From an optimization exercise on the open Yosys and OpenROAD flow, aimed at small area and a short achievable clock period; shortcuts taken in it are not production practice.
Not every run is shown, and edits may drop behaviour that the tests do not exercise.
No functional check of the RTL was part of any run shown here.
Power is estimated from default activity; no workload was simulated.

--- flow/design.v: outline only ---
// module logical: 90 lines
// module arithmetic: 153 lines
// module multiplier: 937 lines
// module ALU: 50 lines
module ALU(
input clk,
input [15:0] a, b,
input [3*8:0] op,
output [31:0] out
    );
  // ...
==> flow/flow/run.sh <==
#!/bin/bash
# Layout flow: the standard ORFS flow, with
#  - the generated multiplier and adder modules mapped gate for gate onto cells (flow/map_cells.py)
#    before synthesis, so Yosys keeps their adder structure as written;
#  - small port buffers and a timing-repair slack target.
set -euo pipefail
MARGIN=$(cat flow/margin.txt 2>/dev/null || echo 0)
BUF=$(cat flow/portbuf.txt 2>/dev/null || echo sky130_fd_sc_hd__buf_2)
python3 flow/map_cells.py design.v design_mapped.v > map_cells.log 2>&1
bash standard.sh "VERILOG_FILES=$PWD/design_mapped.v" "BUFFER_PORTS_ARGS=-buffer_cell $BUF" "SETUP_SLACK_MARGIN=$MARGIN" finish > standard.log 2>&1
==> flow/flow/map_cells.py <==
#!/usr/bin/env python3
"""Maps the generated modules of design.v (multiplier, arithmetic, logical) gate for gate onto sky130
cells before synthesis. In those modules each gate is one assign driving a net named KIND_N
(KIND_N_s / KIND_N_c for the sum and carry of an adder); KIND names the cell. Other lines are
kept; the multiplier's product register becomes dfxtp cells named as Yosys names them.
usage: map_cells.py design.v out.v"""
import re, sys

CELL = {
    'inv': ('inv_1', ['A'], ['Y']),
    'nand2': ('nand2_1', ['A', 'B'], ['Y']),
    'nor2': ('nor2_1', ['A', 'B'], ['Y']),
    'fa': ('fa_1', ['A', 'B', 'CIN'], ['SUM', 'COUT']),
    'ha': ('ha_1', ['A', 'B'], ['SUM', 'COUT']),
    'xor2': ('xor2_1', ['A', 'B'], ['X']),
    'xnor2': ('xnor2_1', ['A', 'B'], ['Y']),
    'a21oi': ('a21oi_1', ['A1', 'A2', 'B1'], ['Y']),
    'o21ai': ('o21ai_1', ['A1', 'A2', 'B1'], ['Y']),
    'a222oi': ('a222oi_1', ['A1', 'A2', 'B1', 'B2', 'C1', 'C2'], ['Y']),
    'a22oi': ('a22oi_1', ['A1', 'A2', 'B1', 'B2'], ['Y']),
    'nand3': ('nand3_1', ['A', 'B', 'C'], ['Y']),
    'and2': ('and2_1', ['A', 'B'], ['X']),
    'and2b': ('and2b_1', ['A_N', 'B'], ['X']),
    'nor3': ('nor3_1', ['A', 'B', 'C'], ['Y']),
    'nor4': ('nor4_1', ['A', 'B', 'C', 'D'], ['Y']),
    'nand4': ('nand4_1', ['A', 'B', 'C', 'D'], ['Y']),
}
# drive strength by fanout inside the module: (fanout at least, cell)
SIZES = {
    'inv': [(4, 'inv_2'), (8, 'inv_4')],
    'nand2': [(4, 'nand2_2')],
    'nor2': [(4, 'nor2_2'), (8, 'nor2_4')],
    'a21oi': [(4, 'a21oi_2'), (8, 'a21oi_4')],
    'o21ai': [(5, 'o21ai_2'), (9, 'o21ai_4')],
    'nor3': [(4, 'nor3_2'), (8, 'nor3_4')],
    'and2': [(4, 'and2_2'), (8, 'and2_4')],
}
IDENT = r'[A-Za-z_][A-Za-z0-9_]*(?:\s*\[\s*\d+\s*\])?'
GATE = re.compile(r'\s*assign\s+((' + '|'.join(CELL) + r')(?:X(\d+))?_(\d+)(?:_([sc]))?)\s*=\s*([^;]*);\s*$')


def map_module(mod):
    gates = {}
    out = []
    for line in mod.split('\n'):
        m = GATE.match(line)
        if not m:
            out.append(line)
            continue
        lhs, kind, size, idx, part, rhs = m.groups()
        ins = []
        for t in re.findall(IDENT, rhs):
            t = re.sub(r'\s+', '', t)
            if t not in ins:
                ins.append(t)
        e = gates.get(idx)
        if e is None:
            e = gates[idx] = {'kind': kind, 'size': size, 'ins': None, 'outs': {}, 'pos': len(out)}
            out.append(None)
        if part in (None, 's'):
            e['ins'] = ins
        e['outs'][part] = lhs
    fanout = {}
    for e in gates.values():
        for s in e['ins']:
            fanout[s] = fanout.get(s, 0) + 1
    for line in out:
        if line is not None and not line.lstrip().startswith('sky130'):
            for t in re.findall(IDENT, line):
                fanout[t] = fanout.get(t, 0) + 1
    for idx, e in gates.items():
        cell, ip, op = CELL[e['kind']]
        outs0 = list(e['outs'].values())
        fo = max(fanout.get(o, 0) for o in outs0)
        for lim, big in SIZES.get(e['kind'], []):
            if fo >= lim:
                cell = big
        if e['size']:
            cell = cell.rsplit('_', 1)[0] + '_' + e['size']
        assert len(e['ins']) == len(ip), (idx, e)
        outs = [e['outs'][None]] if None in e['outs'] else [e['outs']['s'], e['outs']['c']]
        pins = [f'.{p}({s})' for p, s in zip(ip, e['ins'])] + \
               [f'.{p}({s})' for p, s in zip(op, outs)]
        out[e['pos']] = f'sky130_fd_sc_hd__{cell} g{idx} (' + ', '.join(pins) + ');'
    text = '\n'.join(out)
    m = re.search(r'always\s*@\s*\(\s*posedge\s+clk\s*\)\s*C\s*<=\s*prod\s*;', text)
    if m:
        regs = '\n'.join(f'sky130_fd_sc_hd__dfxtp_1 \\C[{c}]$_DFF_P_  (.CLK(clk), .D(prod[{c}]), .Q(C[{c}]));'
                         for c in range(32))
        text = text[:m.start()] + regs + text[m.end():]
        text = re.sub(r'output\s+reg\s+\[31:0\]\s*C', 'output [31:0] C', text)
    return text, len(gates)


src = open(sys.argv[1]).read()
total = 0
for name in ('multiplier', 'arithmetic', 'logical'):
    m = re.search(r'module\s+' + name + r'\s*\(.*?\bendmodule\b', src, re.S)
    if m:
        text, n = map_module(m.group(0))
        src = src[:m.start()] + text + src[m.end():]
        total += n
open(sys.argv[2], 'w').write(src)
print(f'mapped {total} gates', file=sys.stderr)
==> flow/standard.sh <==
#!/bin/bash
# synth_recipe.tcl (not shown) runs the flow's synth.tcl, then flattens the netlist and writes it again
# the make line also repeats each setting of config.mk as NAME=value (left out here)
make -C /OpenROAD-flow-scripts/flow DESIGN_CONFIG=/design/flow/config.mk WORK_HOME=/design/flow/orfs CLKGATE_MAP_FILE= SYNTH_SCRIPT=/design/flow/synth_recipe.tcl "${@:-finish}"
==> flow/config.mk <==
export PLATFORM = sky130hd
export DESIGN_NAME = ALU
export DESIGN_NICKNAME = ALU
export VERILOG_FILES = /design/flow/design.v
export SDC_FILE = /design/flow/constraint.sdc
export NUM_CORES = 4
export LEC_CHECK = 0
export CAP_MARGIN = 20
export CORE_MARGIN = 2
export CORE_UTILIZATION = 40
export SLEW_MARGIN = 20
==> flow/constraint.sdc <==
create_clock -name core_clock -period 28.0 [get_ports {clk}]
set_input_delay 5.6000 -clock core_clock [delete_from_list [all_inputs] [get_ports {clk}]]
set_output_delay 5.6000 -clock core_clock [all_outputs]
set_load 0.01 [all_outputs]
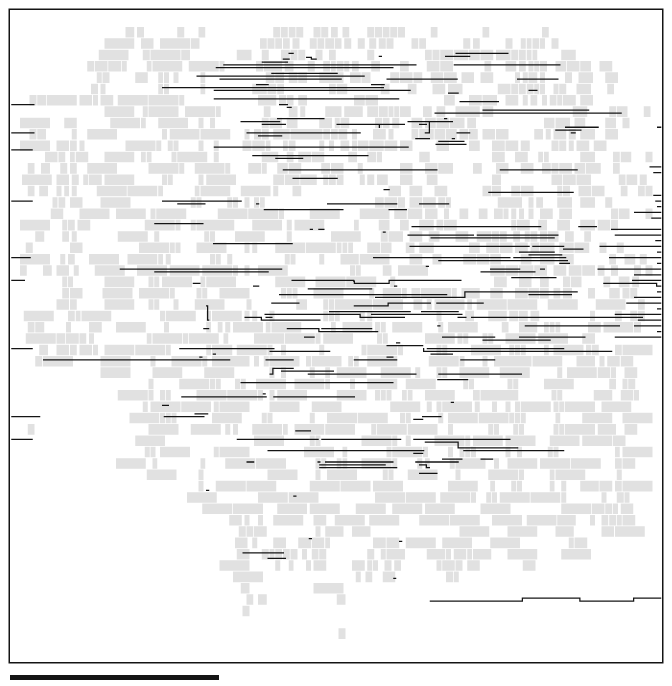
Fig. 1. M3 wires (run 1).
Scale bar: 50 um. Cells faint in the background.
- wire length on this layer: 2540 um
- longest straight run: 52.9 um
- share of all routed wire: 8.9%

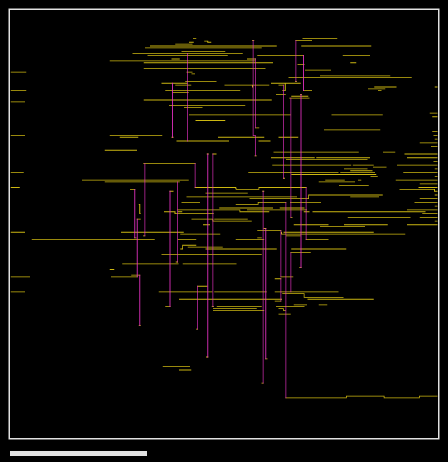
Fig. 2. Routed metal, one color a layer (run 1).
Scale bar: 50 um. Two of the layers only.
- yellow: metal 3 (wire length 2540 um)
- magenta: metal 4 (wire length 846 um)

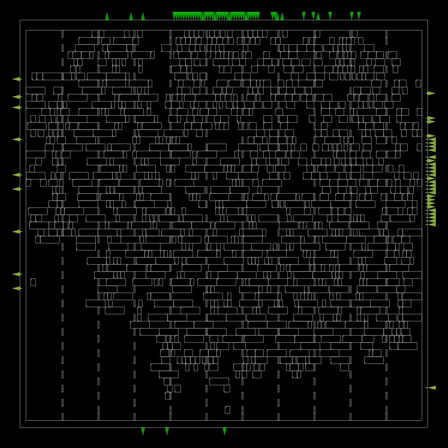
Fig. 3. Cell placement (run 1).
Final Non-Filler Cells: 1394
Seq area share: 0.0632
final core occ: 0.447
core footprint: 22700 sq um

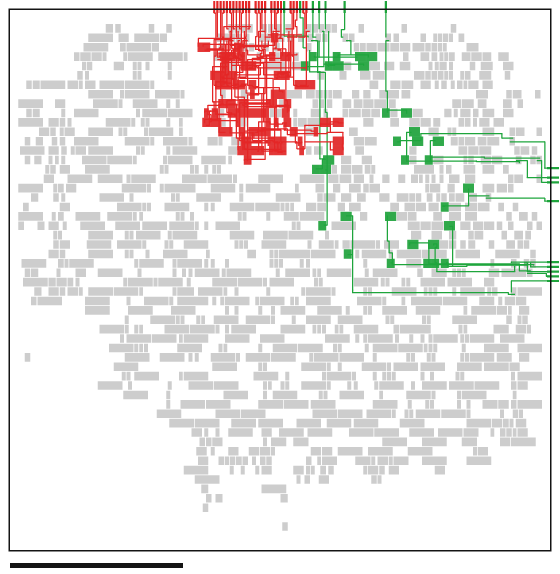
Fig. 4. Port wiring (run 1).
Scale bar: 50 um.
- red: op (bits 25; direction input; edge top; end cells 61; buffers 25; wire 1370 um)
- green: b (bits 16; direction input; edge 9 right, 7 top; end cells 32; buffers 16; wire 759 um)

==> out/qor.yml, run 1 <==
outcome: "no timing/DRC/antenna violations"
yosys.area.top_type: "fa_1"
die_h_um: 156
initialDrtViolationCount: 823
yosys_warnings: 0
grt_pass1_vias: 8446
synth_edf_count: 0
final_nets: 1380
htreeDepth: 2
required_ns: 22.40
grt_usage: 0.245
drc_errors: 0
slowest_delay_ns: 0.48
ioPinCount: 90
cp_top_family: "compound AO/OA/AOI/OAI gates"
cts-resized-gates: 0
syn_to_final_growth_pct: 9.35
cts_root_buf: "clkbuf_16"
critical_path_class: "in2out"
clock_sinks: 32
path_cells: "buf_2 > inv_2 > a21oi_2 > xor2_1 > and2b_1 > a21oi_1 > o21ai_2 > a21oi_4 > o21ai_1 > a21oi_4 > inv_1 > mux2_2 > nand2_1 > nor4_1 > buf_2"
hpwl_mm: 20.7
cp.depth: 15
maxSlewHeadroom: 0.458
yosysUniqueCellTypes: 49
dp_cells: 1386
grt_pass1_wl_mm: 46.3
initial_core_util: 0.408
synth_cells: 1026
power_density_nw_per_um2: 16.7
wl_per_cell_um: 20.5
syn-num-nets: 1298
grt_max_degree: 20
die_area_sq_um: 24400
crit_path_end_kind: "output pin"
crit_path_start_kind: "primary input"
dr.pass1.iters: 10
cts_tree: "yes"
setup_viol: 0
p_total_w: 0.000169
cts_hold_buf: 0
worstHoldPathCells: 3
leakagePower_nw: 5.06
maxCapViolCount: 0
cts_setup_buffers: 0
maxSlewViolCount: 0
diodes: 0
fp.dieW_um: 156
clkPwrFrac: 0.368
numCtsBuffers: 5
hold_violations: 0
critPathArrivalTime_ns: 8.91
avgViaCountPerCell: 5.73
critPathMaxFanout: 16
netSwitchingPower_w: 0.0000693
setup_slack_ns: 13.49
synth_area_leaders: "fa_1, nor2_1, dfxtp_1"
seq_area_frac_synth: 0.0691
slowest_stage: "a21oi_4"
timing.fmax_ghz: 0.0689
grt_antenna_before_repair: 0
ys_ff_latch: 32
drt_wl_total_mm: 28.6
synth_ff_type: "dfxtp_1"
clkSlewWorstSetupHoldPaths_ns: 0.06
synth_top_area_frac: 0.427
finalCriticalPeriod_ns: 14.51
finalCritPeriodShare: 0.518
largest_reg_flops: 32
row_count: 55
syn-cell-area_sq_um: 9280
drtAntennaViolNets: 0
setup_tns_ns: 0
worstHoldPathType: "in2reg"
io_buffers: 89
intPower_w: 0.0000996
grt_overflow_total: 0
rsz0062_at_grt: "no"
drive_gt1_frac: 0.151
peakVddDrop_v: 0.0000162
pre_cts_slack_ns: 13.54
sw_frac_of_total: 0.411
place.gp.congestion: 0.907
vias: 7985
syn_area_per_cell_sq_um: 9.04
async_reset_ff_frac: 0
worst_pin_slew_ns: 0.813
p_comb_frac: 0.363
seq_power_share: 0.269
clk_path_buf_depth: 2
cp_num_buf_inv: 4
-- run 1: cell families after synthesis --
group           Yosys count  share of synthesized area
compound gates          138                      0.106
xor+xnor                118                      0.111
fa+ha+maj               214                      0.449
buf+inv                  68                     0.0394
flops                    32                     0.0691
mux                       1                    0.00121
simple gates            455                      0.224
-- run 1: power by group through the flow --
stage	Sequential [W]	Combinational [W]	Clock, W
6_report	0.0000455	0.0000613	0.0000621
3_5_place_dp	0.0000465	0.0000601	0
5_1_grt	0.0000455	0.0000667	0.0000649
3_3_place_gp	0.0000465	0.0000607	0
4_1_cts	0.0000455	0.0000605	0.0000634
2_1_floorplan	0.0000465	0.0000396	0
-- run 1: worst min-delay path, stage by stage --
cell    delay (ns)
buf_2         0.18
inv_4         0.12
nor2_1        0.11
-- run 1: metrics by stage --
step	area (sq um)	hold WS, ns
6_report	10100	5.75
5_1_grt	10100	5.79
4_1_cts	10100	5.75
3_5_place_dp	9990	6.06
3_3_place_gp	9990	6.05
2_1_floorplan	9280	5.76
-- run 1: cells in the mapped netlist, drive strengths merged (2+ instances only) --
library cell,n
nor2,283
fa,198
xor2,68
nand2,67
xnor2,50
inv,47
o21ai,45
a21oi,40
dfxtp,32
a222oi,31
nand3,23
buf,20
a22oi,18
and2b,16
ha,16
and2,15
nor4,12
nor3,11
nand4,9
nand2b,4
nand4b,4
nor3b,2
or4,2
-- run 1: area by class of cell --
cell class	instances	area [sq um]
inverters	47	216
repair buffers	96	498
multi-input cells	926	8280
clock inverters	2	10.0
fillers	2261	12600
clock buffers	6	139
flip-flops and latches	32	641
well taps	285	357
-- run 1: layer usage --
metal  vias up  wire, um  global-route usage
li1       3571         -                   -
met1      3995     11500               0.332
met2       366     13600               0.401
met3        53      2540              0.0418
met4         0       845              0.0769
met5         -         0                   0
-- run 1: placed cells by master, fill, tap and decap left out, types with 7 or more instances in the layout --
cell,n
nand4_1,9
dfxtp_1,32
and2_1,15
nand3_1,22
a22oi_1,18
inv_4,16
nor3_1,10
fa_1,198
inv_1,30
nand2_1,48
and2b_1,16
xnor2_1,50
buf_4,7
nor2_1,281
buf_2,89
o21ai_1,42
nand2_2,19
a222oi_1,31
ha_1,16
nor4_1,8
xor2_1,68
a21oi_2,12
a21oi_1,26
==> inputs of run 2 (changes only) <==
==> flow/flow/portbuf.txt (new file) <==
sky130_fd_sc_hd__buf_1
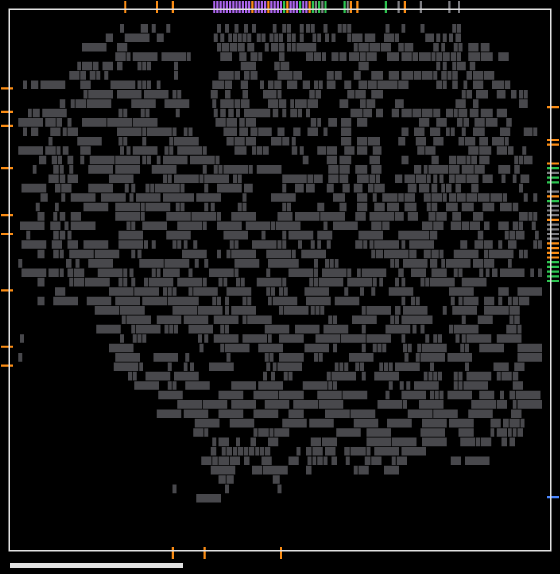
Fig. 5. I/O pins on the die edge (run 2).
Scale bar: 50 um. Pins as bars across the die edge, other pins in gray.
- orange: out (pins 32; direction output; edge 10 top, 10 right, 9 left, 3 bottom)
- purple: op (pins 25; direction input; edge top)
- blue: clk (pins 1; direction input; edge right)
- green: b (pins 16; direction input; edge 9 right, 7 top)
- all pins by edge: 49 top, 29 right, 9 left, 3 bottom

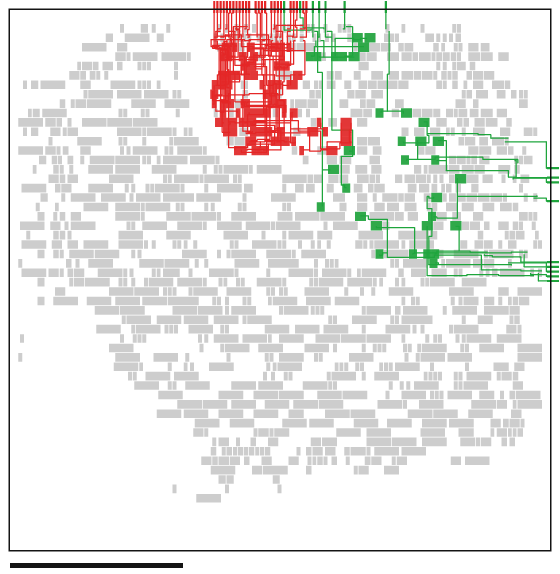
Fig. 6. Port wiring (run 2).
Scale bar: 50 um.
Port-buffer cells: 89
# IOs: 90

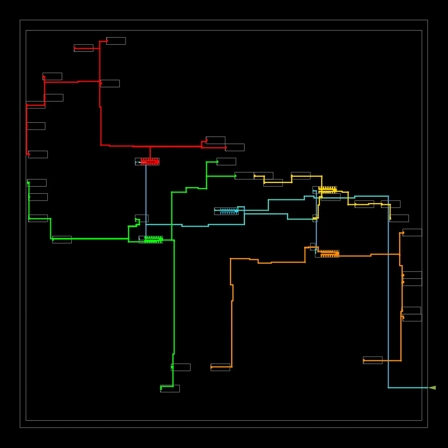
Fig. 7. The clock tree on the layout (run 2).
H-tree levels: 2
Seq cells: 32
CTS Sinks: 32
clock root buffer: clkbuf_16
TritonCTS buffer count: 5

==> run 2 against run 1 <==
Net effect: still clean on timing, DRC and antenna; global-route usage down 0.58 points; non-clock buffer count fell by 2; cell count decreased by 0.14%; die area is the same; sequential power hardly changed; synthesized cell count unchanged; combinational power shrank 1%; final area is 1.2% lower; critical endpoint unchanged.
==> out/qor.yml, run 2 <==
clkPwrFrac: 0.369  # was 0.368
crit_path_start_kind: "primary input"  # unchanged
cp_num_buf_inv: 3  # was 4
synthTopCellsByCount: "nor2_1, fa_1, xor2_1, xnor2_1, nand2_1"  # unchanged
setup_slack_ns: 13.21  # was 13.49 ns
finalCriticalPeriod_ns: 14.79  # was 14.51 ns
cts_hold_buf: 0  # unchanged
intPower_w: 0.0000983  # was 0.0000996 W
grt_pass1_vias: 8230  # was 8446
dp_cells: 1384  # was 1386
drc_errors: 0  # unchanged
syn-cell-area_sq_um: 9280  # unchanged
diodes: 0  # unchanged
power_density_nw_per_um2: 16.8  # was 16.7 nW/um^2
ys_ff_latch: 32  # unchanged
initialDrtViolationCount: 825  # was 823
grt_antenna_before_repair: 0  # unchanged
clkSlewWorstSetupHoldPaths_ns: 0.06  # about the same
netSwitchingPower_w: 0.0000695  # was 0.0000693 W
worstHoldPathCells: 3  # unchanged
cts_setup_buffers: 0  # unchanged
initial_core_util: 0.408  # unchanged
seq_area_frac_synth: 0.0691  # unchanged
row_count: 55  # unchanged
grt_pass1_wl_mm: 45.1  # was 46.3 mm
place.gp.congestion: 0.889  # was 0.907
p_comb_frac: 0.360  # was 0.363
final_nets: 1378  # was 1380
drive_gt1_frac: 0.0696  # was 0.151
setup_viol: 0  # unchanged
final_cell_area_sq_um: 10000  # was 10100 sq um
path_cells: "buf_1 > a21oi_2 > xor2_1 > and2b_1 > a21oi_1 > o21ai_2 > a21oi_4 > o21ai_1 > a21oi_4 > inv_1 > mux2_2 > nand2_1 > nor4_1 > buf_1"  # was buf_2 > inv_2 > a21oi_2 > xor2_1 > and2b_1 > a21oi_1 > o21ai_2 > a21oi_4 > o21ai_1 > a21oi_4 > inv_1 > mux2_2 > nand2_1 > nor4_1 > buf_2
leakagePower_nw: 4.75  # was 5.06 nW
die_h_um: 156  # unchanged
largest_reg_flops: 32  # unchanged
grt_usage: 0.239  # was 0.245
seq_power_share: 0.271  # was 0.269
outcome: "no timing/DRC/antenna violations"  # unchanged
dr.pass1.iters: 9  # was 10
yosysUniqueCellTypes: 49  # unchanged
pre_cts_slack_ns: 13.31  # was 13.54 ns
hold_ws_ns: 5.83  # was 5.75 ns
async_reset_ff_frac: 0  # unchanged
yosys.area.top_type: "fa_1"  # unchanged
fp.dieW_um: 156  # unchanged
cts_tree: "yes"  # unchanged
synth_edf_count: 0  # unchanged
rsz0062_at_grt: "no"  # unchanged
critPathArrivalTime_ns: 9.19  # was 8.91 ns
place_area_sq_um: 9870  # was 9990 sq um
cp.depth: 14  # was 15
layout_common_cells: "nor2_1, fa_1, buf_1, xor2_1, xnor2_1"  # was nor2_1, fa_1, buf_2, xor2_1, xnor2_1
drt_wl_total_mm: 28.1  # was 28.6 mm
synth_top_area_frac: 0.427  # unchanged
critPathMaxFanout: 16  # unchanged
crit_path_end_kind: "output pin"  # unchanged
slowest_delay_ns: 0.63  # was 0.48 ns
maxSlewHeadroom: 0.340  # was 0.458
synth.most_common_cell: "nor2_1"  # unchanged
sw_frac_of_total: 0.414  # was 0.411
hpwl_mm: 20.4  # was 20.7 mm
die_area_sq_um: 24400  # unchanged
cts-resized-gates: 0  # unchanged
slowest_stage: "buf_1"  # was a21oi_4
synth_ff_type: "dfxtp_1"  # unchanged
avgViaCountPerCell: 5.79  # was 5.73
critical_path_class: "in2out"  # unchanged
run 2: cell counts after synthesis:
No cell type changed its count.
run 2: metrics by stage:
stage	util	total power, W
3_5_place_dp	0.435	0.000105
3_3_place_gp	0.434	0.000106
5_1_grt	0.441	0.000175
2_1_floorplan	-	0.0000862
6_report	0.441	0.000168
4_1_cts	0.441	0.000168
run 2: area by class of cell:
type,instances,area [sq um],share of cell area
multi-input combinational,926,8290,0.827
clock inverter,2,10.0,0.000999
clock buffer,6,139,0.0139
sequential,32,641,0.0639
inverter,47,216,0.0216
tap,285,357,0.0356
timing repair buffer,94,372,0.0371
run 2: kinds of logic after synthesis:
| family | synth area share |
|---|---|
| and+or+nand+nor | 0.224 |
| xor gates and xnor gates | 0.111 |
| DFF | 0.0691 |
| AOI/OAI and AO/OA | 0.106 |
| buffers and inverters | 0.0394 |
| adders and majority gates | 0.449 |
| muxes | 0.00121 |
run 2: power by group through the flow:
stage	logic (W)	registers (W)	clock network (W)
4_1_cts	0.0000592	0.0000455	0.0000635
3_3_place_gp	0.0000592	0.0000465	0
5_1_grt	0.0000658	0.0000455	0.0000641
6_report	0.0000605	0.0000455	0.0000619
3_5_place_dp	0.0000586	0.0000465	0
2_1_floorplan	0.0000396	0.0000465	0
run 2: layer usage:
layer | track usage | vias to the layer above | part of all wire
li1 | - | 3564 | -
met2 | 0.387 | 383 | 0.48
met5 | 0 | - | 0
met4 | 0.0699 | 0 | 0.031
met3 | 0.0360 | 59 | 0.081
met1 | 0.333 | 4057 | 0.41
==> inputs of run 3 (changes only) <==
--- a/flow/config.mk
+++ b/flow/config.mk
@@ -7,5 +7,5 @@
 export LEC_CHECK = 0
 export CAP_MARGIN = 20
 export CORE_MARGIN = 2
-export CORE_UTILIZATION = 40
+export CORE_UTILIZATION = 65
 export SLEW_MARGIN = 20
removed: flow/flow/portbuf.txt
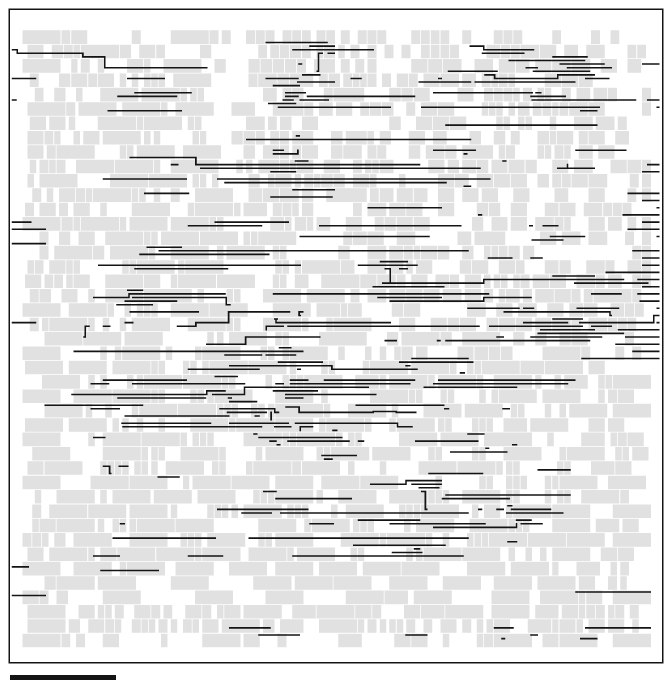
Fig. 8. M3 wires (run 3).
Scale bar: 20 um. Cells faint in the background.
- share of all routed wire: 11%
- wire length on this layer: 2820 um
- longest straight run: 58.4 um
- nets with wire on the layer: 156
- main direction: horizontal

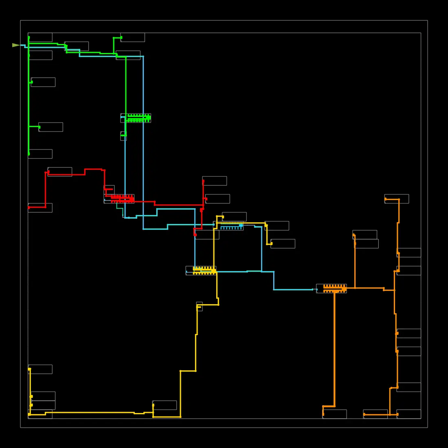
Fig. 9. The clock tree on the layout (run 3).

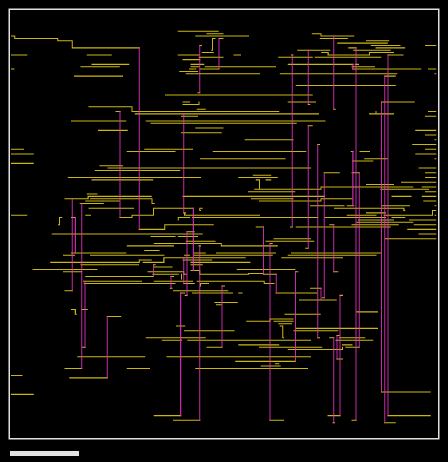
Fig. 10. Routed metal, one color a layer (run 3).
Scale bar: 20 um. Two of the layers only.
DR vias: 8109
WL/cell: 20.8 um
total track usage: 0.373
final wirelength: 26.8 mm

==> run 3 against run 2 <==
Net effect: still clean; total power is 1.7% lower; sequential share of layout area hardly changed; sequential cell count unchanged; critical path depth is 1 higher; first-iteration DRC count up 28%; wire length is 4.8% lower; critical path type unchanged.
==> out/qor.yml, run 3 <==
seq_area_frac_synth: 0.0691  # unchanged
row_count: 43  # was 55
grt_max_degree: 24  # was 20
drive_gt1_frac: 0.149  # was 0.0696
yosys.area.top_type: "fa_1"  # unchanged
clkSlewWorstSetupHoldPaths_ns: 0.06  # about the same
place.gp.congestion: 0.936  # was 0.889
finalCriticalPeriod_ns: 14.55  # was 14.79 ns
multi_input_area_sq_um: 8290  # about the same
ys_ff_latch: 32  # unchanged
syn-num-nets: 1298  # unchanged
synth_top_area_frac: 0.427  # unchanged
layout_common_cells: "nor2_1, fa_1, buf_2, xor2_1, xnor2_1"  # was nor2_1, fa_1, buf_1, xor2_1, xnor2_1
syn_to_final_growth_pct: 7.74  # was 8.01%
grt_pass1_wl_mm: 42.6  # was 45.1 mm
worstHoldPathCells: 3  # unchanged
die_area_sq_um: 15200  # was 24400 sq um
core_region_area_sq_um: 13900  # was 22700 sq um
fp.dieW_um: 123  # was 156 um
mostFrequentLayoutCell: "nor2_1"  # unchanged
final_nets: 1377  # was 1378
setup_slack_ns: 13.45  # was 13.21 ns
maxCapViolCount: 0  # unchanged
avgViaCountPerCell: 6.31  # was 5.79
crit_path_start_kind: "primary input"  # unchanged
syn_area_per_cell_sq_um: 9.04  # unchanged
maxSlewViolCount: 0  # unchanged
hold_violations: 0  # unchanged
p_total_w: 0.000165  # was 0.000168 W
clk_path_buf_depth: 2  # unchanged
cts_setup_buffers: 0  # unchanged
synth_ff_type: "dfxtp_1"  # unchanged
setup_viol: 0  # unchanged
leakagePower_nw: 5.04  # was 4.75 nW
diodes: 0  # unchanged
power_density_nw_per_um2: 16.5  # was 16.8 nW/um^2
critPathArrivalTime_ns: 8.95  # was 9.19 ns
synth.most_common_cell: "nor2_1"  # unchanged
numCtsBuffers: 5  # unchanged
drtAntennaViolNets: 0  # unchanged
io_buffers: 89  # unchanged
htreeDepth: 2  # unchanged
cts_tree: "yes"  # unchanged
cts_root_buf: "clkbuf_16"  # unchanged
crit_path_end_kind: "output pin"  # unchanged
setup_tns_ns: 0  # unchanged
cts_hold_buf: 0  # unchanged
synthTopCellsByCount: "nor2_1, fa_1, xor2_1, xnor2_1, nand2_1"  # unchanged
synth_edf_count: 0  # unchanged
drc_errors: 0  # unchanged
fillCellCount: 1133  # was 2265
initial_core_util: 0.666  # was 0.408
dr.pass1.iters: 7  # was 9
yosys_warnings: 0  # unchanged
timing.fmax_ghz: 0.0687  # was 0.0676 GHz
clock_sinks: 32  # unchanged
initialDrtViolationCount: 1055  # was 825
yosysUniqueCellTypes: 49  # unchanged
worst_pin_slew_ns: 0.934  # was 0.986 ns
synth_area_leaders: "fa_1, nor2_1, dfxtp_1"  # unchanged
critPathMaxFanout: 16  # unchanged
outcome: "no timing/DRC/antenna violations"  # unchanged
finalCritPeriodShare: 0.520  # was 0.528
die_h_um: 123  # was 156 um
syn-cell-area_sq_um: 9280  # unchanged
ioPinCount: 90  # unchanged
hpwl_mm: 19.6  # was 20.4 mm
seq_area_sq_um: 641  # unchanged
maxSlewHeadroom: 0.375  # was 0.340
required_ns: 22.40  # about the same
grt_antenna_before_repair: 0  # unchanged
peakVddDrop_v: 0.0000194  # was 0.0000155 V
async_reset_ff_frac: 0  # unchanged
grt_overflow_total: 0  # unchanged
worstHoldPathType: "in2reg"  # unchanged
pre_cts_slack_ns: 13.53  # was 13.31 ns
rsz0062_at_grt: "no"  # unchanged
critical_path_class: "in2out"  # unchanged
largest_reg_flops: 32  # unchanged
cts-resized-gates: 0  # unchanged
synth_cells: 1026  # unchanged
grt_pass1_vias: 8206  # was 8230
-- run 3: per-layer routing --
metal | GRT usage | up-vias | part of all wire
li1 | - | 3560 | -
met1 | 0.508 | 3976 | 0.38
met2 | 0.590 | 486 | 0.47
met3 | 0.0720 | 87 | 0.11
met4 | 0.157 | 0 | 0.047
met5 | 0 | - | 0
-- run 3: metrics by stage --
stage          utilization  instance area, sq um  std cells  hold WS (ns)
6_report             0.717                  9990       1286          5.75
5_1_grt              0.717                  9990       1286          5.80
4_1_cts              0.717                  9990       1286          5.75
3_5_place_dp         0.707                  9850       1278          6.04
3_3_place_gp         0.706                  9840       1278          6.05
2_1_floorplan            -                  9280       1026          5.76
-- run 3: layout make-up --
cell class | instances | area share
clock buffers | 5 | 0.0125
repair buffers | 93 | 0.0476
clock inverters | 3 | 0.00188
inverters | 47 | 0.0217
multi-input cells | 926 | 0.830
well taps | 180 | 0.0225
flip-flops and latches | 32 | 0.0641
-- run 3: power breakdown --
part / switching, W / internal, W
combinational: 0.0000422 / 0.0000188
clock: 0.0000256 / 0.0000329
sequential: 0.00000000000529 / 0.0000455
-- run 3: cell families (layout without fill, tap and decap cells) --
group | Yosys count | in the layout | synth area share
multiplexers | 1 | 1 | 0.00121
AND/OR/NAND/NOR | 455 | 455 | 0.224
flip-flops | 32 | 32 | 0.0691
XOR/XNOR | 118 | 118 | 0.111
adder cells (fa/ha/maj) | 214 | 214 | 0.449
AO/OA/AOI/OAI | 138 | 138 | 0.106
buffers and inverters | 68 | 148 | 0.0394
-- run 3: worst max-delay path, stage by stage --
cell	delay (ns)
buf_2	0.22
inv_2	0.10
a21oi_2	0.37
xor2_1	0.44
and2b_1	0.27
a21oi_1	0.18
o21ai_2	0.14
a21oi_4	0.31
o21ai_1	0.19
a21oi_4	0.50
inv_1	0.08
mux2_2	0.27
nand2_1	0.06
nor4_1	0.05
buf_2	0.16
==> inputs of run 4 (changes only) <==
--- a/flow/design.v
+++ b/flow/design.v
@@ -1,10 +1,10 @@
-module logical(input [15:0] a, p, g, s, m, input k_g, k_p, k_a, inv, as, left, rol, right, asr, ror, mul, cmp, lt, ne, output [15:0] x);
+module logical(input [15:0] a, p, g, s, input [16:0] m, input k_g, k_p, k_a, inv, as, add, left, rol, right, asr, ror, mul, cmp, lt, ne, output [16:0] x);
 wire a222oi_20001, xor2_20002, a222oi_20003, a22oi_20004, nand3_20005, a222oi_20006, xor2_20007, a222oi_20008, a22oi_20009, nand3_20010, a222oi_20011, xor2_20012, a222oi_20013, a22oi_20014, nand3_20015, a222oi_20016;
 wire xor2_20017, a222oi_20018, a22oi_20019, nand3_20020, a222oi_20021, xor2_20022, a222oi_20023, a22oi_20024, nand3_20025, a222oi_20026, xor2_20027, a222oi_20028, a22oi_20029, nand3_20030, a222oi_20031, xor2_20032;
 wire a222oi_20033, a22oi_20034, nand3_20035, a222oi_20036, xor2_20037, a222oi_20038, a22oi_20039, nand3_20040, a222oi_20041, xor2_20042, a222oi_20043, a22oi_20044, nand3_20045, a222oi_20046, xor2_20047, a222oi_20048;
 wire a22oi_20049, nand3_20050, a222oi_20051, xor2_20052, a222oi_20053, a22oi_20054, nand3_20055, a222oi_20056, xor2_20057, a222oi_20058, a22oi_20059, nand3_20060, a222oi_20061, xor2_20062, a222oi_20063, a22oi_20064;
 wire nand3_20065, a222oi_20066, xor2_20067, a222oi_20068, a22oi_20069, nand3_20070, a222oi_20071, xor2_20072, a222oi_20073, a22oi_20074, nand3_20075, a222oi_20076, xor2_20077, a22oi_20078, a22oi_20079, a22oi_20080;
-wire nand4_20081;
+wire nand4_20081, and2b_20082, a21o_20083;
 assign a222oi_20001 = ~((k_g & g[0]) | (k_p & p[0]) | (k_a & a[0]));
 assign xor2_20002 = a222oi_20001 ^ inv;
 assign a222oi_20003 = ~((as & s[0]) | (rol & a[15]) | (right & a[1]));
@@ -86,9 +86,11 @@
 assign a22oi_20079 = ~((mul & m[15]) | (cmp & lt));
 assign a22oi_20080 = ~((asr & a[15]) | (ror & a[0]));
 assign nand4_20081 = ~(a22oi_20078 & a22oi_20079 & a22oi_20080 & xor2_20077);
-assign x = {nand4_20081, nand3_20075, nand3_20070, nand3_20065, nand3_20060, nand3_20055, nand3_20050, nand3_20045, nand3_20040, nand3_20035, nand3_20030, nand3_20025, nand3_20020, nand3_20015, nand3_20010, nand3_20005};
+assign and2b_20082 = ~lt & add;
+assign a21o_20083 = (mul & m[16]) | and2b_20082;
+assign x = {a21o_20083, nand4_20081, nand3_20075, nand3_20070, nand3_20065, nand3_20060, nand3_20055, nand3_20050, nand3_20045, nand3_20040, nand3_20035, nand3_20030, nand3_20025, nand3_20020, nand3_20015, nand3_20010, nand3_20005};
 endmodule
-module arithmetic(input [15:0] A, input [15:0] B, input [2:0] o, output [15:0] S, output Cout, output lt, output [15:0] p, output [15:0] g);
+module arithmetic(input [15:0] A, input [15:0] B, input [2:0] o, output [15:0] S, output lt, output [15:0] p, output [15:0] g);
 wire inv_10001, a21oiX2_10002, a21oiX2_10003, a21oiX2_10004, a21oiX2_10005, xor2_10006, xor2_10007, and2b_10008, xor2_10009, xor2_10010, and2b_10011, xor2_10012, xor2_10013, and2b_10014, xor2_10015, xor2_10016;
 wire and2b_10017, xor2_10018, xor2_10019, and2b_10020, xor2_10021, xor2_10022, and2b_10023, xor2_10024, xor2_10025, and2b_10026, xor2_10027, xor2_10028, and2b_10029, xor2_10030, xor2_10031, and2b_10032;
 wire xor2_10033, xor2_10034, and2b_10035, xor2_10036, xor2_10037, and2b_10038, xor2_10039, xor2_10040, and2b_10041, xor2_10042, xor2_10043, and2b_10044, xor2_10045, xor2_10046, and2b_10047, xor2_10048;
@@ -97,7 +99,7 @@
 wire nand2_10081, o21ai_10082, nor2_10083, inv_10084, a21oi_10085, inv_10086, nand2_10087, o21ai_10088, nor2_10089, a21oi_10090, inv_10091, o21ai_10092, inv_10093, o21ai_10094, a21oi_10095, a21oi_10096;
 wire nand2_10097, inv_10098, o21ai_10099, inv_10100, nand2_10101, inv_10102, o21ai_10103, inv_10104, nand2_10105, a21oi_10106, nand2_10107, inv_10108, a21oi_10109, o21ai_10110, o21ai_10111, inv_10112;
 wire a21oi_10113, o21ai_10114, inv_10115, o21ai_10116, inv_10117, o21ai_10118, o21ai_10119, a21oiX4_10120, xor2_10121, xnor2_10122, xnor2_10123, xor2_10124, xnor2_10125, xor2_10126, xor2_10127, xnor2_10128;
-wire xnor2_10129, xor2_10130, xor2_10131, xnor2_10132, xor2_10133, xor2_10134, xor2_10135, xor2_10136, inv_10137;
+wire xnor2_10129, xor2_10130, xor2_10131, xnor2_10132, xor2_10133, xor2_10134, xor2_10135, xor2_10136;
 assign inv_10001 = ~o[0];
 assign a21oiX2_10002 = ~((inv_10001 & o[2]) | o[1]);
 assign a21oiX2_10003 = ~((inv_10001 & o[2]) | o[1]);
@@ -234,9 +236,7 @@
 assign xor2_10134 = xor2_10046 ^ o21ai_10116;
 assign xor2_10135 = xor2_10049 ^ o21ai_10118;
 assign xor2_10136 = xor2_10052 ^ o21ai_10119;
-assign inv_10137 = ~a21oiX4_10120;
 assign S = {xor2_10136, xor2_10135, xor2_10134, xor2_10133, xnor2_10132, xor2_10131, xor2_10130, xnor2_10129, xnor2_10128, xor2_10127, xor2_10126, xnor2_10125, xor2_10124, xnor2_10123, xnor2_10122, xor2_10121};
-assign Cout = inv_10137;
 assign p = {xor2_10052, xor2_10049, xor2_10046, xor2_10043, xor2_10040, xor2_10037, xor2_10034, xor2_10031, xor2_10028, xor2_10025, xor2_10022, xor2_10019, xor2_10016, xor2_10013, xor2_10010, xor2_10007};
 assign g = {and2b_10053, and2b_10050, and2b_10047, and2b_10044, and2b_10041, and2b_10038, and2b_10035, and2b_10032, and2b_10029, and2b_10026, and2b_10023, and2b_10020, and2b_10017, and2b_10014, and2b_10011, and2b_10008};
 assign lt = a21oiX4_10120;
@@ -1209,22 +1209,21 @@
 wire is_ror  = ro_ & (c0 == "r");
 wire is_cmp  = t3 & (c2 == "c") & (c1 == "m") & (c0 == "p");
 wire [15:0] s, p, g;
-wire co, lt;
-arithmetic AA1(.A(a), .B(b), .o(op[2:0]), .S(s), .Cout(co), .lt(lt), .p(p), .g(g));
+wire lt;
+arithmetic AA1(.A(a), .B(b), .o(op[2:0]), .S(s), .lt(lt), .p(p), .g(g));
 wire ne = ~&p;                           
 wire [31:0] m;
 multiplier M(.clk(clk), .A1(a), .B1(b), .op(op), .C(m));
 wire as = is_add | is_sub;
-logical L(.a(a), .p(p), .g(g), .s(s), .m(m[15:0]),
+logical L(.a(a), .p(p), .g(g), .s(s), .m(m[16:0]),
   .k_g(is_and | is_or | is_nand | is_nor),
   .k_p(is_or | is_xor | is_nor | is_xnor),
   .k_a(is_not),
   .inv(is_not | is_nand | is_nor | is_xnor),
-  .as(as),
+  .as(as), .add(is_add),
   .left(is_shl | is_asl | is_rol), .rol(is_rol),
   .right(is_shr | is_asr | is_ror), .asr(is_asr), .ror(is_ror),
   .mul(is_mul), .cmp(is_cmp), .lt(lt), .ne(ne),
-  .x(out[15:0]));
-assign out[16]    = (is_add & co) | (is_mul & m[16]);
+  .x(out[16:0]));
 assign out[31:17] = {15{is_mul}} & m[31:17];
 endmodule
--- a/flow/flow/map_cells.py
+++ b/flow/flow/map_cells.py
@@ -24,6 +24,7 @@
     'nor3': ('nor3_1', ['A', 'B', 'C'], ['Y']),
     'nor4': ('nor4_1', ['A', 'B', 'C', 'D'], ['Y']),
     'nand4': ('nand4_1', ['A', 'B', 'C', 'D'], ['Y']),
+    'a21o': ('a21o_1', ['A1', 'A2', 'B1'], ['X']),
 }
 # drive strength by fanout inside the module: (fanout at least, cell)
 SIZES = {
--- a/flow/config.mk
+++ b/flow/config.mk
@@ -7,5 +7,5 @@
 export LEC_CHECK = 0
 export CAP_MARGIN = 20
 export CORE_MARGIN = 2
-export CORE_UTILIZATION = 65
+export CORE_UTILIZATION = 40
 export SLEW_MARGIN = 20
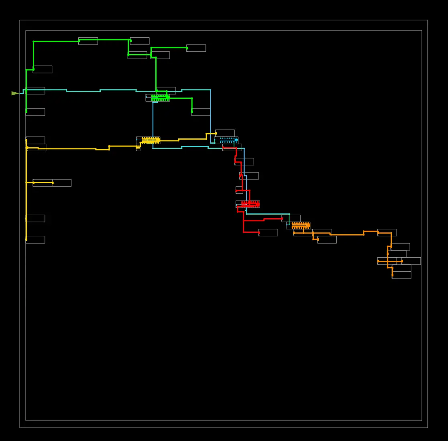
Fig. 11. The clock tree on the layout (run 4).

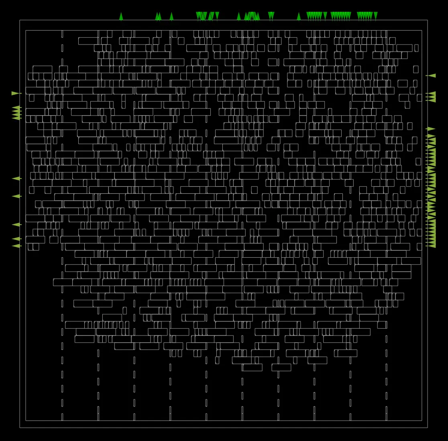
Fig. 12. Cell placement (run 4).
fill count: 2269
n_taps: 285
final core occ: 0.445

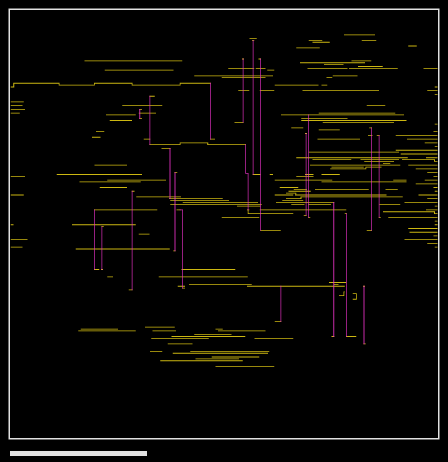
Fig. 13. Routed metal, one color a layer (run 4).
Scale bar: 50 um. Two of the layers only.
DR vias: 8060
WL/cell: 20.2 um
total track usage: 0.241

==> run 4 against run 3 <==
Net effect: largest cell class unchanged; clock-buffer cell count is the same; maximum frequency grew 0.52%; largest power group unchanged; first-iteration DRC count shrank 39%; setup slack gained 0.076 ns; global-route usage shrank 13 points; non-clock buffer count is the same; area after synthesis is the same; sequential power is essentially flat; via count shrank 0.60%; critical endpoint unchanged; cell count grew 8.1%; total power shrank 2.1%.
==> out/qor.yml, run 4 <==
outcome: "no timing/DRC/antenna violations"  # unchanged
diodes: 0  # unchanged
synth_area_leaders: "fa_1, nor2_1, dfxtp_1"  # unchanged
drc_errors: 0  # unchanged
yosys_warnings: 0  # unchanged
cts_hold_buf: 0  # unchanged
mostFrequentLayoutCell: "nor2_1"  # unchanged
die_area_sq_um: 24400  # was 15200 sq um
leakagePower_nw: 5.08  # was 5.04 nW
critPathArrivalTime_ns: 8.88  # was 8.95 ns
synth_cells: 1023  # was 1026
timing.fmax_ghz: 0.0691  # was 0.0687 GHz
layout_common_cells: "nor2_1, fa_1, buf_2, xor2_1"  # was nor2_1, fa_1, buf_2, xor2_1, xnor2_1
drive_gt1_frac: 0.148  # was 0.149
maxSlewHeadroom: 0.249  # was 0.375
fp.dieW_um: 156  # was 123 um
pre_cts_slack_ns: 13.63  # was 13.53 ns
maxCapViolCount: 0  # unchanged
dp_cells: 1383  # was 1278
worstHoldPathCells: 3  # unchanged
ioPinCount: 90  # unchanged
synth_ff_type: "dfxtp_1"  # unchanged
p_total_w: 0.000162  # was 0.000165 W
grt_pass1_wl_mm: 45.8  # was 42.6 mm
yosysUniqueCellTypes: 49  # unchanged
synthTopCellsByCount: "nor2_1, fa_1, xor2_1, nand2_1, xnor2_1"  # was nor2_1, fa_1, xor2_1, xnor2_1, nand2_1
clock_sinks: 32  # unchanged
seq_area_sq_um: 641  # unchanged
syn-cell-area_sq_um: 9280  # unchanged
async_reset_ff_frac: 0  # unchanged
htreeDepth: 2  # unchanged
yosys.area.top_type: "fa_1"  # unchanged
grt_max_degree: 33  # was 24
power_density_nw_per_um2: 16.0  # was 16.5 nW/um^2
worstHoldPathType: "in2reg"  # unchanged
drt_wl_total_mm: 28.1  # was 26.8 mm
clk_path_buf_depth: 2  # unchanged
initial_core_util: 0.408  # was 0.666
cts_setup_buffers: 0  # unchanged
cts_tree: "yes"  # unchanged
die_h_um: 156  # was 123 um
grt_antenna_before_repair: 0  # unchanged
final_nets: 1377  # unchanged
hold_violations: 0  # unchanged
drtAntennaViolNets: 0  # unchanged
setup_slack_ns: 13.52  # was 13.45 ns
syn_area_per_cell_sq_um: 9.07  # was 9.04 sq um
place_area_sq_um: 9980  # was 9850 sq um
syn-num-nets: 1295  # was 1298
syn_to_final_growth_pct: 9.04  # was 7.74%
synth_top_area_frac: 0.427  # unchanged
clkSlewWorstSetupHoldPaths_ns: 0.05  # was 0.06 ns
fin_cells: 1390  # was 1286
cts_root_buf: "clkbuf_16"  # unchanged
grt_pass1_vias: 8505  # was 8206
multi_input_area_sq_um: 8290  # about the same
grt_overflow_total: 0  # unchanged
seq_area_frac_synth: 0.0691  # unchanged
synth_edf_count: 0  # unchanged
largest_reg_flops: 32  # unchanged
synth.most_common_cell: "nor2_1"  # unchanged
peakVddDrop_v: 0.0000188  # was 0.0000194 V
worst_pin_slew_ns: 1.12  # was 0.934 ns
finalCriticalPeriod_ns: 14.48  # was 14.55 ns
dr.pass1.iters: 7  # unchanged
avgViaCountPerCell: 5.80  # was 6.31
numCtsBuffers: 5  # unchanged
setup_viol: 0  # unchanged
core_region_area_sq_um: 22700  # was 13900 sq um
hpwl_mm: 20.9  # was 19.6 mm
rsz0062_at_grt: "no"  # unchanged
setup_tns_ns: 0  # unchanged
maxSlewViolCount: 0  # unchanged
cts-resized-gates: 0  # unchanged
final_cell_area_sq_um: 10100  # was 9990 sq um
required_ns: 22.40  # about the same
io_buffers: 89  # unchanged
ys_ff_latch: 32  # unchanged
crit_path_end_kind: "output pin"  # unchanged
place.gp.congestion: 0.894  # was 0.936
crit_path_start_kind: "primary input"  # unchanged
critPathMaxFanout: 16  # unchanged
row_count: 55  # was 43
finalCritPeriodShare: 0.517  # was 0.520
critical_path_class: "in2out"  # unchanged
initialDrtViolationCount: 640  # was 1055
-- run 4: cell types whose count changed after synthesis, sizes merged, moves of 2 or more --
cell     change
buf          -2
nand3        -3
and4         +2
or4          +3
nand2b       -2
nor3         -5
or4b         +2
o2bb2ai      +2
-- run 4: cell families after synthesis --
kind of cell,share of synthesized area
simple gates,0.224
fa+ha+maj,0.449
compound gates,0.108
xor+xnor,0.110
buf+inv,0.0379
flops,0.0691
mux,0.00108
-- run 4: per-layer routing --
layer	global-route usage	share of wire	up-vias
met5	0	0	-
met1	0.330	0.42	4108
li1	-	-	3563
met3	0.0349	0.077	44
met4	0.0555	0.022	0
met2	0.407	0.48	345
-- run 4: layout make-up --
class                      count  area share
clock buffer                   5      0.0124
clock inverter                 2     0.00124
inverter                      47      0.0214
multi-input combinational    926       0.819
sequential                    32      0.0633
tap                          285      0.0353
timing repair buffer          93      0.0470
-- run 4: power breakdown --
group | internal (W) | total [W] | switching [W] | leakage [nW]
combinational | 0.0000185 | 0.0000623 | 0.0000438 | 4.76
sequential | 0.0000455 | 0.0000455 | 0.00000000000334 | 0.258
clock | 0.0000323 | 0.0000537 | 0.0000214 | 0.0657
-- run 4: metrics by stage --
step	util	hold WS, ns
after floorplan	-	5.76
after global placement	0.439	6.07
after detailed placement	0.439	6.07
after CTS	0.445	5.79
after global routing	0.445	5.82
final	0.445	5.80
-- run 4: worst max-delay path, cell delays in order --
cell	delay (ns)
buf_2	0.18
inv_2	0.10
a21oi_2	0.39
xor2_1	0.49
and2b_1	0.27
a21oi_1	0.18
o21ai_2	0.14
a21oi_4	0.30
o21ai_1	0.18
a21oi_4	0.50
and2b_1	0.26
a21o_1	0.15
buf_2	0.13
==> run 5: too many edits to list; what changed since run 4 <==
flow/design.v: 1229 -> 1195 lines; modules unchanged: 0
  logical: edited, 92 -> 92 lines
  arithmetic: edited, 151 -> 152 lines
  multiplier: edited, 937 -> 902 lines
  ALU: edited, 49 -> 49 lines
==> module logical as of run 5 <==
module logical(input [15:0] a, p, g, s, input [16:0] m, input k_g, k_p, k_a, inv, as, add, left, rol, right, asr, ror, mul, cmp, ne, input [1:0] lt, output [16:0] x);
wire a222oi_20001, xor2_20002, a222oi_20003, a22oi_20004, nand3_20005, a222oi_20006, xor2_20007, a222oi_20008, a22oi_20009, nand3_20010, a222oi_20011, xor2_20012, a222oi_20013, a22oi_20014, nand3_20015, a222oi_20016;
wire xor2_20017, a222oi_20018, a22oi_20019, nand3_20020, a222oi_20021, xor2_20022, a222oi_20023, a22oi_20024, nand3_20025, a222oi_20026, xor2_20027, a222oi_20028, a22oi_20029, nand3_20030, a222oi_20031, xor2_20032;
wire a222oi_20033, a22oi_20034, nand3_20035, a222oi_20036, xor2_20037, a222oi_20038, a22oi_20039, nand3_20040, a222oi_20041, xor2_20042, a222oi_20043, a22oi_20044, nand3_20045, a222oi_20046, xor2_20047, a222oi_20048;
wire a22oi_20049, nand3_20050, a222oi_20051, xor2_20052, a222oi_20053, a22oi_20054, nand3_20055, a222oi_20056, xor2_20057, a222oi_20058, a22oi_20059, nand3_20060, a222oi_20061, xor2_20062, a222oi_20063, a22oi_20064;
wire nand3_20065, a222oi_20066, xor2_20067, a222oi_20068, a22oi_20069, nand3_20070, a222oi_20071, xor2_20072, a222oi_20073, a22oi_20074, nand3_20075, a222oi_20076, xor2_20077, a22oi_20078, a22oi_20079, a22oi_20080;
wire nand4_20081, and2b_20082, a21o_20083;
assign a222oi_20001 = ~((k_g & g[0]) | (k_p & p[0]) | (k_a & a[0]));
assign xor2_20002 = a222oi_20001 ^ inv;
assign a222oi_20003 = ~((as & s[0]) | (rol & a[15]) | (right & a[1]));
assign a22oi_20004 = ~((mul & m[0]) | (cmp & ne));
assign nand3_20005 = ~(a222oi_20003 & a22oi_20004 & xor2_20002);
assign a222oi_20006 = ~((k_g & g[1]) | (k_p & p[1]) | (k_a & a[1]));
assign xor2_20007 = a222oi_20006 ^ inv;
assign a222oi_20008 = ~((as & s[1]) | (left & a[0]) | (right & a[2]));
assign a22oi_20009 = ~((mul & m[1]) | (cmp & lt[0]));
assign nand3_20010 = ~(a222oi_20008 & a22oi_20009 & xor2_20007);
assign a222oi_20011 = ~((k_g & g[2]) | (k_p & p[2]) | (k_a & a[2]));
assign xor2_20012 = a222oi_20011 ^ inv;
assign a222oi_20013 = ~((as & s[2]) | (left & a[1]) | (right & a[3]));
assign a22oi_20014 = ~((mul & m[2]) | (cmp & lt[0]));
assign nand3_20015 = ~(a222oi_20013 & a22oi_20014 & xor2_20012);
assign a222oi_20016 = ~((k_g & g[3]) | (k_p & p[3]) | (k_a & a[3]));
assign xor2_20017 = a222oi_20016 ^ inv;
assign a222oi_20018 = ~((as & s[3]) | (left & a[2]) | (right & a[4]));
assign a22oi_20019 = ~((mul & m[3]) | (cmp & lt[0]));
assign nand3_20020 = ~(a222oi_20018 & a22oi_20019 & xor2_20017);
assign a222oi_20021 = ~((k_g & g[4]) | (k_p & p[4]) | (k_a & a[4]));
assign xor2_20022 = a222oi_20021 ^ inv;
assign a222oi_20023 = ~((as & s[4]) | (left & a[3]) | (right & a[5]));
assign a22oi_20024 = ~((mul & m[4]) | (cmp & lt[0]));
assign nand3_20025 = ~(a222oi_20023 & a22oi_20024 & xor2_20022);
assign a222oi_20026 = ~((k_g & g[5]) | (k_p & p[5]) | (k_a & a[5]));
assign xor2_20027 = a222oi_20026 ^ inv;
assign a222oi_20028 = ~((as & s[5]) | (left & a[4]) | (right & a[6]));
assign a22oi_20029 = ~((mul & m[5]) | (cmp & lt[0]));
assign nand3_20030 = ~(a222oi_20028 & a22oi_20029 & xor2_20027);
assign a222oi_20031 = ~((k_g & g[6]) | (k_p & p[6]) | (k_a & a[6]));
assign xor2_20032 = a222oi_20031 ^ inv;
assign a222oi_20033 = ~((as & s[6]) | (left & a[5]) | (right & a[7]));
assign a22oi_20034 = ~((mul & m[6]) | (cmp & lt[0]));
assign nand3_20035 = ~(a222oi_20033 & a22oi_20034 & xor2_20032);
assign a222oi_20036 = ~((k_g & g[7]) | (k_p & p[7]) | (k_a & a[7]));
assign xor2_20037 = a222oi_20036 ^ inv;
assign a222oi_20038 = ~((as & s[7]) | (left & a[6]) | (right & a[8]));
assign a22oi_20039 = ~((mul & m[7]) | (cmp & lt[0]));
assign nand3_20040 = ~(a222oi_20038 & a22oi_20039 & xor2_20037);
assign a222oi_20041 = ~((k_g & g[8]) | (k_p & p[8]) | (k_a & a[8]));
assign xor2_20042 = a222oi_20041 ^ inv;
assign a222oi_20043 = ~((as & s[8]) | (left & a[7]) | (right & a[9]));
assign a22oi_20044 = ~((mul & m[8]) | (cmp & lt[1]));
assign nand3_20045 = ~(a222oi_20043 & a22oi_20044 & xor2_20042);
assign a222oi_20046 = ~((k_g & g[9]) | (k_p & p[9]) | (k_a & a[9]));
assign xor2_20047 = a222oi_20046 ^ inv;
assign a222oi_20048 = ~((as & s[9]) | (left & a[8]) | (right & a[10]));
assign a22oi_20049 = ~((mul & m[9]) | (cmp & lt[1]));
assign nand3_20050 = ~(a222oi_20048 & a22oi_20049 & xor2_20047);
assign a222oi_20051 = ~((k_g & g[10]) | (k_p & p[10]) | (k_a & a[10]));
assign xor2_20052 = a222oi_20051 ^ inv;
assign a222oi_20053 = ~((as & s[10]) | (left & a[9]) | (right & a[11]));
assign a22oi_20054 = ~((mul & m[10]) | (cmp & lt[1]));
assign nand3_20055 = ~(a222oi_20053 & a22oi_20054 & xor2_20052);
assign a222oi_20056 = ~((k_g & g[11]) | (k_p & p[11]) | (k_a & a[11]));
assign xor2_20057 = a222oi_20056 ^ inv;
assign a222oi_20058 = ~((as & s[11]) | (left & a[10]) | (right & a[12]));
assign a22oi_20059 = ~((mul & m[11]) | (cmp & lt[1]));
assign nand3_20060 = ~(a222oi_20058 & a22oi_20059 & xor2_20057);
assign a222oi_20061 = ~((k_g & g[12]) | (k_p & p[12]) | (k_a & a[12]));
assign xor2_20062 = a222oi_20061 ^ inv;
assign a222oi_20063 = ~((as & s[12]) | (left & a[11]) | (right & a[13]));
assign a22oi_20064 = ~((mul & m[12]) | (cmp & lt[1]));
assign nand3_20065 = ~(a222oi_20063 & a22oi_20064 & xor2_20062);
assign a222oi_20066 = ~((k_g & g[13]) | (k_p & p[13]) | (k_a & a[13]));
assign xor2_20067 = a222oi_20066 ^ inv;
assign a222oi_20068 = ~((as & s[13]) | (left & a[12]) | (right & a[14]));
assign a22oi_20069 = ~((mul & m[13]) | (cmp & lt[1]));
assign nand3_20070 = ~(a222oi_20068 & a22oi_20069 & xor2_20067);
assign a222oi_20071 = ~((k_g & g[14]) | (k_p & p[14]) | (k_a & a[14]));
assign xor2_20072 = a222oi_20071 ^ inv;
assign a222oi_20073 = ~((as & s[14]) | (left & a[13]) | (right & a[15]));
assign a22oi_20074 = ~((mul & m[14]) | (cmp & lt[1]));
assign nand3_20075 = ~(a222oi_20073 & a22oi_20074 & xor2_20072);
assign a222oi_20076 = ~((k_g & g[15]) | (k_p & p[15]) | (k_a & a[15]));
assign xor2_20077 = a222oi_20076 ^ inv;
assign a22oi_20078 = ~((as & s[15]) | (left & a[14]));
assign a22oi_20079 = ~((mul & m[15]) | (cmp & lt[1]));
assign a22oi_20080 = ~((asr & a[15]) | (ror & a[0]));
assign nand4_20081 = ~(a22oi_20078 & a22oi_20079 & a22oi_20080 & xor2_20077);
assign and2b_20082 = ~lt[0] & add;
assign a21o_20083 = (mul & m[16]) | and2b_20082;
assign x = {a21o_20083, nand4_20081, nand3_20075, nand3_20070, nand3_20065, nand3_20060, nand3_20055, nand3_20050, nand3_20045, nand3_20040, nand3_20035, nand3_20030, nand3_20025, nand3_20020, nand3_20015, nand3_20010, nand3_20005};
endmodule
==> module ALU as of run 5 <==
module ALU(
input clk,
input [15:0] a, b,
input [3*8:0] op,
output [31:0] out
    );
wire [7:0] c0 = op[7:0], c1 = op[15:8], c2 = op[23:16];
wire z2  = (op[24:16] == 9'd0);          
wire z1  = z2 & (c1 == 8'd0);            
wire t3  = ~op[24];                      
wire is_mul  = z1 & (c0 == "*");
wire is_add  = z1 & (c0 == "+");
wire is_sub  = z1 & (c0 == "-");
wire is_not  = z1 & (c0 == "~");
wire is_or   = z1 & (c0 == "|");
wire is_and  = z1 & (c0 == "&");
wire is_xor  = z1 & (c0 == "^");
wire tl      = z2 & (c1 == "~");
wire is_nand = tl & (c0 == "&");
wire is_nor  = tl & (c0 == "|");
wire is_xnor = tl & (c0 == "^");
wire is_shl  = z2 & (c1 == "<") & (c0 == "<");
wire is_shr  = z2 & (c1 == ">") & (c0 == ">");
wire as_     = t3 & (c2 == "a") & (c1 == "s");
wire ro_     = t3 & (c2 == "r") & (c1 == "o");
wire is_asl  = as_ & (c0 == "l");
wire is_asr  = as_ & (c0 == "r");
wire is_rol  = ro_ & (c0 == "l");
wire is_ror  = ro_ & (c0 == "r");
wire is_cmp  = t3 & (c2 == "c") & (c1 == "m") & (c0 == "p");
wire [15:0] s, p, g;
wire [1:0] lt;                           
arithmetic AA1(.A(a), .B(b), .o(op[2:0]), .S(s), .lt(lt), .p(p), .g(g));
wire ne = ~&p;                           
wire [31:0] m;
multiplier M(.clk(clk), .A1(a), .B1(b), .op(op), .C(m));
wire as = is_add | is_sub;
logical L(.a(a), .p(p), .g(g), .s(s), .m(m[16:0]),
  .k_g(is_and | is_or | is_nand | is_nor),
  .k_p(is_or | is_xor | is_nor | is_xnor),
  .k_a(is_not),
  .inv(is_not | is_nand | is_nor | is_xnor),
  .as(as), .add(is_add),
  .left(is_shl | is_asl | is_rol), .rol(is_rol),
  .right(is_shr | is_asr | is_ror), .asr(is_asr), .ror(is_ror),
  .mul(is_mul), .cmp(is_cmp), .lt(lt), .ne(ne),
  .x(out[16:0]));
assign out[31:17] = {15{is_mul}} & m[31:17];
endmodule
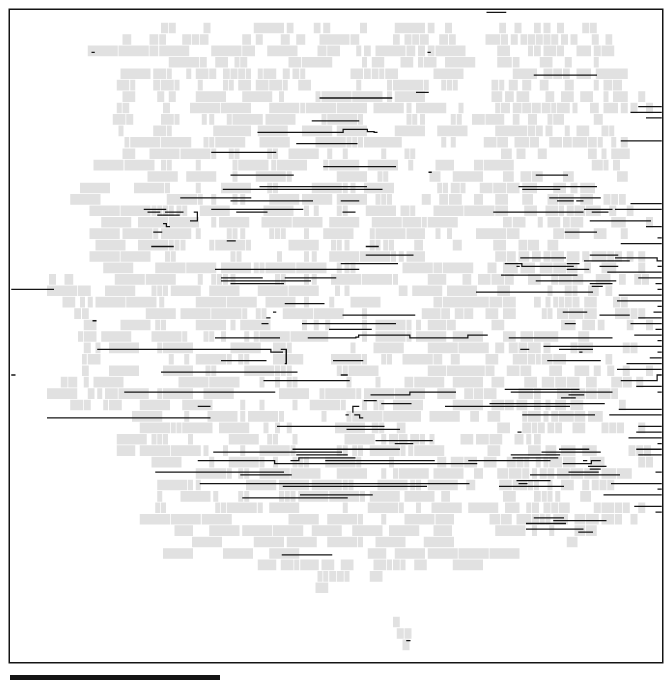
Fig. 14. M3 wires (run 5).
Scale bar: 50 um. Cells faint in the background.
- longest straight run: 63.9 um
- share of all routed wire: 7.8%

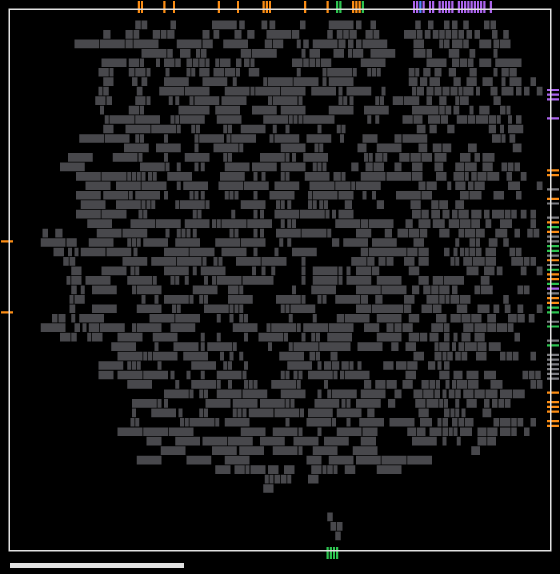
Fig. 15. I/O pins on the die edge (run 5).
Scale bar: 50 um. Pins as bars across the die edge, other pins in gray.
- green: b (pins 16; direction input; edge 9 right, 4 bottom, 3 top)
- purple: op (pins 25; direction input; edge 20 top, 5 right)
- orange: out (pins 32; direction output; edge 16 right, 14 top, 2 left)
- blue: clk (pins 1; direction input; edge top)

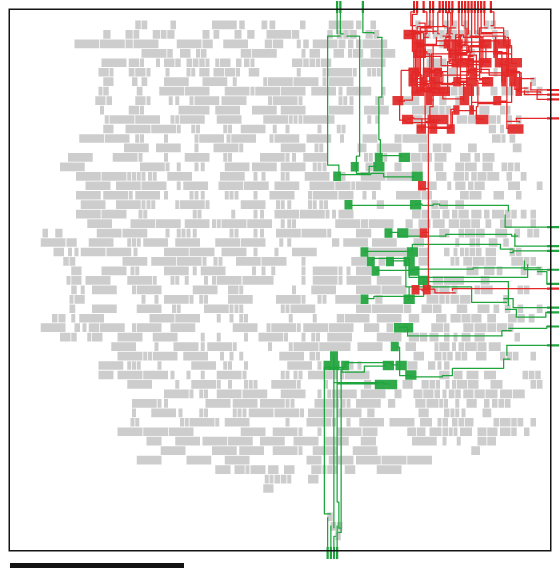
Fig. 16. Port wiring (run 5).
Scale bar: 50 um.
- red: op (bits 25; direction input; edge 20 top, 5 right; end cells 55; buffers 25; wire 1200 um)
- green: b (bits 16; direction input; edge 9 right, 4 bottom, 3 top; end cells 32; buffers 16; wire 1010 um)

==> run 5 against run 4 <==
Net effect: area after synthesis decreased by 1.3%; final area decreased by 1.0%; maximum frequency increased by 0.49%; setup slack improved by 0.071 ns; die area decreased by 1.3%; clock power increased by 22%; cell count decreased by 3.0%; sequential share of layout area increased by 0.066 points; core utilization decreased by 0.19 points; via count decreased by 4.7%; non-clock buffer count decreased by 1.
==> out/qor.yml, run 5 <==
finalCritPeriodShare: 0.514  # was 0.517
io_buffers: 89  # unchanged
critPathMaxFanout: 9  # was 16
synth_top_area_frac: 0.451  # was 0.427
yosys.area.top_type: "fa_1"  # unchanged
finalCriticalPeriod_ns: 14.41  # was 14.48 ns
worstHoldPathCells: 3  # unchanged
dr.pass1.iters: 9  # was 7
leakagePower_nw: 5.12  # was 5.08 nW
yosys_warnings: 0  # unchanged
rsz0062_at_grt: "no"  # unchanged
worst_pin_slew_ns: 1.02  # was 1.12 ns
synthTopCellsByCount: "nor2_1, fa_1, xor2_1, nand2_1, xnor2_1"  # unchanged
setup_tns_ns: 0  # unchanged
grt_pass1_wl_mm: 43.6  # was 45.8 mm
fp.dieW_um: 155  # was 156 um
row_count: 55  # unchanged
mostFrequentLayoutCell: "nor2_1"  # unchanged
numCtsBuffers: 5  # unchanged
clock_sinks: 32  # unchanged
synth_edf_count: 0  # unchanged
maxSlewHeadroom: 0.319  # was 0.249
cts-resized-gates: 0  # unchanged
die_area_sq_um: 24100  # was 24400 sq um
critPathArrivalTime_ns: 8.81  # was 8.88 ns
cts_hold_buf: 0  # unchanged
required_ns: 22.40  # about the same
final_nets: 1342  # was 1377
setup_slack_ns: 13.59  # was 13.52 ns
avgViaCountPerCell: 5.70  # was 5.80
seq_area_frac_synth: 0.0700  # was 0.0691
syn-num-nets: 1262  # was 1295
die_h_um: 155  # was 156 um
hpwl_mm: 20.1  # was 20.9 mm
htreeDepth: 2  # unchanged
pre_cts_slack_ns: 13.60  # was 13.63 ns
grt_overflow_total: 0  # unchanged
largest_reg_flops: 32  # unchanged
core_region_area_sq_um: 22600  # was 22700 sq um
diodes: 0  # unchanged
async_reset_ff_frac: 0  # unchanged
drtAntennaViolNets: 0  # unchanged
crit_path_end_kind: "output pin"  # unchanged
drt_wl_total_mm: 26.7  # was 28.1 mm
yosysUniqueCellTypes: 49  # unchanged
ys_ff_latch: 32  # unchanged
cts_tree: "yes"  # unchanged
place.gp.congestion: 0.942  # was 0.894
setup_viol: 0  # unchanged
drive_gt1_frac: 0.150  # was 0.148
peakVddDrop_v: 0.0000197  # was 0.0000188 V
grt_pass1_vias: 7938  # was 8505
clk_path_buf_depth: 2  # unchanged
syn-cell-area_sq_um: 9150  # was 9280 sq um
syn_area_per_cell_sq_um: 9.32  # was 9.07 sq um
cts_root_buf: "clkbuf_16"  # unchanged
crit_path_start_kind: "primary input"  # unchanged
clkSlewWorstSetupHoldPaths_ns: 0.06  # was 0.05 ns
grt_antenna_before_repair: 0  # unchanged
grt_max_degree: 33  # unchanged
synth_cells: 982  # was 1023
vias: 7681  # was 8060
hold_violations: 0  # unchanged
initial_core_util: 0.405  # was 0.408
cts_setup_buffers: 0  # unchanged
initialDrtViolationCount: 808  # was 640
maxCapViolCount: 0  # unchanged
drc_errors: 0  # unchanged
layout_common_cells: "nor2_1, fa_1, buf_2, xor2_1, nand2_1"  # was nor2_1, fa_1, buf_2, xor2_1
power_density_nw_per_um2: 17.2  # was 16.0 nW/um^2
critical_path_class: "in2out"  # unchanged
worstHoldPathType: "in2reg"  # unchanged
timing.fmax_ghz: 0.0694  # was 0.0691 GHz
synth.most_common_cell: "nor2_1"  # unchanged
grt_usage: 0.232  # was 0.241
outcome: "no timing/DRC/antenna violations"  # unchanged
maxSlewViolCount: 0  # unchanged
syn_to_final_growth_pct: 9.39  # was 9.04%
ioPinCount: 90  # unchanged
wl_per_cell_um: 19.8  # was 20.2 um
synth_ff_type: "dfxtp_1"  # unchanged
synth_area_leaders: "fa_1, nor2_1, dfxtp_1"  # unchanged
==> run 5: through the flow <==
step / std cells / hold WS [ns] / instance area [sq um] / util / power [W]
finish: 1348 / 5.75 / 10000 / 0.444 / 0.000172
detailed placement: 1340 / 6.04 / 9850 / 0.436 / 0.000106
global route: 1348 / 5.78 / 10000 / 0.444 / 0.000181
CTS: 1348 / 5.74 / 10000 / 0.444 / 0.000173
global placement: 1340 / 6.05 / 9840 / 0.436 / 0.000106
floorplan: 982 / 5.76 / 9150 / - / 0.0000852
==> run 5: final cells by class <==
cell class              instances  area [sq um]
clock buffers                   6           129
well taps                     285           357
flip-flops and latches         32           641
inverters                      42           198
clock inverters                 2          35.0
multi-input cells             889          8180
fillers                      2211         12600
repair buffers                 92           468
==> run 5: worst max-delay path, stage by stage <==
cell     delay (ns)
buf_2          0.16
and2b_1        0.28
nor2_2         0.31
xor2_1         0.44
and2b_1        0.27
a21oi_1        0.17
o21ai_2        0.13
a21oi_4        0.29
o21ai_1        0.18
a21oi_2        0.40
and2b_1        0.26
a21o_1         0.17
buf_2          0.14
==> run 5: kinds of logic after synthesis <==
logic type                 count (synthesis)  synth area share
and+or+nand+nor                          445             0.227
adders and majority gates                222             0.473
DFF                                       32            0.0700
xor gates and xnor gates                 102            0.0976
buffers and inverters                     61            0.0373
AOI/OAI and AO/OA                        120            0.0953
==> run 5: routing by layer <==
layer	GRT usage	up-vias	wire length [um]
met3	0.0345	27	2090
met5	0	-	0
met2	0.372	335	12400
li1	-	3421	-
met1	0.333	3898	11700
met4	0.0533	0	512
==> run 5: report_power, final <==
| group | switching, W | leakage, nW | internal (W) |
|---|---|---|---|
| clock network | 0.0000235 | 0.0808 | 0.0000419 |
| registers | 0.00000000000288 | 0.258 | 0.0000455 |
| logic | 0.0000426 | 4.78 | 0.0000187 |
| total | 0.0000661 | 5.12 | 0.000106 |
==> inputs of run 6 (changes only) <==
==> flow/flow/run.sh (replaced) <==
#!/bin/bash
# Layout flow: the standard ORFS flow, with
#  - the generated multiplier, adder and result-select modules mapped gate for gate onto
#    cells (flow/map_cells.py) before synthesis, so Yosys keeps their structure as written;
#  - small port buffers, a small clock tree without dummy loads, and an optional
#    timing-repair slack target.
set -euo pipefail
MARGIN=$(cat flow/margin.txt 2>/dev/null || echo 0)
BUF=$(cat flow/portbuf.txt 2>/dev/null || echo sky130_fd_sc_hd__buf_2)
CTS=$(cat flow/cts_args.txt 2>/dev/null || echo "-sink_clustering_enable -repair_clock_nets")
python3 flow/map_cells.py design.v design_mapped.v > map_cells.log 2>&1
bash standard.sh "VERILOG_FILES=$PWD/design_mapped.v" "BUFFER_PORTS_ARGS=-buffer_cell $BUF" \
  "SETUP_SLACK_MARGIN=$MARGIN" "CTS_ARGS=$CTS" finish > standard.log 2>&1
==> flow/flow/cts_args.txt (new file) <==
-buf_list sky130_fd_sc_hd__clkbuf_4 -root_buf sky130_fd_sc_hd__clkbuf_4 -sink_clustering_enable -dont_use_dummy_load -repair_clock_nets
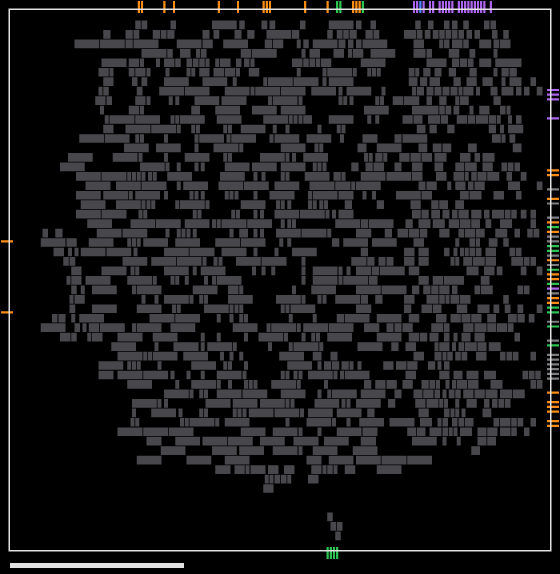
Fig. 17. I/O pins on the die edge (run 6).
Scale bar: 50 um. Pins as bars across the die edge, other pins in gray.
Chip Height: 155 um
DIE WIDTH: 155 um

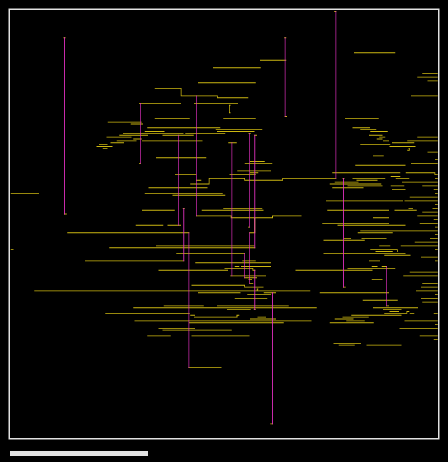
Fig. 18. Routed metal, one color a layer (run 6).
Scale bar: 50 um. Two of the layers only.
- yellow: metal 3 (wire length 2370 um)
- magenta: metal 4 (wire length 585 um)

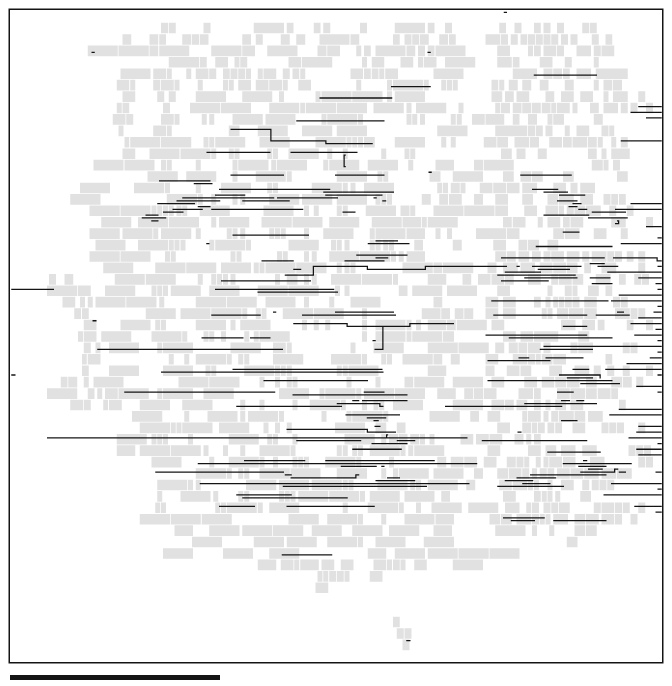
Fig. 19. M3 wires (run 6).
Scale bar: 50 um. Cells faint in the background.
final wirelength: 26.7 mm
met3 GRT Util: 0.0409
DR vias: 7691

==> run 6 against run 5 <==
Net effect: sequential cell count unchanged; critical endpoint unchanged; setup slack improved by 0.0061 ns; clock power down 58%; maximum frequency about the same; critical path type unchanged.
==> out/qor.yml, run 6 <==
outcome: "no timing/DRC/antenna violations"  # unchanged
hold_violations: 0  # unchanged
htreeDepth: 2  # unchanged
io_buffers: 89  # unchanged
final_cell_area_sq_um: 9890  # was 10000 sq um
maxSlewViolCount: 0  # unchanged
largest_reg_flops: 32  # unchanged
leakagePower_nw: 5.06  # was 5.12 nW
place.gp.congestion: 0.942  # unchanged
cts_setup_buffers: 0  # unchanged
critPathMaxFanout: 9  # unchanged
slowest_stage: "xor2_1"  # unchanged
clkSlewWorstSetupHoldPaths_ns: 0.12  # was 0.06 ns
setup_tns_ns: 0  # unchanged
top_layer: "met4"  # unchanged
maxSlewHeadroom: 0.326  # was 0.319
path_cells: "buf_2 > and2b_1 > nor2_2 > xor2_1 > and2b_1 > a21oi_1 > o21ai_2 > a21oi_4 > o21ai_1 > a21oi_2 > and2b_1 > a21o_1 > buf_2"  # unchanged
maxCapViolCount: 0  # unchanged
synthTopCellsByCount: "nor2_1, fa_1, xor2_1, nand2_1, xnor2_1"  # unchanged
initial_core_util: 0.405  # unchanged
drc_errors: 0  # unchanged
grt_usage: 0.231  # was 0.232
final_nets: 1342  # unchanged
avgViaCountPerCell: 5.71  # was 5.70
die_area_sq_um: 24100  # unchanged
power_density_nw_per_um2: 13.6  # was 17.2 nW/um^2
wl_met1_mm: 11.5  # was 11.7 mm
grt_max_degree: 33  # unchanged
layout_common_cells: "nor2_1, fa_1, buf_2, xor2_1, nand2_1"  # unchanged
slowest_delay_ns: 0.43  # was 0.44 ns
dr.pass1.iters: 10  # was 9
rsz0062_at_grt: "no"  # unchanged
cts_hold_buf: 0  # unchanged
drive_gt1_frac: 0.148  # was 0.150
ioPinCount: 90  # unchanged
grt_pass1_wl_mm: 43.6  # about the same
yosys.area.top_type: "fa_1"  # unchanged
clock_sinks: 32  # unchanged
crit_path_start_kind: "primary input"  # unchanged
drtAntennaViolNets: 0  # unchanged
initialDrtViolationCount: 822  # was 808
p_total_w: 0.000134  # was 0.000172 W
grt_overflow_total: 0  # unchanged
seq_area_frac_synth: 0.0700  # unchanged
synth_area_leaders: "fa_1, nor2_1, dfxtp_1"  # unchanged
worstHoldPathCells: 3  # unchanged
synth_top_area_frac: 0.451  # unchanged
met2WireLength_mm: 12.2  # was 12.4 mm
worst_pin_slew_ns: 1.01  # was 1.02 ns
cts_tree: "yes"  # unchanged
finalCritPeriodShare: 0.514  # about the same
worstHoldPathType: "in2reg"  # unchanged
wl_met3_mm: 2.37  # was 2.09 mm
grt_antenna_before_repair: 1  # was 0
hpwl_mm: 20.1  # unchanged
setup_viol: 0  # unchanged
cts_root_buf: "clkbuf_4"  # was clkbuf_16
synth_ff_type: "dfxtp_1"  # unchanged
async_reset_ff_frac: 0  # unchanged
core_region_area_sq_um: 22600  # unchanged
timing.fmax_ghz: 0.0694  # about the same
synth_cells: 982  # unchanged
crit_path_end_kind: "output pin"  # unchanged
peakVddDrop_v: 0.00000891  # was 0.0000197 V
syn-num-nets: 1262  # unchanged
yosys_warnings: 0  # unchanged
numCtsBuffers: 5  # unchanged
required_ns: 22.40  # about the same
cp_common_cell: "and2b_1"  # unchanged
mostFrequentLayoutCell: "nor2_1"  # unchanged
finalCriticalPeriod_ns: 14.40  # was 14.41 ns
syn_to_final_growth_pct: 8.04  # was 9.39%
syn-cell-area_sq_um: 9150  # unchanged
multi_input_area_sq_um: 8180  # unchanged
clk_path_buf_depth: 2  # unchanged
critical_path_class: "in2out"  # unchanged
ys_ff_latch: 32  # unchanged
row_count: 55  # unchanged
seq_area_sq_um: 641  # unchanged
yosysUniqueCellTypes: 49  # unchanged
grt_pass1_vias: 7958  # was 7938
cts-resized-gates: 0  # unchanged
synth_edf_count: 0  # unchanged
synth.most_common_cell: "nor2_1"  # unchanged
critPathArrivalTime_ns: 8.80  # was 8.81 ns
syn_area_per_cell_sq_um: 9.32  # unchanged
fillCellCount: 2228  # was 2211
wl_per_cell_um: 19.8  # about the same
place_area_sq_um: 9850  # unchanged
-- run 6: cell counts after synthesis --
No cell type changed its count.
-- run 6: cell families after synthesis --
| logic type | Yosys count | synth area share |
|---|---|---|
| buffers and inverters | 61 | 0.0373 |
| XOR/XNOR | 102 | 0.0976 |
| adder cells (fa/ha/maj) | 222 | 0.473 |
| AO/OA/AOI/OAI | 120 | 0.0953 |
| AND/OR/NAND/NOR | 445 | 0.227 |
| flip-flops | 32 | 0.0700 |
-- run 6: through the flow --
step / hold slack [ns] / cells / setup slack, ns / utilization
floorplan: 5.76 / 982 / 14.19 / -
global placement: 6.05 / 1340 / 13.66 / 0.436
detailed placement: 6.04 / 1340 / 13.60 / 0.436
CTS: 5.62 / 1345 / 13.59 / 0.438
global route: 5.65 / 1346 / 13.37 / 0.438
finish: 5.64 / 1346 / 13.60 / 0.438
-- run 6: final cells by class --
class	count	area share
Antenna cell	1	0.000253
Tap cell	285	0.0361
Sequential cell	32	0.0648
Inverter	42	0.0200
Multi-Input combinational cell	889	0.828
Timing Repair Buffer	92	0.0473
Clock buffer	5	0.00380
-- run 6: worst max-delay path: cells and delay by family --
family | cells | cell delay [ns]
compound gates | 6 | 1.34
simple gates | 4 | 1.11
xor+xnor | 1 | 0.43
buf+inv | 2 | 0.30
-- run 6: where the power goes --
group	leakage (nW)	total (W)	internal, W	switching (W)
Sequential	0.258	0.0000455	0.0000455	0.00000000000291
Clock	0.0230	0.0000276	0.00000838	0.0000192
Combinational	4.78	0.0000613	0.0000187	0.0000426
-- run 6: routing by layer --
layer / global-route usage / vias to the layer above
met3: 0.0409 / 35
met2: 0.370 / 373
met4: 0.0564 / 0
li1: - / 3419
met5: 0 / -
met1: 0.330 / 3864
==> inputs of run 7 (changes only) <==
--- a/flow/design.v
+++ b/flow/design.v
@@ -4,7 +4,7 @@
 wire a222oi_20033, a22oi_20034, nand3_20035, a222oi_20036, xor2_20037, a222oi_20038, a22oi_20039, nand3_20040, a222oi_20041, xor2_20042, a222oi_20043, a22oi_20044, nand3_20045, a222oi_20046, xor2_20047, a222oi_20048;
 wire a22oi_20049, nand3_20050, a222oi_20051, xor2_20052, a222oi_20053, a22oi_20054, nand3_20055, a222oi_20056, xor2_20057, a222oi_20058, a22oi_20059, nand3_20060, a222oi_20061, xor2_20062, a222oi_20063, a22oi_20064;
 wire nand3_20065, a222oi_20066, xor2_20067, a222oi_20068, a22oi_20069, nand3_20070, a222oi_20071, xor2_20072, a222oi_20073, a22oi_20074, nand3_20075, a222oi_20076, xor2_20077, a22oi_20078, a22oi_20079, a22oi_20080;
-wire nand4_20081, and2b_20082, a21o_20083;
+wire nand4_20081, inv_20082, nor2_20083, a21o_20084;
 assign a222oi_20001 = ~((k_g & g[0]) | (k_p & p[0]) | (k_a & a[0]));
 assign xor2_20002 = a222oi_20001 ^ inv;
 assign a222oi_20003 = ~((as & s[0]) | (rol & a[15]) | (right & a[1]));
@@ -86,9 +86,10 @@
 assign a22oi_20079 = ~((mul & m[15]) | (cmp & lt[1]));
 assign a22oi_20080 = ~((asr & a[15]) | (ror & a[0]));
 assign nand4_20081 = ~(a22oi_20078 & a22oi_20079 & a22oi_20080 & xor2_20077);
-assign and2b_20082 = ~lt[0] & add;
-assign a21o_20083 = (mul & m[16]) | and2b_20082;
-assign x = {a21o_20083, nand4_20081, nand3_20075, nand3_20070, nand3_20065, nand3_20060, nand3_20055, nand3_20050, nand3_20045, nand3_20040, nand3_20035, nand3_20030, nand3_20025, nand3_20020, nand3_20015, nand3_20010, nand3_20005};
+assign inv_20082 = ~add;
+assign nor2_20083 = ~(inv_20082 | lt[0]);
+assign a21o_20084 = (mul & m[16]) | nor2_20083;
+assign x = {a21o_20084, nand4_20081, nand3_20075, nand3_20070, nand3_20065, nand3_20060, nand3_20055, nand3_20050, nand3_20045, nand3_20040, nand3_20035, nand3_20030, nand3_20025, nand3_20020, nand3_20015, nand3_20010, nand3_20005};
 endmodule
 module arithmetic(input [15:0] A, input [15:0] B, input [2:0] o, output [15:0] S, output [1:0] lt, output [15:0] p, output [15:0] g);
 wire and2b_10001, nor2X2_10002, nor2X2_10003, nor2X2_10004, nor2X2_10005, xor2_10006, xor2_10007, and2b_10008, xor2_10009, xor2_10010, and2b_10011, xor2_10012, xor2_10013, and2b_10014, xor2_10015, xor2_10016;
@@ -99,7 +100,7 @@
 wire nand2_10081, o21ai_10082, nor2_10083, inv_10084, a21oi_10085, inv_10086, nand2_10087, o21ai_10088, nor2_10089, a21oi_10090, inv_10091, o21ai_10092, inv_10093, o21ai_10094, a21oi_10095, a21oi_10096;
 wire nand2_10097, inv_10098, o21ai_10099, inv_10100, nand2_10101, inv_10102, o21ai_10103, inv_10104, nand2_10105, a21oi_10106, nand2_10107, inv_10108, a21oi_10109, o21ai_10110, o21ai_10111, inv_10112;
 wire a21oi_10113, o21ai_10114, inv_10115, o21ai_10116, inv_10117, o21ai_10118, o21ai_10119, xor2_10121, xnor2_10122, xnor2_10123, xor2_10124, xnor2_10125, xor2_10126, xor2_10127, xnor2_10128, xnor2_10129;
-wire xor2_10130, xor2_10131, xnor2_10132, xor2_10133, xor2_10134, xor2_10135, xor2_10136, a21oiX2_10137, a21oiX2_10138;
+wire xor2_10130, xor2_10131, xnor2_10132, xor2_10133, xor2_10134, xor2_10135, xor2_10136, a21oiX4_10137, a21oiX4_10138;
 assign and2b_10001 = ~o[0] & o[2];
 assign nor2X2_10002 = ~(o[1] | and2b_10001);
 assign nor2X2_10003 = ~(o[1] | and2b_10001);
@@ -235,12 +236,12 @@
 assign xor2_10134 = xor2_10046 ^ o21ai_10116;
 assign xor2_10135 = xor2_10049 ^ o21ai_10118;
 assign xor2_10136 = xor2_10052 ^ o21ai_10119;
-assign a21oiX2_10137 = ~((xor2_10052 & o21ai_10119) | and2b_10053);
-assign a21oiX2_10138 = ~((xor2_10052 & o21ai_10119) | and2b_10053);
+assign a21oiX4_10137 = ~((xor2_10052 & o21ai_10119) | and2b_10053);
+assign a21oiX4_10138 = ~((xor2_10052 & o21ai_10119) | and2b_10053);
 assign S = {xor2_10136, xor2_10135, xor2_10134, xor2_10133, xnor2_10132, xor2_10131, xor2_10130, xnor2_10129, xnor2_10128, xor2_10127, xor2_10126, xnor2_10125, xor2_10124, xnor2_10123, xnor2_10122, xor2_10121};
-assign p = {xor2_10052, xor2_10049, xor2_10046, xor2_10043, xor2_10040, xor2_10037, xor2_10034, xor2_10031, xor2_10028, xor2_10025, xor2_10022, xor2_10019, xor2_10016, xor2_10013, xor2_10010, xor2_10007};
+assign p = {xor2_10051, xor2_10048, xor2_10045, xor2_10042, xor2_10039, xor2_10036, xor2_10033, xor2_10030, xor2_10027, xor2_10024, xor2_10021, xor2_10018, xor2_10015, xor2_10012, xor2_10009, xor2_10006};
 assign g = {and2b_10053, and2b_10050, and2b_10047, and2b_10044, and2b_10041, and2b_10038, and2b_10035, and2b_10032, and2b_10029, and2b_10026, and2b_10023, and2b_10020, and2b_10017, and2b_10014, and2b_10011, and2b_10008};
-assign lt = {a21oiX2_10138, a21oiX2_10137};
+assign lt = {a21oiX4_10138, a21oiX4_10137};
 endmodule
 module multiplier(input clk, input [15:0] A1, input [15:0] B1, input [24:0] op, output reg [31:0] C);
 wire nor4_1, nor4_2, nor4_3, nor4_4, nor4_5, nor2_6, nand4_7, nand2_8, nand3_9, nor3_10, inv_11, inv_12, inv_13, inv_14, inv_15, inv_16;
@@ -1177,7 +1178,7 @@
 wire [15:0] s, p, g;
 wire [1:0] lt;                           
 arithmetic AA1(.A(a), .B(b), .o(op[2:0]), .S(s), .lt(lt), .p(p), .g(g));
-wire ne = ~&p;                           
+wire ne = |p;                            
 wire [31:0] m;
 multiplier M(.clk(clk), .A1(a), .B1(b), .op(op), .C(m));
 wire as = is_add | is_sub;
removed: flow/flow/cts_args.txt
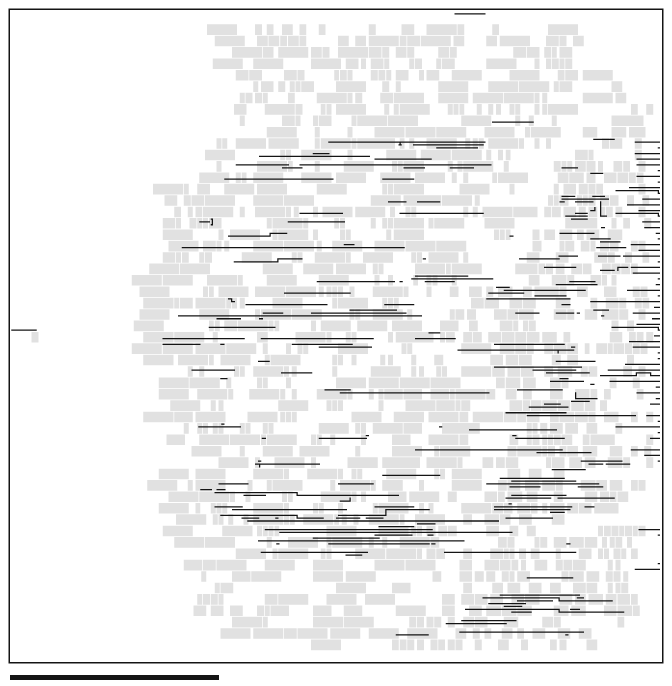
Fig. 20. M3 wires (run 7).
Scale bar: 50 um. Cells faint in the background.
- longest straight run: 59.8 um
- share of all routed wire: 8.4%
- wire length on this layer: 2420 um
- main direction: horizontal

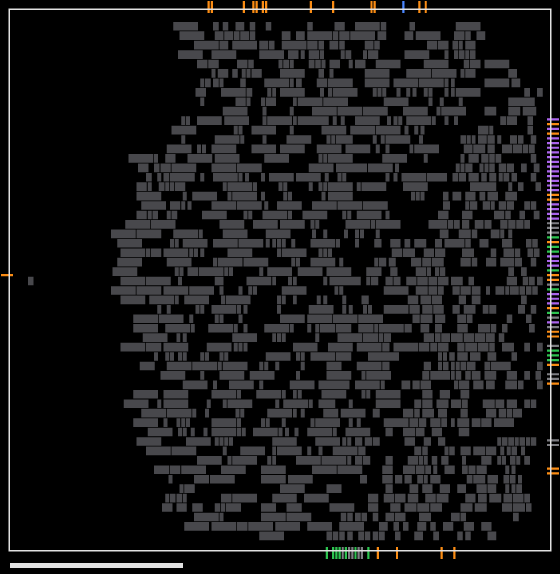
Fig. 21. I/O pins on the die edge (run 7).
Scale bar: 50 um. Pins as bars across the die edge, other pins in gray.
DIE WIDTH: 156 um
Chip Height: 156 um

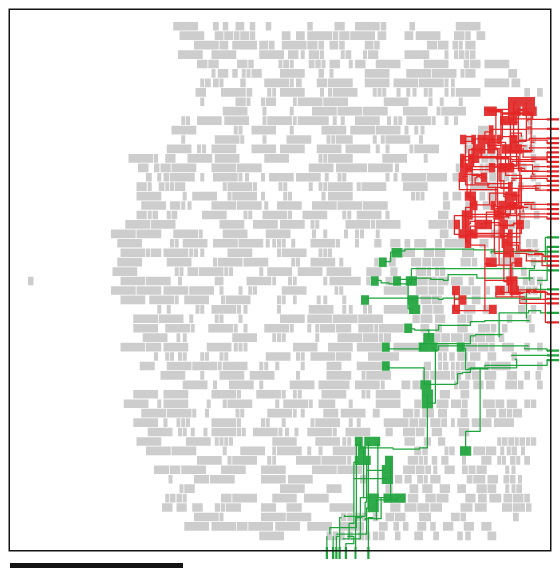
Fig. 22. Port wiring (run 7).
Scale bar: 50 um.
- red: op (bits 25; direction input; edge right; end cells 57; buffers 25; wire 1240 um)
- green: b (bits 16; direction input; edge 9 right, 7 bottom; end cells 32; buffers 16; wire 843 um)

==> run 7 against run 6 <==
Net effect: clock-buffer cell count is 2 higher; non-clock buffer count stayed put; combinational power is 0.7% higher; critical path type unchanged; largest cell class unchanged; largest power group unchanged; highest routed layer unchanged.
==> out/qor.yml, run 7 <==
worstHoldPathType: "in2reg"  # unchanged
grt_max_degree: 33  # unchanged
wl_per_cell_um: 21.4  # was 19.8 um
rsz0062_at_grt: "no"  # unchanged
worst_pin_slew_ns: 0.979  # was 1.01 ns
drt_wl_total_mm: 28.9  # was 26.7 mm
fillCellCount: 2212  # was 2228
maxCapViolCount: 0  # unchanged
grt_usage: 0.252  # was 0.231
required_ns: 22.40  # about the same
syn_to_final_growth_pct: 9.33  # was 8.04%
cts-resized-gates: 0  # unchanged
worstHoldPathCells: 3  # unchanged
finish.utilization: 0.444  # was 0.438
critical_path_class: "in2out"  # unchanged
seq_area_frac_synth: 0.0696  # was 0.0700
synth_ff_type: "dfxtp_1"  # unchanged
power_density_nw_per_um2: 16.5  # was 13.6 nW/um^2
initialDrtViolationCount: 712  # was 822
synth_area_leaders: "fa_1, nor2_1, dfxtp_1"  # unchanged
dr.pass1.iters: 8  # was 10
ioPinCount: 90  # unchanged
clock_sinks: 32  # unchanged
setup_tns_ns: 0  # unchanged
fin_cells: 1350  # was 1346
grt_overflow_total: 0  # unchanged
yosysUniqueCellTypes: 51  # was 49
layout_common_cells: "nor2_1, fa_1, buf_2, xor2_1, nand2_1"  # unchanged
cts_hold_buf: 0  # unchanged
finalCritPeriodShare: 0.509  # was 0.514
syn-num-nets: 1265  # was 1262
yosys_warnings: 0  # unchanged
grt_pass1_vias: 8283  # was 7958
htreeDepth: 2  # unchanged
finalCriticalPeriod_ns: 14.24  # was 14.40 ns
outcome: "no timing/DRC/antenna violations"  # unchanged
critPathArrivalTime_ns: 8.64  # was 8.80 ns
synth_top_area_frac: 0.448  # was 0.451
syn_area_per_cell_sq_um: 9.34  # was 9.32 sq um
synth_edf_count: 0  # unchanged
clkSlewWorstSetupHoldPaths_ns: 0.05  # was 0.12 ns
cts_root_buf: "clkbuf_16"  # was clkbuf_4
crit_path_end_kind: "output pin"  # unchanged
synthTopCellsByCount: "nor2_1, fa_1, xor2_1, nand2_1, xnor2_1"  # unchanged
crit_path_start_kind: "primary input"  # unchanged
avgViaCountPerCell: 5.84  # was 5.71
initial_core_util: 0.406  # was 0.405
mostFrequentLayoutCell: "nor2_1"  # unchanged
final_nets: 1345  # was 1342
grt_antenna_before_repair: 0  # was 1
largest_reg_flops: 32  # unchanged
timing.fmax_ghz: 0.0702  # was 0.0694 GHz
io_buffers: 89  # unchanged
syn-cell-area_sq_um: 9200  # was 9150 sq um
place.gp.congestion: 0.899  # was 0.942
grt_pass1_wl_mm: 47.1  # was 43.6 mm
die_area_sq_um: 24200  # was 24100 sq um
cts_tree: "yes"  # unchanged
hold_violations: 0  # unchanged
synth_cells: 985  # was 982
cts_setup_buffers: 0  # unchanged
row_count: 55  # unchanged
vias: 7886  # was 7691
ys_ff_latch: 32  # unchanged
drc_errors: 0  # unchanged
clk_path_buf_depth: 2  # unchanged
maxSlewViolCount: 0  # unchanged
diodes: 0  # was 1
drive_gt1_frac: 0.171  # was 0.148
yosys.area.top_type: "fa_1"  # unchanged
core_region_area_sq_um: 22600  # about the same
hpwl_mm: 21.2  # was 20.1 mm
maxSlewHeadroom: 0.345  # was 0.326
critPathMaxFanout: 9  # unchanged
dp_cells: 1343  # was 1340
leakagePower_nw: 5.12  # was 5.06 nW
async_reset_ff_frac: 0  # unchanged
numCtsBuffers: 5  # unchanged
drtAntennaViolNets: 0  # unchanged
setup_viol: 0  # unchanged
synth.most_common_cell: "nor2_1"  # unchanged
peakVddDrop_v: 0.0000187  # was 0.00000891 V
==> run 7: changes by cell type in the layout (fill, tap and decap cells not counted), moves of 3 or more <==
cell       delta
clkbuf_16     +5
nor4_1        +5
and2_1       -17
and2_2       +15
nor4bb_1      -3
and2b_2       +3
nand4_1       -4
a21oi_4       +3
nand3_1       +5
clkbuf_4      -5
nor3_1        -4
==> run 7: report_power, final <==
group           total, W  leakage (nW)  internal (W)     switching [W]
Sequential     0.0000456         0.258     0.0000456  0.00000000000359
Combinational  0.0000617          4.78     0.0000191         0.0000426
Clock          0.0000592        0.0760     0.0000374         0.0000219
Total           0.000166          5.12      0.000102         0.0000645
==> run 7: cell type report <==
| type | instances | area [sq um] | share of cell area |
|---|---|---|---|
| inverter | 42 | 198 | 0.0197 |
| sequential | 32 | 641 | 0.0637 |
| tap | 285 | 357 | 0.0355 |
| multi-input combinational | 892 | 8240 | 0.819 |
| clock buffer | 7 | 153 | 0.0152 |
| timing repair buffer | 92 | 468 | 0.0465 |
==> run 7: cell families after synthesis <==
family          share of synthesized area
simple gates                        0.229
fa+ha+maj                           0.470
compound gates                     0.0959
xor+xnor                           0.0971
buf+inv                            0.0381
flops                              0.0696
==> run 7: critical path, stage by stage <==
cell and delay [ns]:
buf_2 0.16, and2b_1 0.27, nor2_2 0.32, xor2_1 0.33
and2b_1 0.25, a21oi_1 0.18, o21ai_2 0.14, a21oi_4 0.32
o21ai_1 0.24, a21oi_4 0.31, nor2_1 0.15, a21o_1 0.21
buf_2 0.14
==> run 7: through the flow <==
stage | instance area, sq um | hold slack [ns] | total power (W) | setup WS, ns
3_3_place_gp | 9880 | 6.05 | 0.000107 | 13.82
3_5_place_dp | 9900 | 6.06 | 0.000106 | 13.83
2_1_floorplan | 9200 | 5.76 | 0.0000858 | 13.87
6_report | 10100 | 5.78 | 0.000166 | 13.76
4_1_cts | 10100 | 5.77 | 0.000166 | 13.82
5_1_grt | 10100 | 5.79 | 0.000174 | 13.58
==> run 7: routing by layer <==
| metal | up-vias | track usage | wire length, um |
|---|---|---|---|
| li1 | 3424 | - | - |
| met1 | 3963 | 0.344 | 11800 |
| met2 | 440 | 0.415 | 13800 |
| met3 | 59 | 0.0350 | 2420 |
| met4 | 0 | 0.0826 | 842 |
| met5 | - | 0 | 0 |
==> inputs of run 8 (changes only) <==
--- a/flow/design.v
+++ b/flow/design.v
@@ -92,7 +92,7 @@
 assign x = {a21o_20084, nand4_20081, nand3_20075, nand3_20070, nand3_20065, nand3_20060, nand3_20055, nand3_20050, nand3_20045, nand3_20040, nand3_20035, nand3_20030, nand3_20025, nand3_20020, nand3_20015, nand3_20010, nand3_20005};
 endmodule
 module arithmetic(input [15:0] A, input [15:0] B, input [2:0] o, output [15:0] S, output [1:0] lt, output [15:0] p, output [15:0] g);
-wire and2b_10001, nor2X2_10002, nor2X2_10003, nor2X2_10004, nor2X2_10005, xor2_10006, xor2_10007, and2b_10008, xor2_10009, xor2_10010, and2b_10011, xor2_10012, xor2_10013, and2b_10014, xor2_10015, xor2_10016;
+wire nor2b_10001, nor2X2_10002, nor2X2_10003, nor2X2_10004, nor2X2_10005, xor2_10006, xor2_10007, and2b_10008, xor2_10009, xor2_10010, and2b_10011, xor2_10012, xor2_10013, and2b_10014, xor2_10015, xor2_10016;
 wire and2b_10017, xor2_10018, xor2_10019, and2b_10020, xor2_10021, xor2_10022, and2b_10023, xor2_10024, xor2_10025, and2b_10026, xor2_10027, xor2_10028, and2b_10029, xor2_10030, xor2_10031, and2b_10032;
 wire xor2_10033, xor2_10034, and2b_10035, xor2_10036, xor2_10037, and2b_10038, xor2_10039, xor2_10040, and2b_10041, xor2_10042, xor2_10043, and2b_10044, xor2_10045, xor2_10046, and2b_10047, xor2_10048;
 wire xor2_10049, and2b_10050, xor2_10051, xor2_10052, and2b_10053, a21oi_10054, a21oi_10055, nand2_10056, a21oi_10057, nand2_10058, a21oi_10059, nand2_10060, a21oi_10061, nand2_10062, a21oi_10063, nand2_10064;
@@ -101,11 +101,11 @@
 wire nand2_10097, inv_10098, o21ai_10099, inv_10100, nand2_10101, inv_10102, o21ai_10103, inv_10104, nand2_10105, a21oi_10106, nand2_10107, inv_10108, a21oi_10109, o21ai_10110, o21ai_10111, inv_10112;
 wire a21oi_10113, o21ai_10114, inv_10115, o21ai_10116, inv_10117, o21ai_10118, o21ai_10119, xor2_10121, xnor2_10122, xnor2_10123, xor2_10124, xnor2_10125, xor2_10126, xor2_10127, xnor2_10128, xnor2_10129;
 wire xor2_10130, xor2_10131, xnor2_10132, xor2_10133, xor2_10134, xor2_10135, xor2_10136, a21oiX4_10137, a21oiX4_10138;
-assign and2b_10001 = ~o[0] & o[2];
-assign nor2X2_10002 = ~(o[1] | and2b_10001);
-assign nor2X2_10003 = ~(o[1] | and2b_10001);
-assign nor2X2_10004 = ~(o[1] | and2b_10001);
-assign nor2X2_10005 = ~(o[1] | and2b_10001);
+assign nor2b_10001 = ~o[0] & o[2];
+assign nor2X2_10002 = ~(o[1] | nor2b_10001);
+assign nor2X2_10003 = ~(o[1] | nor2b_10001);
+assign nor2X2_10004 = ~(o[1] | nor2b_10001);
+assign nor2X2_10005 = ~(o[1] | nor2b_10001);
 assign xor2_10006 = A[0] ^ B[0];
 assign xor2_10007 = xor2_10006 ^ nor2X2_10002;
 assign and2b_10008 = ~xor2_10007 & A[0];
--- a/flow/flow/map_cells.py
+++ b/flow/flow/map_cells.py
@@ -21,6 +21,7 @@
     'nand3': ('nand3_1', ['A', 'B', 'C'], ['Y']),
     'and2': ('and2_1', ['A', 'B'], ['X']),
     'and2b': ('and2b_1', ['A_N', 'B'], ['X']),
+    'nor2b': ('nor2b_1', ['A', 'B_N'], ['Y']),
     'nor3': ('nor3_1', ['A', 'B', 'C'], ['Y']),
     'nor4': ('nor4_1', ['A', 'B', 'C', 'D'], ['Y']),
     'nand4': ('nand4_1', ['A', 'B', 'C', 'D'], ['Y']),
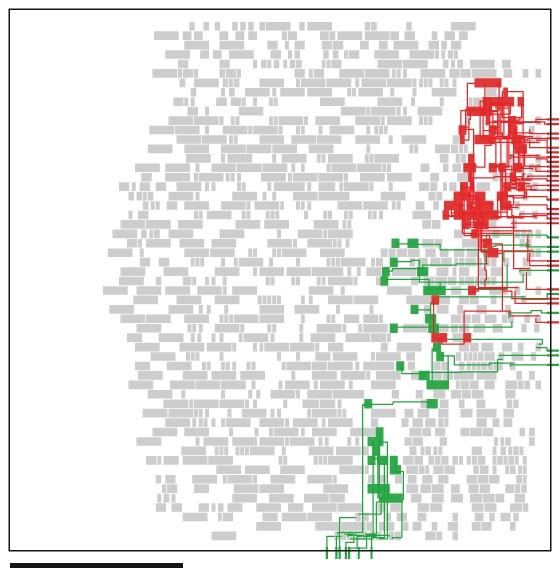
Fig. 23. Port wiring (run 8).
Scale bar: 50 um.

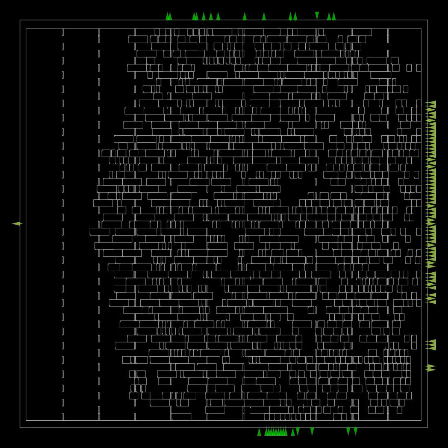
Fig. 24. Cell placement (run 8).
row cnt: 55
Final Non-Filler Cells: 1353
final core occ: 0.446
fill count: 2196

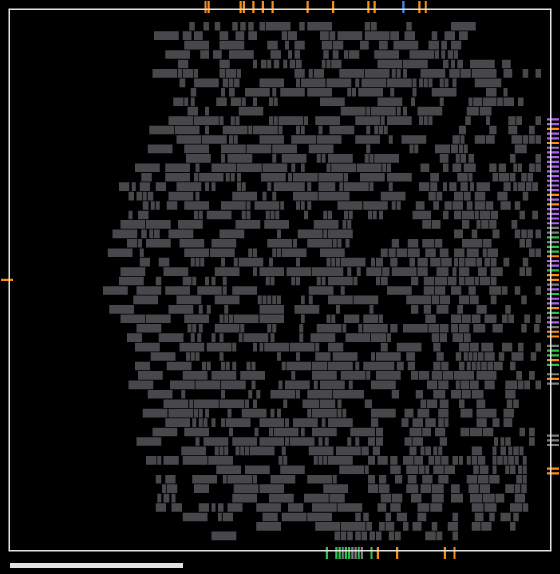
Fig. 25. I/O pins on the die edge (run 8).
Scale bar: 50 um. Pins as bars across the die edge, other pins in gray.
DIE WIDTH: 156 um
Chip Height: 156 um

==> run 8 against run 7 <==
Net effect: cell count up 0.22%; clock-buffer cell count unchanged; still clean on timing, DRC and antenna; core utilization up 0.15 points; critical endpoint unchanged; total power about the same; synthesized cell count unchanged; critical path depth unchanged; sequential cell count unchanged; combinational power down 0.8%; sequential share of layout area about the same; first-iteration DRC count down 13%.
==> out/qor.yml, run 8 <==
cp_num_buf_inv: 2  # unchanged
clk_path_buf_depth: 2  # unchanged
worstHoldPathType: "in2reg"  # unchanged
drt_wl_total_mm: 28.2  # was 28.9 mm
cp_top_family: "compound AO/OA/AOI/OAI gates"  # unchanged
cts_hold_buf: 0  # unchanged
layout_common_cells: "nor2_1, fa_1, buf_2, xor2_1, nand2_1"  # unchanged
synth_area_leaders: "fa_1, nor2_1, dfxtp_1"  # unchanged
power_density_nw_per_um2: 16.5  # about the same
drc_errors: 0  # unchanged
avgViaCountPerCell: 5.81  # was 5.84
required_ns: 22.40  # about the same
finalCritPeriodShare: 0.509  # about the same
synth_top_area_frac: 0.448  # about the same
seq_area_frac_synth: 0.0697  # was 0.0696
yosysUniqueCellTypes: 51  # unchanged
netSwitchingPower_w: 0.0000644  # was 0.0000645 W
htreeDepth: 2  # unchanged
syn_area_per_cell_sq_um: 9.34  # about the same
timing.fmax_ghz: 0.0702  # about the same
peakVddDrop_v: 0.0000235  # was 0.0000187 V
initialDrtViolationCount: 620  # was 712
hpwl_mm: 21.1  # was 21.2 mm
die_area_sq_um: 24200  # about the same
slowest_delay_ns: 0.45  # was 0.33 ns
critical_path_class: "in2out"  # unchanged
finalCriticalPeriod_ns: 14.25  # was 14.24 ns
hold_violations: 0  # unchanged
core_region_area_sq_um: 22600  # about the same
synth_ff_type: "dfxtp_1"  # unchanged
setup_viol: 0  # unchanged
seq_power_share: 0.274  # about the same
drtAntennaViolNets: 0  # unchanged
numCtsBuffers: 5  # unchanged
syn-cell-area_sq_um: 9200  # about the same
worstHoldPathCells: 3  # unchanged
mostFrequentLayoutCell: "nor2_1"  # unchanged
grt_usage: 0.245  # was 0.252
clkPwrFrac: 0.359  # was 0.356
synthTopCellsByCount: "nor2_1, fa_1, xor2_1, nand2_1, xnor2_1"  # unchanged
critPathArrivalTime_ns: 8.65  # was 8.64 ns
ioPinCount: 90  # unchanged
worst_pin_slew_ns: 0.954  # was 0.979 ns
synth_edf_count: 0  # unchanged
maxSlewViolCount: 0  # unchanged
leakagePower_nw: 5.13  # was 5.12 nW
synth.most_common_cell: "nor2_1"  # unchanged
cts-resized-gates: 0  # unchanged
maxCapViolCount: 0  # unchanged
rsz0062_at_grt: "no"  # unchanged
p_comb_frac: 0.368  # was 0.370
crit_path_end_kind: "output pin"  # unchanged
slowest_stage: "o21ai_1"  # was xor2_1
critPathMaxFanout: 9  # unchanged
vias: 7860  # was 7886
cp.depth: 13  # unchanged
synth_cells: 985  # unchanged
grt_antenna_before_repair: 0  # unchanged
initial_core_util: 0.407  # was 0.406
yosys_warnings: 0  # unchanged
cts_tree: "yes"  # unchanged
wl_per_cell_um: 20.9  # was 21.4 um
setup_tns_ns: 0  # unchanged
syn_to_final_growth_pct: 9.37  # was 9.33%
grt_pass1_vias: 8326  # was 8283
largest_reg_flops: 32  # unchanged
path_cells: "buf_2 > nor2b_1 > nor2_2 > xor2_1 > and2b_1 > a21oi_2 > o21ai_2 > a21oi_4 > o21ai_1 > a21oi_4 > nor2_1 > a21o_1 > buf_2"  # was buf_2 > and2b_1 > nor2_2 > xor2_1 > and2b_1 > a21oi_1 > o21ai_2 > a21oi_4 > o21ai_1 > a21oi_4 > nor2_1 > a21o_1 > buf_2
outcome: "no timing/DRC/antenna violations"  # unchanged
final_nets: 1348  # was 1345
io_buffers: 89  # unchanged
cts_setup_buffers: 0  # unchanged
clkSlewWorstSetupHoldPaths_ns: 0.05  # about the same
clock_sinks: 32  # unchanged
maxSlewHeadroom: 0.362  # was 0.345
sw_frac_of_total: 0.387  # about the same
grt_max_degree: 33  # unchanged
syn-num-nets: 1265  # unchanged
ys_ff_latch: 32  # unchanged
async_reset_ff_frac: 0  # unchanged
grt_pass1_wl_mm: 46.1  # was 47.1 mm
seq_area_sq_um: 641  # unchanged
cts_root_buf: "clkbuf_16"  # unchanged
crit_path_start_kind: "primary input"  # unchanged
grt_overflow_total: 0  # unchanged
multi_input_area_sq_um: 8220  # was 8240 sq um
drive_gt1_frac: 0.172  # was 0.171
intPower_w: 0.000102  # about the same
yosys.area.top_type: "fa_1"  # unchanged
diodes: 0  # unchanged
dr.pass1.iters: 8  # unchanged
place.gp.congestion: 0.929  # was 0.899
## run 8: changes by cell type in the layout (fill, tap and decap cells not counted)
cell and delta:
nor2b_1 +2, and2b_1 -1, a21oi_4 -1, o31ai_2 +1, a21oi_2 +1, nor2b_2 -1, buf_4 +3, o31ai_4 -1
## run 8: worst min-delay path, cell delays in order
cell	delay [ns]
buf_2	0.18
inv_4	0.12
nor2_1	0.11
## run 8: layout make-up
type                    instances  share of cell area
multi-input cells             892               0.817
flip-flops and latches         32              0.0637
repair buffers                 95              0.0488
well taps                     285              0.0354
inverters                      42              0.0197
clock buffers                   7              0.0152
## run 8: through the flow
stage	std cells	power (W)	cell area (sq um)	hold slack, ns	worst slack (ns)
floorplan	985	0.0000857	9200	5.76	13.87
global placement	1346	0.000107	9900	6.05	13.91
detailed placement	1346	0.000106	9900	6.05	13.84
CTS	1353	0.000166	10100	5.77	13.83
global route	1353	0.000174	10100	5.83	13.53
finish	1353	0.000166	10100	5.77	13.75
## run 8: power by group through the flow
stage | Sequential, W | Combinational [W] | Clock, W
floorplan | 0.0000465 | 0.0000392 | 0
global placement | 0.0000465 | 0.0000601 | 0
detailed placement | 0.0000465 | 0.0000597 | 0
CTS | 0.0000455 | 0.0000600 | 0.0000603
global route | 0.0000455 | 0.0000664 | 0.0000620
finish | 0.0000455 | 0.0000612 | 0.0000597
## run 8: kinds of logic (layout without fill, tap and decap cells)
group	Yosys count	count (layout)	share of synthesized area
simple gates	448	448	0.229
fa+ha+maj	222	222	0.470
compound gates	120	120	0.0959
xor+xnor	102	102	0.0971
buf+inv	61	144	0.0381
flops	32	32	0.0696
## run 8: routing by layer
layer  vias up  global-route usage  wire [um]
met3        51              0.0408       2600
met4         0              0.0747        807
met5         -                   0          0
met1      3981               0.333      11500
li1       3429                   -          -
met2       399               0.403      13300
==> inputs of run 9 (changes only) <==
==> flow/flow/cts_args.txt (new file) <==
-buf_list sky130_fd_sc_hd__clkbuf_4 -root_buf sky130_fd_sc_hd__clkbuf_8 -sink_clustering_enable -sink_clustering_size 8 -sink_clustering_max_diameter 60 -dont_use_dummy_load -repair_clock_nets
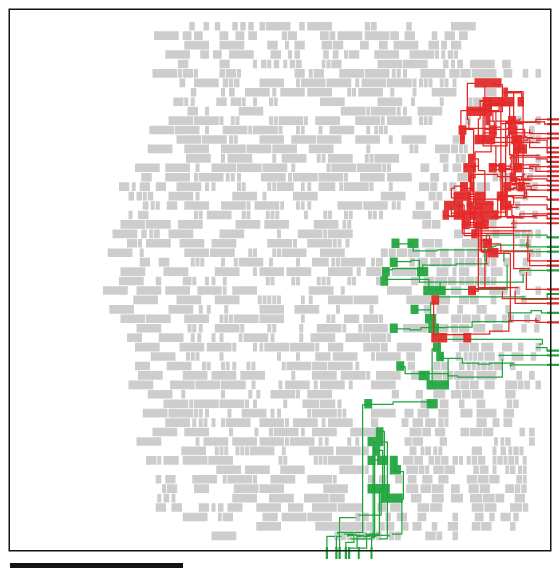
Fig. 26. Port wiring (run 9).
Scale bar: 50 um.
- green: b (bits 16; direction input; edge 9 right, 7 bottom; end cells 32; buffers 16; wire 785 um)
- red: op (bits 25; direction input; edge right; end cells 57; buffers 25; wire 1280 um)

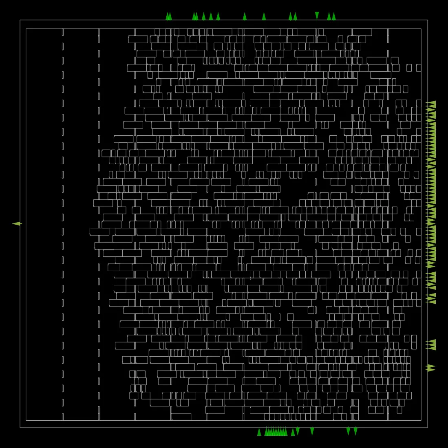
Fig. 27. Cell placement (run 9).
Final Non-Filler Cells: 1351
core footprint: 22600 sq um
Seq area share: 0.0642
fill count: 2204
final core occ: 0.442

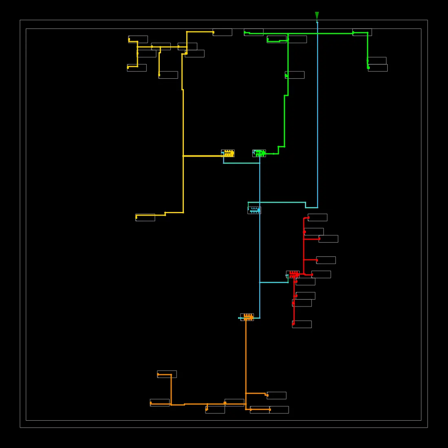
Fig. 28. The clock tree on the layout (run 9).
clock root buffer: clkbuf_8

==> run 9 against run 8 <==
Net effect: non-clock buffer count is the same; global-route usage shrank 0.054 points; clock power shrank 41%; clock-buffer cell count shrank 2; final area shrank 0.83%; die area is the same; maximum frequency is essentially flat; highest routed layer unchanged; sequential power is essentially flat; still clean on timing, DRC and antenna; combinational power is essentially flat; first-iteration DRC count grew 1.3%; cell count shrank 0.15%; area after synthesis is the same.
==> out/qor.yml, run 9 <==
vias: 7838  # was 7860
critPathArrivalTime_ns: 8.65  # about the same
grtUsageMet3: 0.0417  # was 0.0408
synthMuxAreaShare: 0  # unchanged
timing.fmax_ghz: 0.0702  # about the same
grt_overflow_total: 0  # unchanged
maxSlewHeadroom: 0.367  # was 0.362
grt_pass1_wl_mm: 46.0  # was 46.1 mm
largest_reg_flops: 32  # unchanged
io_buffers: 89  # unchanged
met1_usage: 0.331  # was 0.333
slowest_stage: "o21ai_1"  # unchanged
setup_tns_ns: 0  # unchanged
yosys_warnings: 0  # unchanged
outcome: "no timing/DRC/antenna violations"  # unchanged
cts-resized-gates: 0  # unchanged
hpwl_mm: 21.1  # unchanged
crit_path_end_kind: "output pin"  # unchanged
synth.most_common_cell: "nor2_1"  # unchanged
grt_max_degree: 33  # unchanged
leakagePower_nw: 5.09  # was 5.13 nW
worstHoldPathCells: 3  # unchanged
worstHoldPathType: "in2reg"  # unchanged
synth_top_family_by_area: "adder cells"  # unchanged
ioPinCount: 90  # unchanged
final_nets: 1348  # unchanged
peakVddDrop_v: 0.0000130  # was 0.0000235 V
finalCriticalPeriod_ns: 14.25  # about the same
syn-cell-area_sq_um: 9200  # unchanged
gr-max-usage-layer: "met2"  # unchanged
syn_to_final_growth_pct: 8.46  # was 9.37%
yosysUniqueCellTypes: 51  # unchanged
grt_usage: 0.244  # was 0.245
drive_gt1_frac: 0.171  # was 0.172
drtAntennaViolNets: 0  # unchanged
cp_num_buf_inv: 2  # unchanged
clock_sinks: 32  # unchanged
synth_edf_count: 0  # unchanged
row_count: 55  # unchanged
clkSlewWorstSetupHoldPaths_ns: 0.06  # was 0.05 ns
power_density_nw_per_um2: 14.2  # was 16.5 nW/um^2
slowest_delay_ns: 0.45  # about the same
avgViaCountPerCell: 5.80  # was 5.81
rsz0062_at_grt: "no"  # unchanged
mostFrequentLayoutCell: "nor2_1"  # unchanged
critPathMaxFanout: 9  # unchanged
syn-num-nets: 1265  # unchanged
drc_errors: 0  # unchanged
die_area_sq_um: 24200  # unchanged
setup_slack_ns: 13.75  # about the same
dr.pass1.iters: 7  # was 8
cts_hold_buf: 0  # unchanged
async_reset_ff_frac: 0  # unchanged
critical_path_class: "in2out"  # unchanged
finalCritPeriodShare: 0.509  # about the same
hold_ws_ns: 5.76  # was 5.77 ns
worst_pin_slew_ns: 0.946  # was 0.954 ns
pre_cts_slack_ns: 13.84  # unchanged
synth-simple-area-share: 0.229  # unchanged
grt_pass1_vias: 8303  # was 8326
cp_top_family: "compound AO/OA/AOI/OAI gates"  # unchanged
setup_viol: 0  # unchanged
place.gp.congestion: 0.929  # unchanged
seq_area_frac_synth: 0.0697  # unchanged
synth-compound-area-share: 0.0959  # unchanged
fp.dieW_um: 156  # unchanged
maxSlewViolCount: 0  # unchanged
htreeDepth: 2  # unchanged
initialDrtViolationCount: 628  # was 620
synth_top_area_frac: 0.448  # unchanged
path_cells: "buf_2 > nor2b_1 > nor2_2 > xor2_1 > and2b_1 > a21oi_2 > o21ai_2 > a21oi_4 > o21ai_1 > a21oi_4 > nor2_1 > a21o_1 > buf_2"  # unchanged
die_h_um: 156  # unchanged
dp_cells: 1346  # unchanged
required_ns: 22.40  # about the same
synthTopCellsByCount: "nor2_1, fa_1, xor2_1, nand2_1, xnor2_1"  # unchanged
met2_usage: 0.406  # was 0.403
diodes: 0  # unchanged
synth_ff_type: "dfxtp_1"  # unchanged
wl_per_cell_um: 20.9  # about the same
ys_ff_latch: 32  # unchanged
synthXorXnorAreaFrac: 0.0971  # unchanged
drt_wl_total_mm: 28.2  # about the same
cts_setup_buffers: 0  # unchanged
layout_common_cells: "nor2_1, fa_1, buf_2, xor2_1, nand2_1"  # unchanged
syn_area_per_cell_sq_um: 9.34  # unchanged
initial_core_util: 0.407  # unchanged
clk_path_buf_depth: 2  # unchanged
yosys.area.top_type: "fa_1"  # unchanged
hold_violations: 0  # unchanged
synth_cells: 985  # unchanged
synthAdderAreaFrac: 0.470  # unchanged
cts_tree: "yes"  # unchanged
crit_path_start_kind: "primary input"  # unchanged
maxCapViolCount: 0  # unchanged
numCtsBuffers: 5  # unchanged
synth_area_leaders: "fa_1, nor2_1, dfxtp_1"  # unchanged
cp.depth: 13  # unchanged
grt_antenna_before_repair: 0  # unchanged
-- run 9: worst min-delay path: cells and delay by family --
family	cells	cell delay [ns]
AND/OR/NAND/NOR	1	0.11
buffers and inverters	2	0.30
-- run 9: final cells by class --
class | instances | area, sq um
Sequential cell | 32 | 641
Tap cell | 285 | 357
Multi-Input combinational cell | 892 | 8220
Timing Repair Buffer | 95 | 490
Clock buffer | 5 | 68.8
Inverter | 42 | 198
Fill cell | 2204 | 12600
-- run 9: per-stage QoR --
step / total power, W / util / instance area (sq um)
after floorplan: 0.0000857 / - / 9200
after CTS: 0.000142 / 0.442 / 9970
final: 0.000142 / 0.442 / 9980
after global routing: 0.000149 / 0.442 / 9980
after global placement: 0.000107 / 0.439 / 9900
after detailed placement: 0.000106 / 0.439 / 9900
-- run 9: metal layers --
layer	part of all wire	up-vias
met5	0	-
met4	0.024	0
met3	0.090	45
met2	0.48	380
met1	0.41	3990
li1	-	3423
-- run 9: cells by family after synthesis --
kind of cell | Yosys count
adder cells (fa/ha/maj) | 222
buffers and inverters | 61
AO/OA/AOI/OAI | 120
AND/OR/NAND/NOR | 448
XOR/XNOR | 102
flip-flops | 32
-- run 9: power by group --
part	internal (W)	leakage, nW	total [W]	switching [W]
Sequential	0.0000455	0.258	0.0000455	0.00000000000347
Combinational	0.0000191	4.80	0.0000612	0.0000421
Clock	0.0000161	0.0359	0.0000353	0.0000192
Total	0.0000806	5.09	0.000142	0.0000613
==> run 10: too many edits to list; what changed since run 9 <==
flow/design.v: 1196 -> 1195 lines; modules unchanged: 2
  arithmetic: edited, 152 -> 151 lines
  ALU: edited, 49 -> 49 lines
==> module ALU as of run 10 <==
module ALU(
input clk,
input [15:0] a, b,
input [3*8:0] op,
output [31:0] out
    );
wire [7:0] c0 = op[7:0], c1 = op[15:8], c2 = op[23:16];
wire z2  = (op[24:16] == 9'd0);          
wire z1  = z2 & (c1 == 8'd0);            
wire t3  = ~op[24];                      
wire is_mul  = z1 & (c0 == "*");
wire is_add  = z1 & (c0 == "+");
wire is_sub  = z1 & (c0 == "-");
wire is_not  = z1 & (c0 == "~");
wire is_or   = z1 & (c0 == "|");
wire is_and  = z1 & (c0 == "&");
wire is_xor  = z1 & (c0 == "^");
wire tl      = z2 & (c1 == "~");
wire is_nand = tl & (c0 == "&");
wire is_nor  = tl & (c0 == "|");
wire is_xnor = tl & (c0 == "^");
wire is_shl  = z2 & (c1 == "<") & (c0 == "<");
wire is_shr  = z2 & (c1 == ">") & (c0 == ">");
wire as_     = t3 & (c2 == "a") & (c1 == "s");
wire ro_     = t3 & (c2 == "r") & (c1 == "o");
wire is_asl  = as_ & (c0 == "l");
wire is_asr  = as_ & (c0 == "r");
wire is_rol  = ro_ & (c0 == "l");
wire is_ror  = ro_ & (c0 == "r");
wire is_cmp  = t3 & (c2 == "c") & (c1 == "m") & (c0 == "p");
wire [15:0] s, p, g;
wire [1:0] lt;                           
arithmetic AA1(.A(a), .B(b), .o1(op[1]), .S(s), .lt(lt), .p(p), .g(g));
wire ne = |p;                            
wire [31:0] m;
multiplier M(.clk(clk), .A1(a), .B1(b), .op(op), .C(m));
wire as = is_add | is_sub;
logical L(.a(a), .p(p), .g(g), .s(s), .m(m[16:0]),
  .k_g(is_and | is_nand),
  .k_p(is_or | is_xor | is_nor | is_xnor),
  .k_a(is_not | is_or | is_nor),
  .inv(is_not | is_nand | is_nor | is_xnor),
  .as(as), .add(is_add),
  .left(is_shl | is_asl | is_rol), .rol(is_rol),
  .right(is_shr | is_asr | is_ror), .asr(is_asr), .ror(is_ror),
  .mul(is_mul), .cmp(is_cmp), .lt(lt), .ne(ne),
  .x(out[16:0]));
assign out[31:17] = {15{is_mul}} & m[31:17];
endmodule
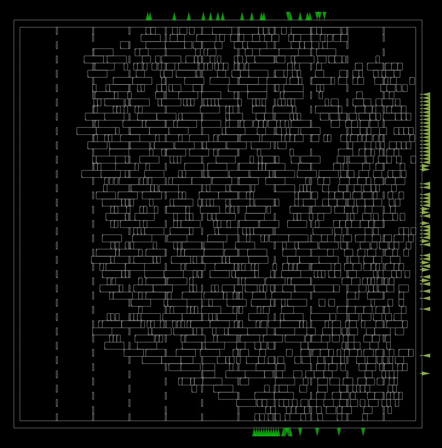
Fig. 29. Cell placement (run 10).
Seq area share: 0.0645
Final Non-Filler Cells: 1344
final core occ: 0.441
core footprint: 22500 sq um
fill count: 2195

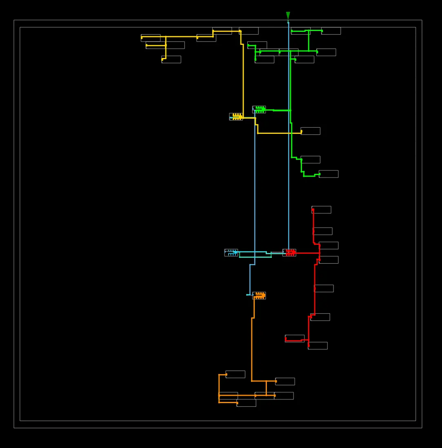
Fig. 30. The clock tree on the layout (run 10).

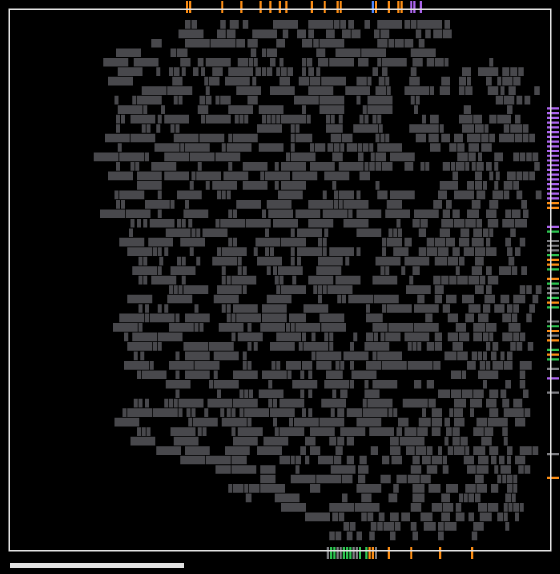
Fig. 31. I/O pins on the die edge (run 10).
Scale bar: 50 um. Pins as bars across the die edge, other pins in gray.
DIE WIDTH: 155 um
Chip Height: 155 um

==> run 10 against run 9 <==
Net effect: still clean; cell count is 0.52% lower; non-clock buffer count unchanged; combinational power fell by 4.7%; clock-buffer cell count did not move; hold slack better by 0.026 ns; die area down 0.71%; maximum frequency up 2.3%; critical path depth unchanged; global-route usage fell by 0.30 points; largest cell class unchanged.
==> out/qor.yml, run 10 <==
worst_pin_slew_ns: 0.743  # was 0.946 ns
synth.most_common_cell: "nor2_1"  # unchanged
critical_path_class: "in2out"  # unchanged
diodes: 0  # unchanged
ioPinCount: 90  # unchanged
initial_core_util: 0.406  # was 0.407
setup_tns_ns: 0  # unchanged
finalCriticalPeriod_ns: 13.93  # was 14.25 ns
grt_pass1_wl_mm: 45.1  # was 46.0 mm
maxCapViolCount: 0  # unchanged
clk_path_buf_depth: 2  # unchanged
maxSlewHeadroom: 0.504  # was 0.367
syn-num-nets: 1258  # was 1265
initialDrtViolationCount: 808  # was 628
synth_ff_type: "dfxtp_1"  # unchanged
cts-resized-gates: 0  # unchanged
largest_reg_flops: 32  # unchanged
row_count: 55  # unchanged
io_buffers: 89  # unchanged
drtAntennaViolNets: 0  # unchanged
clkSlewWorstSetupHoldPaths_ns: 0.06  # about the same
syn_to_final_growth_pct: 8.73  # was 8.46%
vias: 7784  # was 7838
peakVddDrop_v: 0.0000142  # was 0.0000130 V
critPathMaxFanout: 9  # unchanged
final_nets: 1341  # was 1348
dr.pass1.iters: 7  # unchanged
yosysUniqueCellTypes: 49  # was 51
yosys_warnings: 0  # unchanged
drc_errors: 0  # unchanged
power_density_nw_per_um2: 13.9  # was 14.2 nW/um^2
synth_cells: 978  # was 985
pre_cts_slack_ns: 14.10  # was 13.84 ns
worstHoldPathType: "in2reg"  # unchanged
avgViaCountPerCell: 5.79  # was 5.80
setup_viol: 0  # unchanged
drt_wl_total_mm: 28.2  # about the same
worstHoldPathCells: 3  # unchanged
grt_pass1_vias: 8122  # was 8303
finalCritPeriodShare: 0.497  # was 0.509
hold_violations: 0  # unchanged
outcome: "no timing/DRC/antenna violations"  # unchanged
die_area_sq_um: 24000  # was 24200 sq um
maxSlewViolCount: 0  # unchanged
synth_area_leaders: "fa_1, nor2_1, dfxtp_1"  # unchanged
clock_sinks: 32  # unchanged
critPathArrivalTime_ns: 8.33  # was 8.65 ns
grt_antenna_before_repair: 0  # unchanged
async_reset_ff_frac: 0  # unchanged
syn_area_per_cell_sq_um: 9.34  # about the same
ys_ff_latch: 32  # unchanged
grt_overflow_total: 0  # unchanged
yosys.area.top_type: "fa_1"  # unchanged
mostFrequentLayoutCell: "nor2_1"  # unchanged
place.gp.congestion: 0.863  # was 0.929
setup_slack_ns: 14.07  # was 13.75 ns
synth_edf_count: 0  # unchanged
seq_area_frac_synth: 0.0702  # was 0.0697
p_total_w: 0.000138  # was 0.000142 W
crit_path_end_kind: "output pin"  # unchanged
htreeDepth: 2  # unchanged
syn-cell-area_sq_um: 9130  # was 9200 sq um
grt_usage: 0.241  # was 0.244
leakagePower_nw: 5.08  # was 5.09 nW
cts_setup_buffers: 0  # unchanged
grt_max_degree: 33  # unchanged
crit_path_start_kind: "primary input"  # unchanged
synth_top_area_frac: 0.452  # was 0.448
cts_tree: "yes"  # unchanged
synthTopCellsByCount: "nor2_1, fa_1, xor2_1, nand2_1, xnor2_1"  # unchanged
required_ns: 22.40  # about the same
rsz0062_at_grt: "no"  # unchanged
drive_gt1_frac: 0.170  # was 0.171
cts_hold_buf: 0  # unchanged
numCtsBuffers: 5  # unchanged
timing.fmax_ghz: 0.0718  # was 0.0702 GHz
layout_common_cells: "nor2_1, fa_1, buf_2, xor2_1, nand2_1"  # unchanged
cts_root_buf: "clkbuf_8"  # unchanged
wl_per_cell_um: 20.9  # about the same
hpwl_mm: 20.6  # was 21.1 mm
[run 10: changes by cell type in the layout (fill, tap and decap cells not counted), moves of 3 or more]
cell	previous run	this run
nor4b_1	4	0
and4_1	1	4
inv_2	0	4
nor2_1	275	278
nor3_1	4	1
and2b_2	3	0
nand3_1	22	17
nor2_2	7	1
[run 10: where the power goes]
group | switching [W] | internal [W]
Sequential | 0.00000000000281 | 0.0000455
Combinational | 0.0000406 | 0.0000178
Clock | 0.0000181 | 0.0000160
Total | 0.0000587 | 0.0000793
[run 10: cell type report]
class	count	area, sq um
fillers	2195	12600
flip-flops and latches	32	641
repair buffers	95	490
multi-input cells	882	8160
clock buffers	5	68.8
inverters	45	209
well taps	285	357
[run 10: logic make-up after synthesis]
kind of cell	synth area share
AOI/OAI and AO/OA	0.0965
xor gates and xnor gates	0.0978
buffers and inverters	0.0385
adders and majority gates	0.474
DFF	0.0702
and+or+nand+nor	0.223
[run 10: per-stage QoR]
step / cell area, sq um / hold slack [ns] / std cells
after floorplan: 9130 / 5.76 / 978
after global placement: 9850 / 6.08 / 1339
after detailed placement: 9860 / 6.08 / 1339
after CTS: 9930 / 5.78 / 1344
after global routing: 9930 / 5.82 / 1344
final: 9930 / 5.79 / 1344
[run 10: worst max-delay path, cell delays in order]
cell and delay (ns):
buf_2 0.18, xor2_1 0.29, xor2_1 0.35, and2b_1 0.24, a21oi_1 0.17, o21ai_2 0.15
a21oi_4 0.34, inv_1 0.07, a21oi_1 0.18, xnor2_1 0.08, a222oi_1 0.35, nand3_1 0.16
buf_2 0.17
[run 10: routing by layer]
layer  GRT usage  vias to the layer above  part of all wire
met2       0.415                      400              0.49
met3      0.0262                       52             0.080
li1            -                     3404                 -
met5           0                        -                 0
met4      0.0714                        0             0.025
met1       0.323                     3928              0.40

==> re-timing with driven ports <==
How much do the figures lean on ideal ports? The routed layouts below were timed once more, with nothing changed but the port constraints.
Step 1, drivers: a clkbuf_16 drives clk and a buf_2 each remaining input, both assumed.
Step 2 also shifts input and output timing later by t, the mid clock arrival at the registers, as if the neighbouring blocks saw the same clock.
Three values: ideal ports, drivers, drivers and shift; two values: the first two.
run	shift t [ns]	setup slack, ns	hold WS [ns]
run 1	0.344	13.486 / 13.451 / 13.451	5.752 / 5.728 / 6.072
run 2	0.348	13.212 / 13.183 / 13.183	5.832 / 5.806 / 6.132
run 3	0.341	13.448 / 13.424 / 13.424	5.754 / 5.734 / 6.075
run 4	0.323	13.523 / 13.503 / 13.503	5.798 / 5.789 / 6.112
run 5	0.335	13.595 / 13.563 / 13.563	5.754 / 5.735 / 6.070
run 6	0.411	13.601 / 13.569 / 13.569	5.644 / 5.626 / 6.038
run 7	0.327	13.759 / 13.734 / 13.734	5.777 / 5.761 / 6.087
run 8	0.323	13.746 / 13.714 / 13.714	5.773 / 5.763 / 6.085
run 9	0.339	13.746 / 13.713 / 13.713	5.762 / 5.755 / 6.094
run 10	0.335	14.071 / 14.040 / 14.040	5.789 / 5.775 / 6.109
After both steps every run listed still meets setup and hold. For run 1, which loses most, drivers alone change the setup slack by -0.035 ns; drivers and shift together by -0.035 ns.
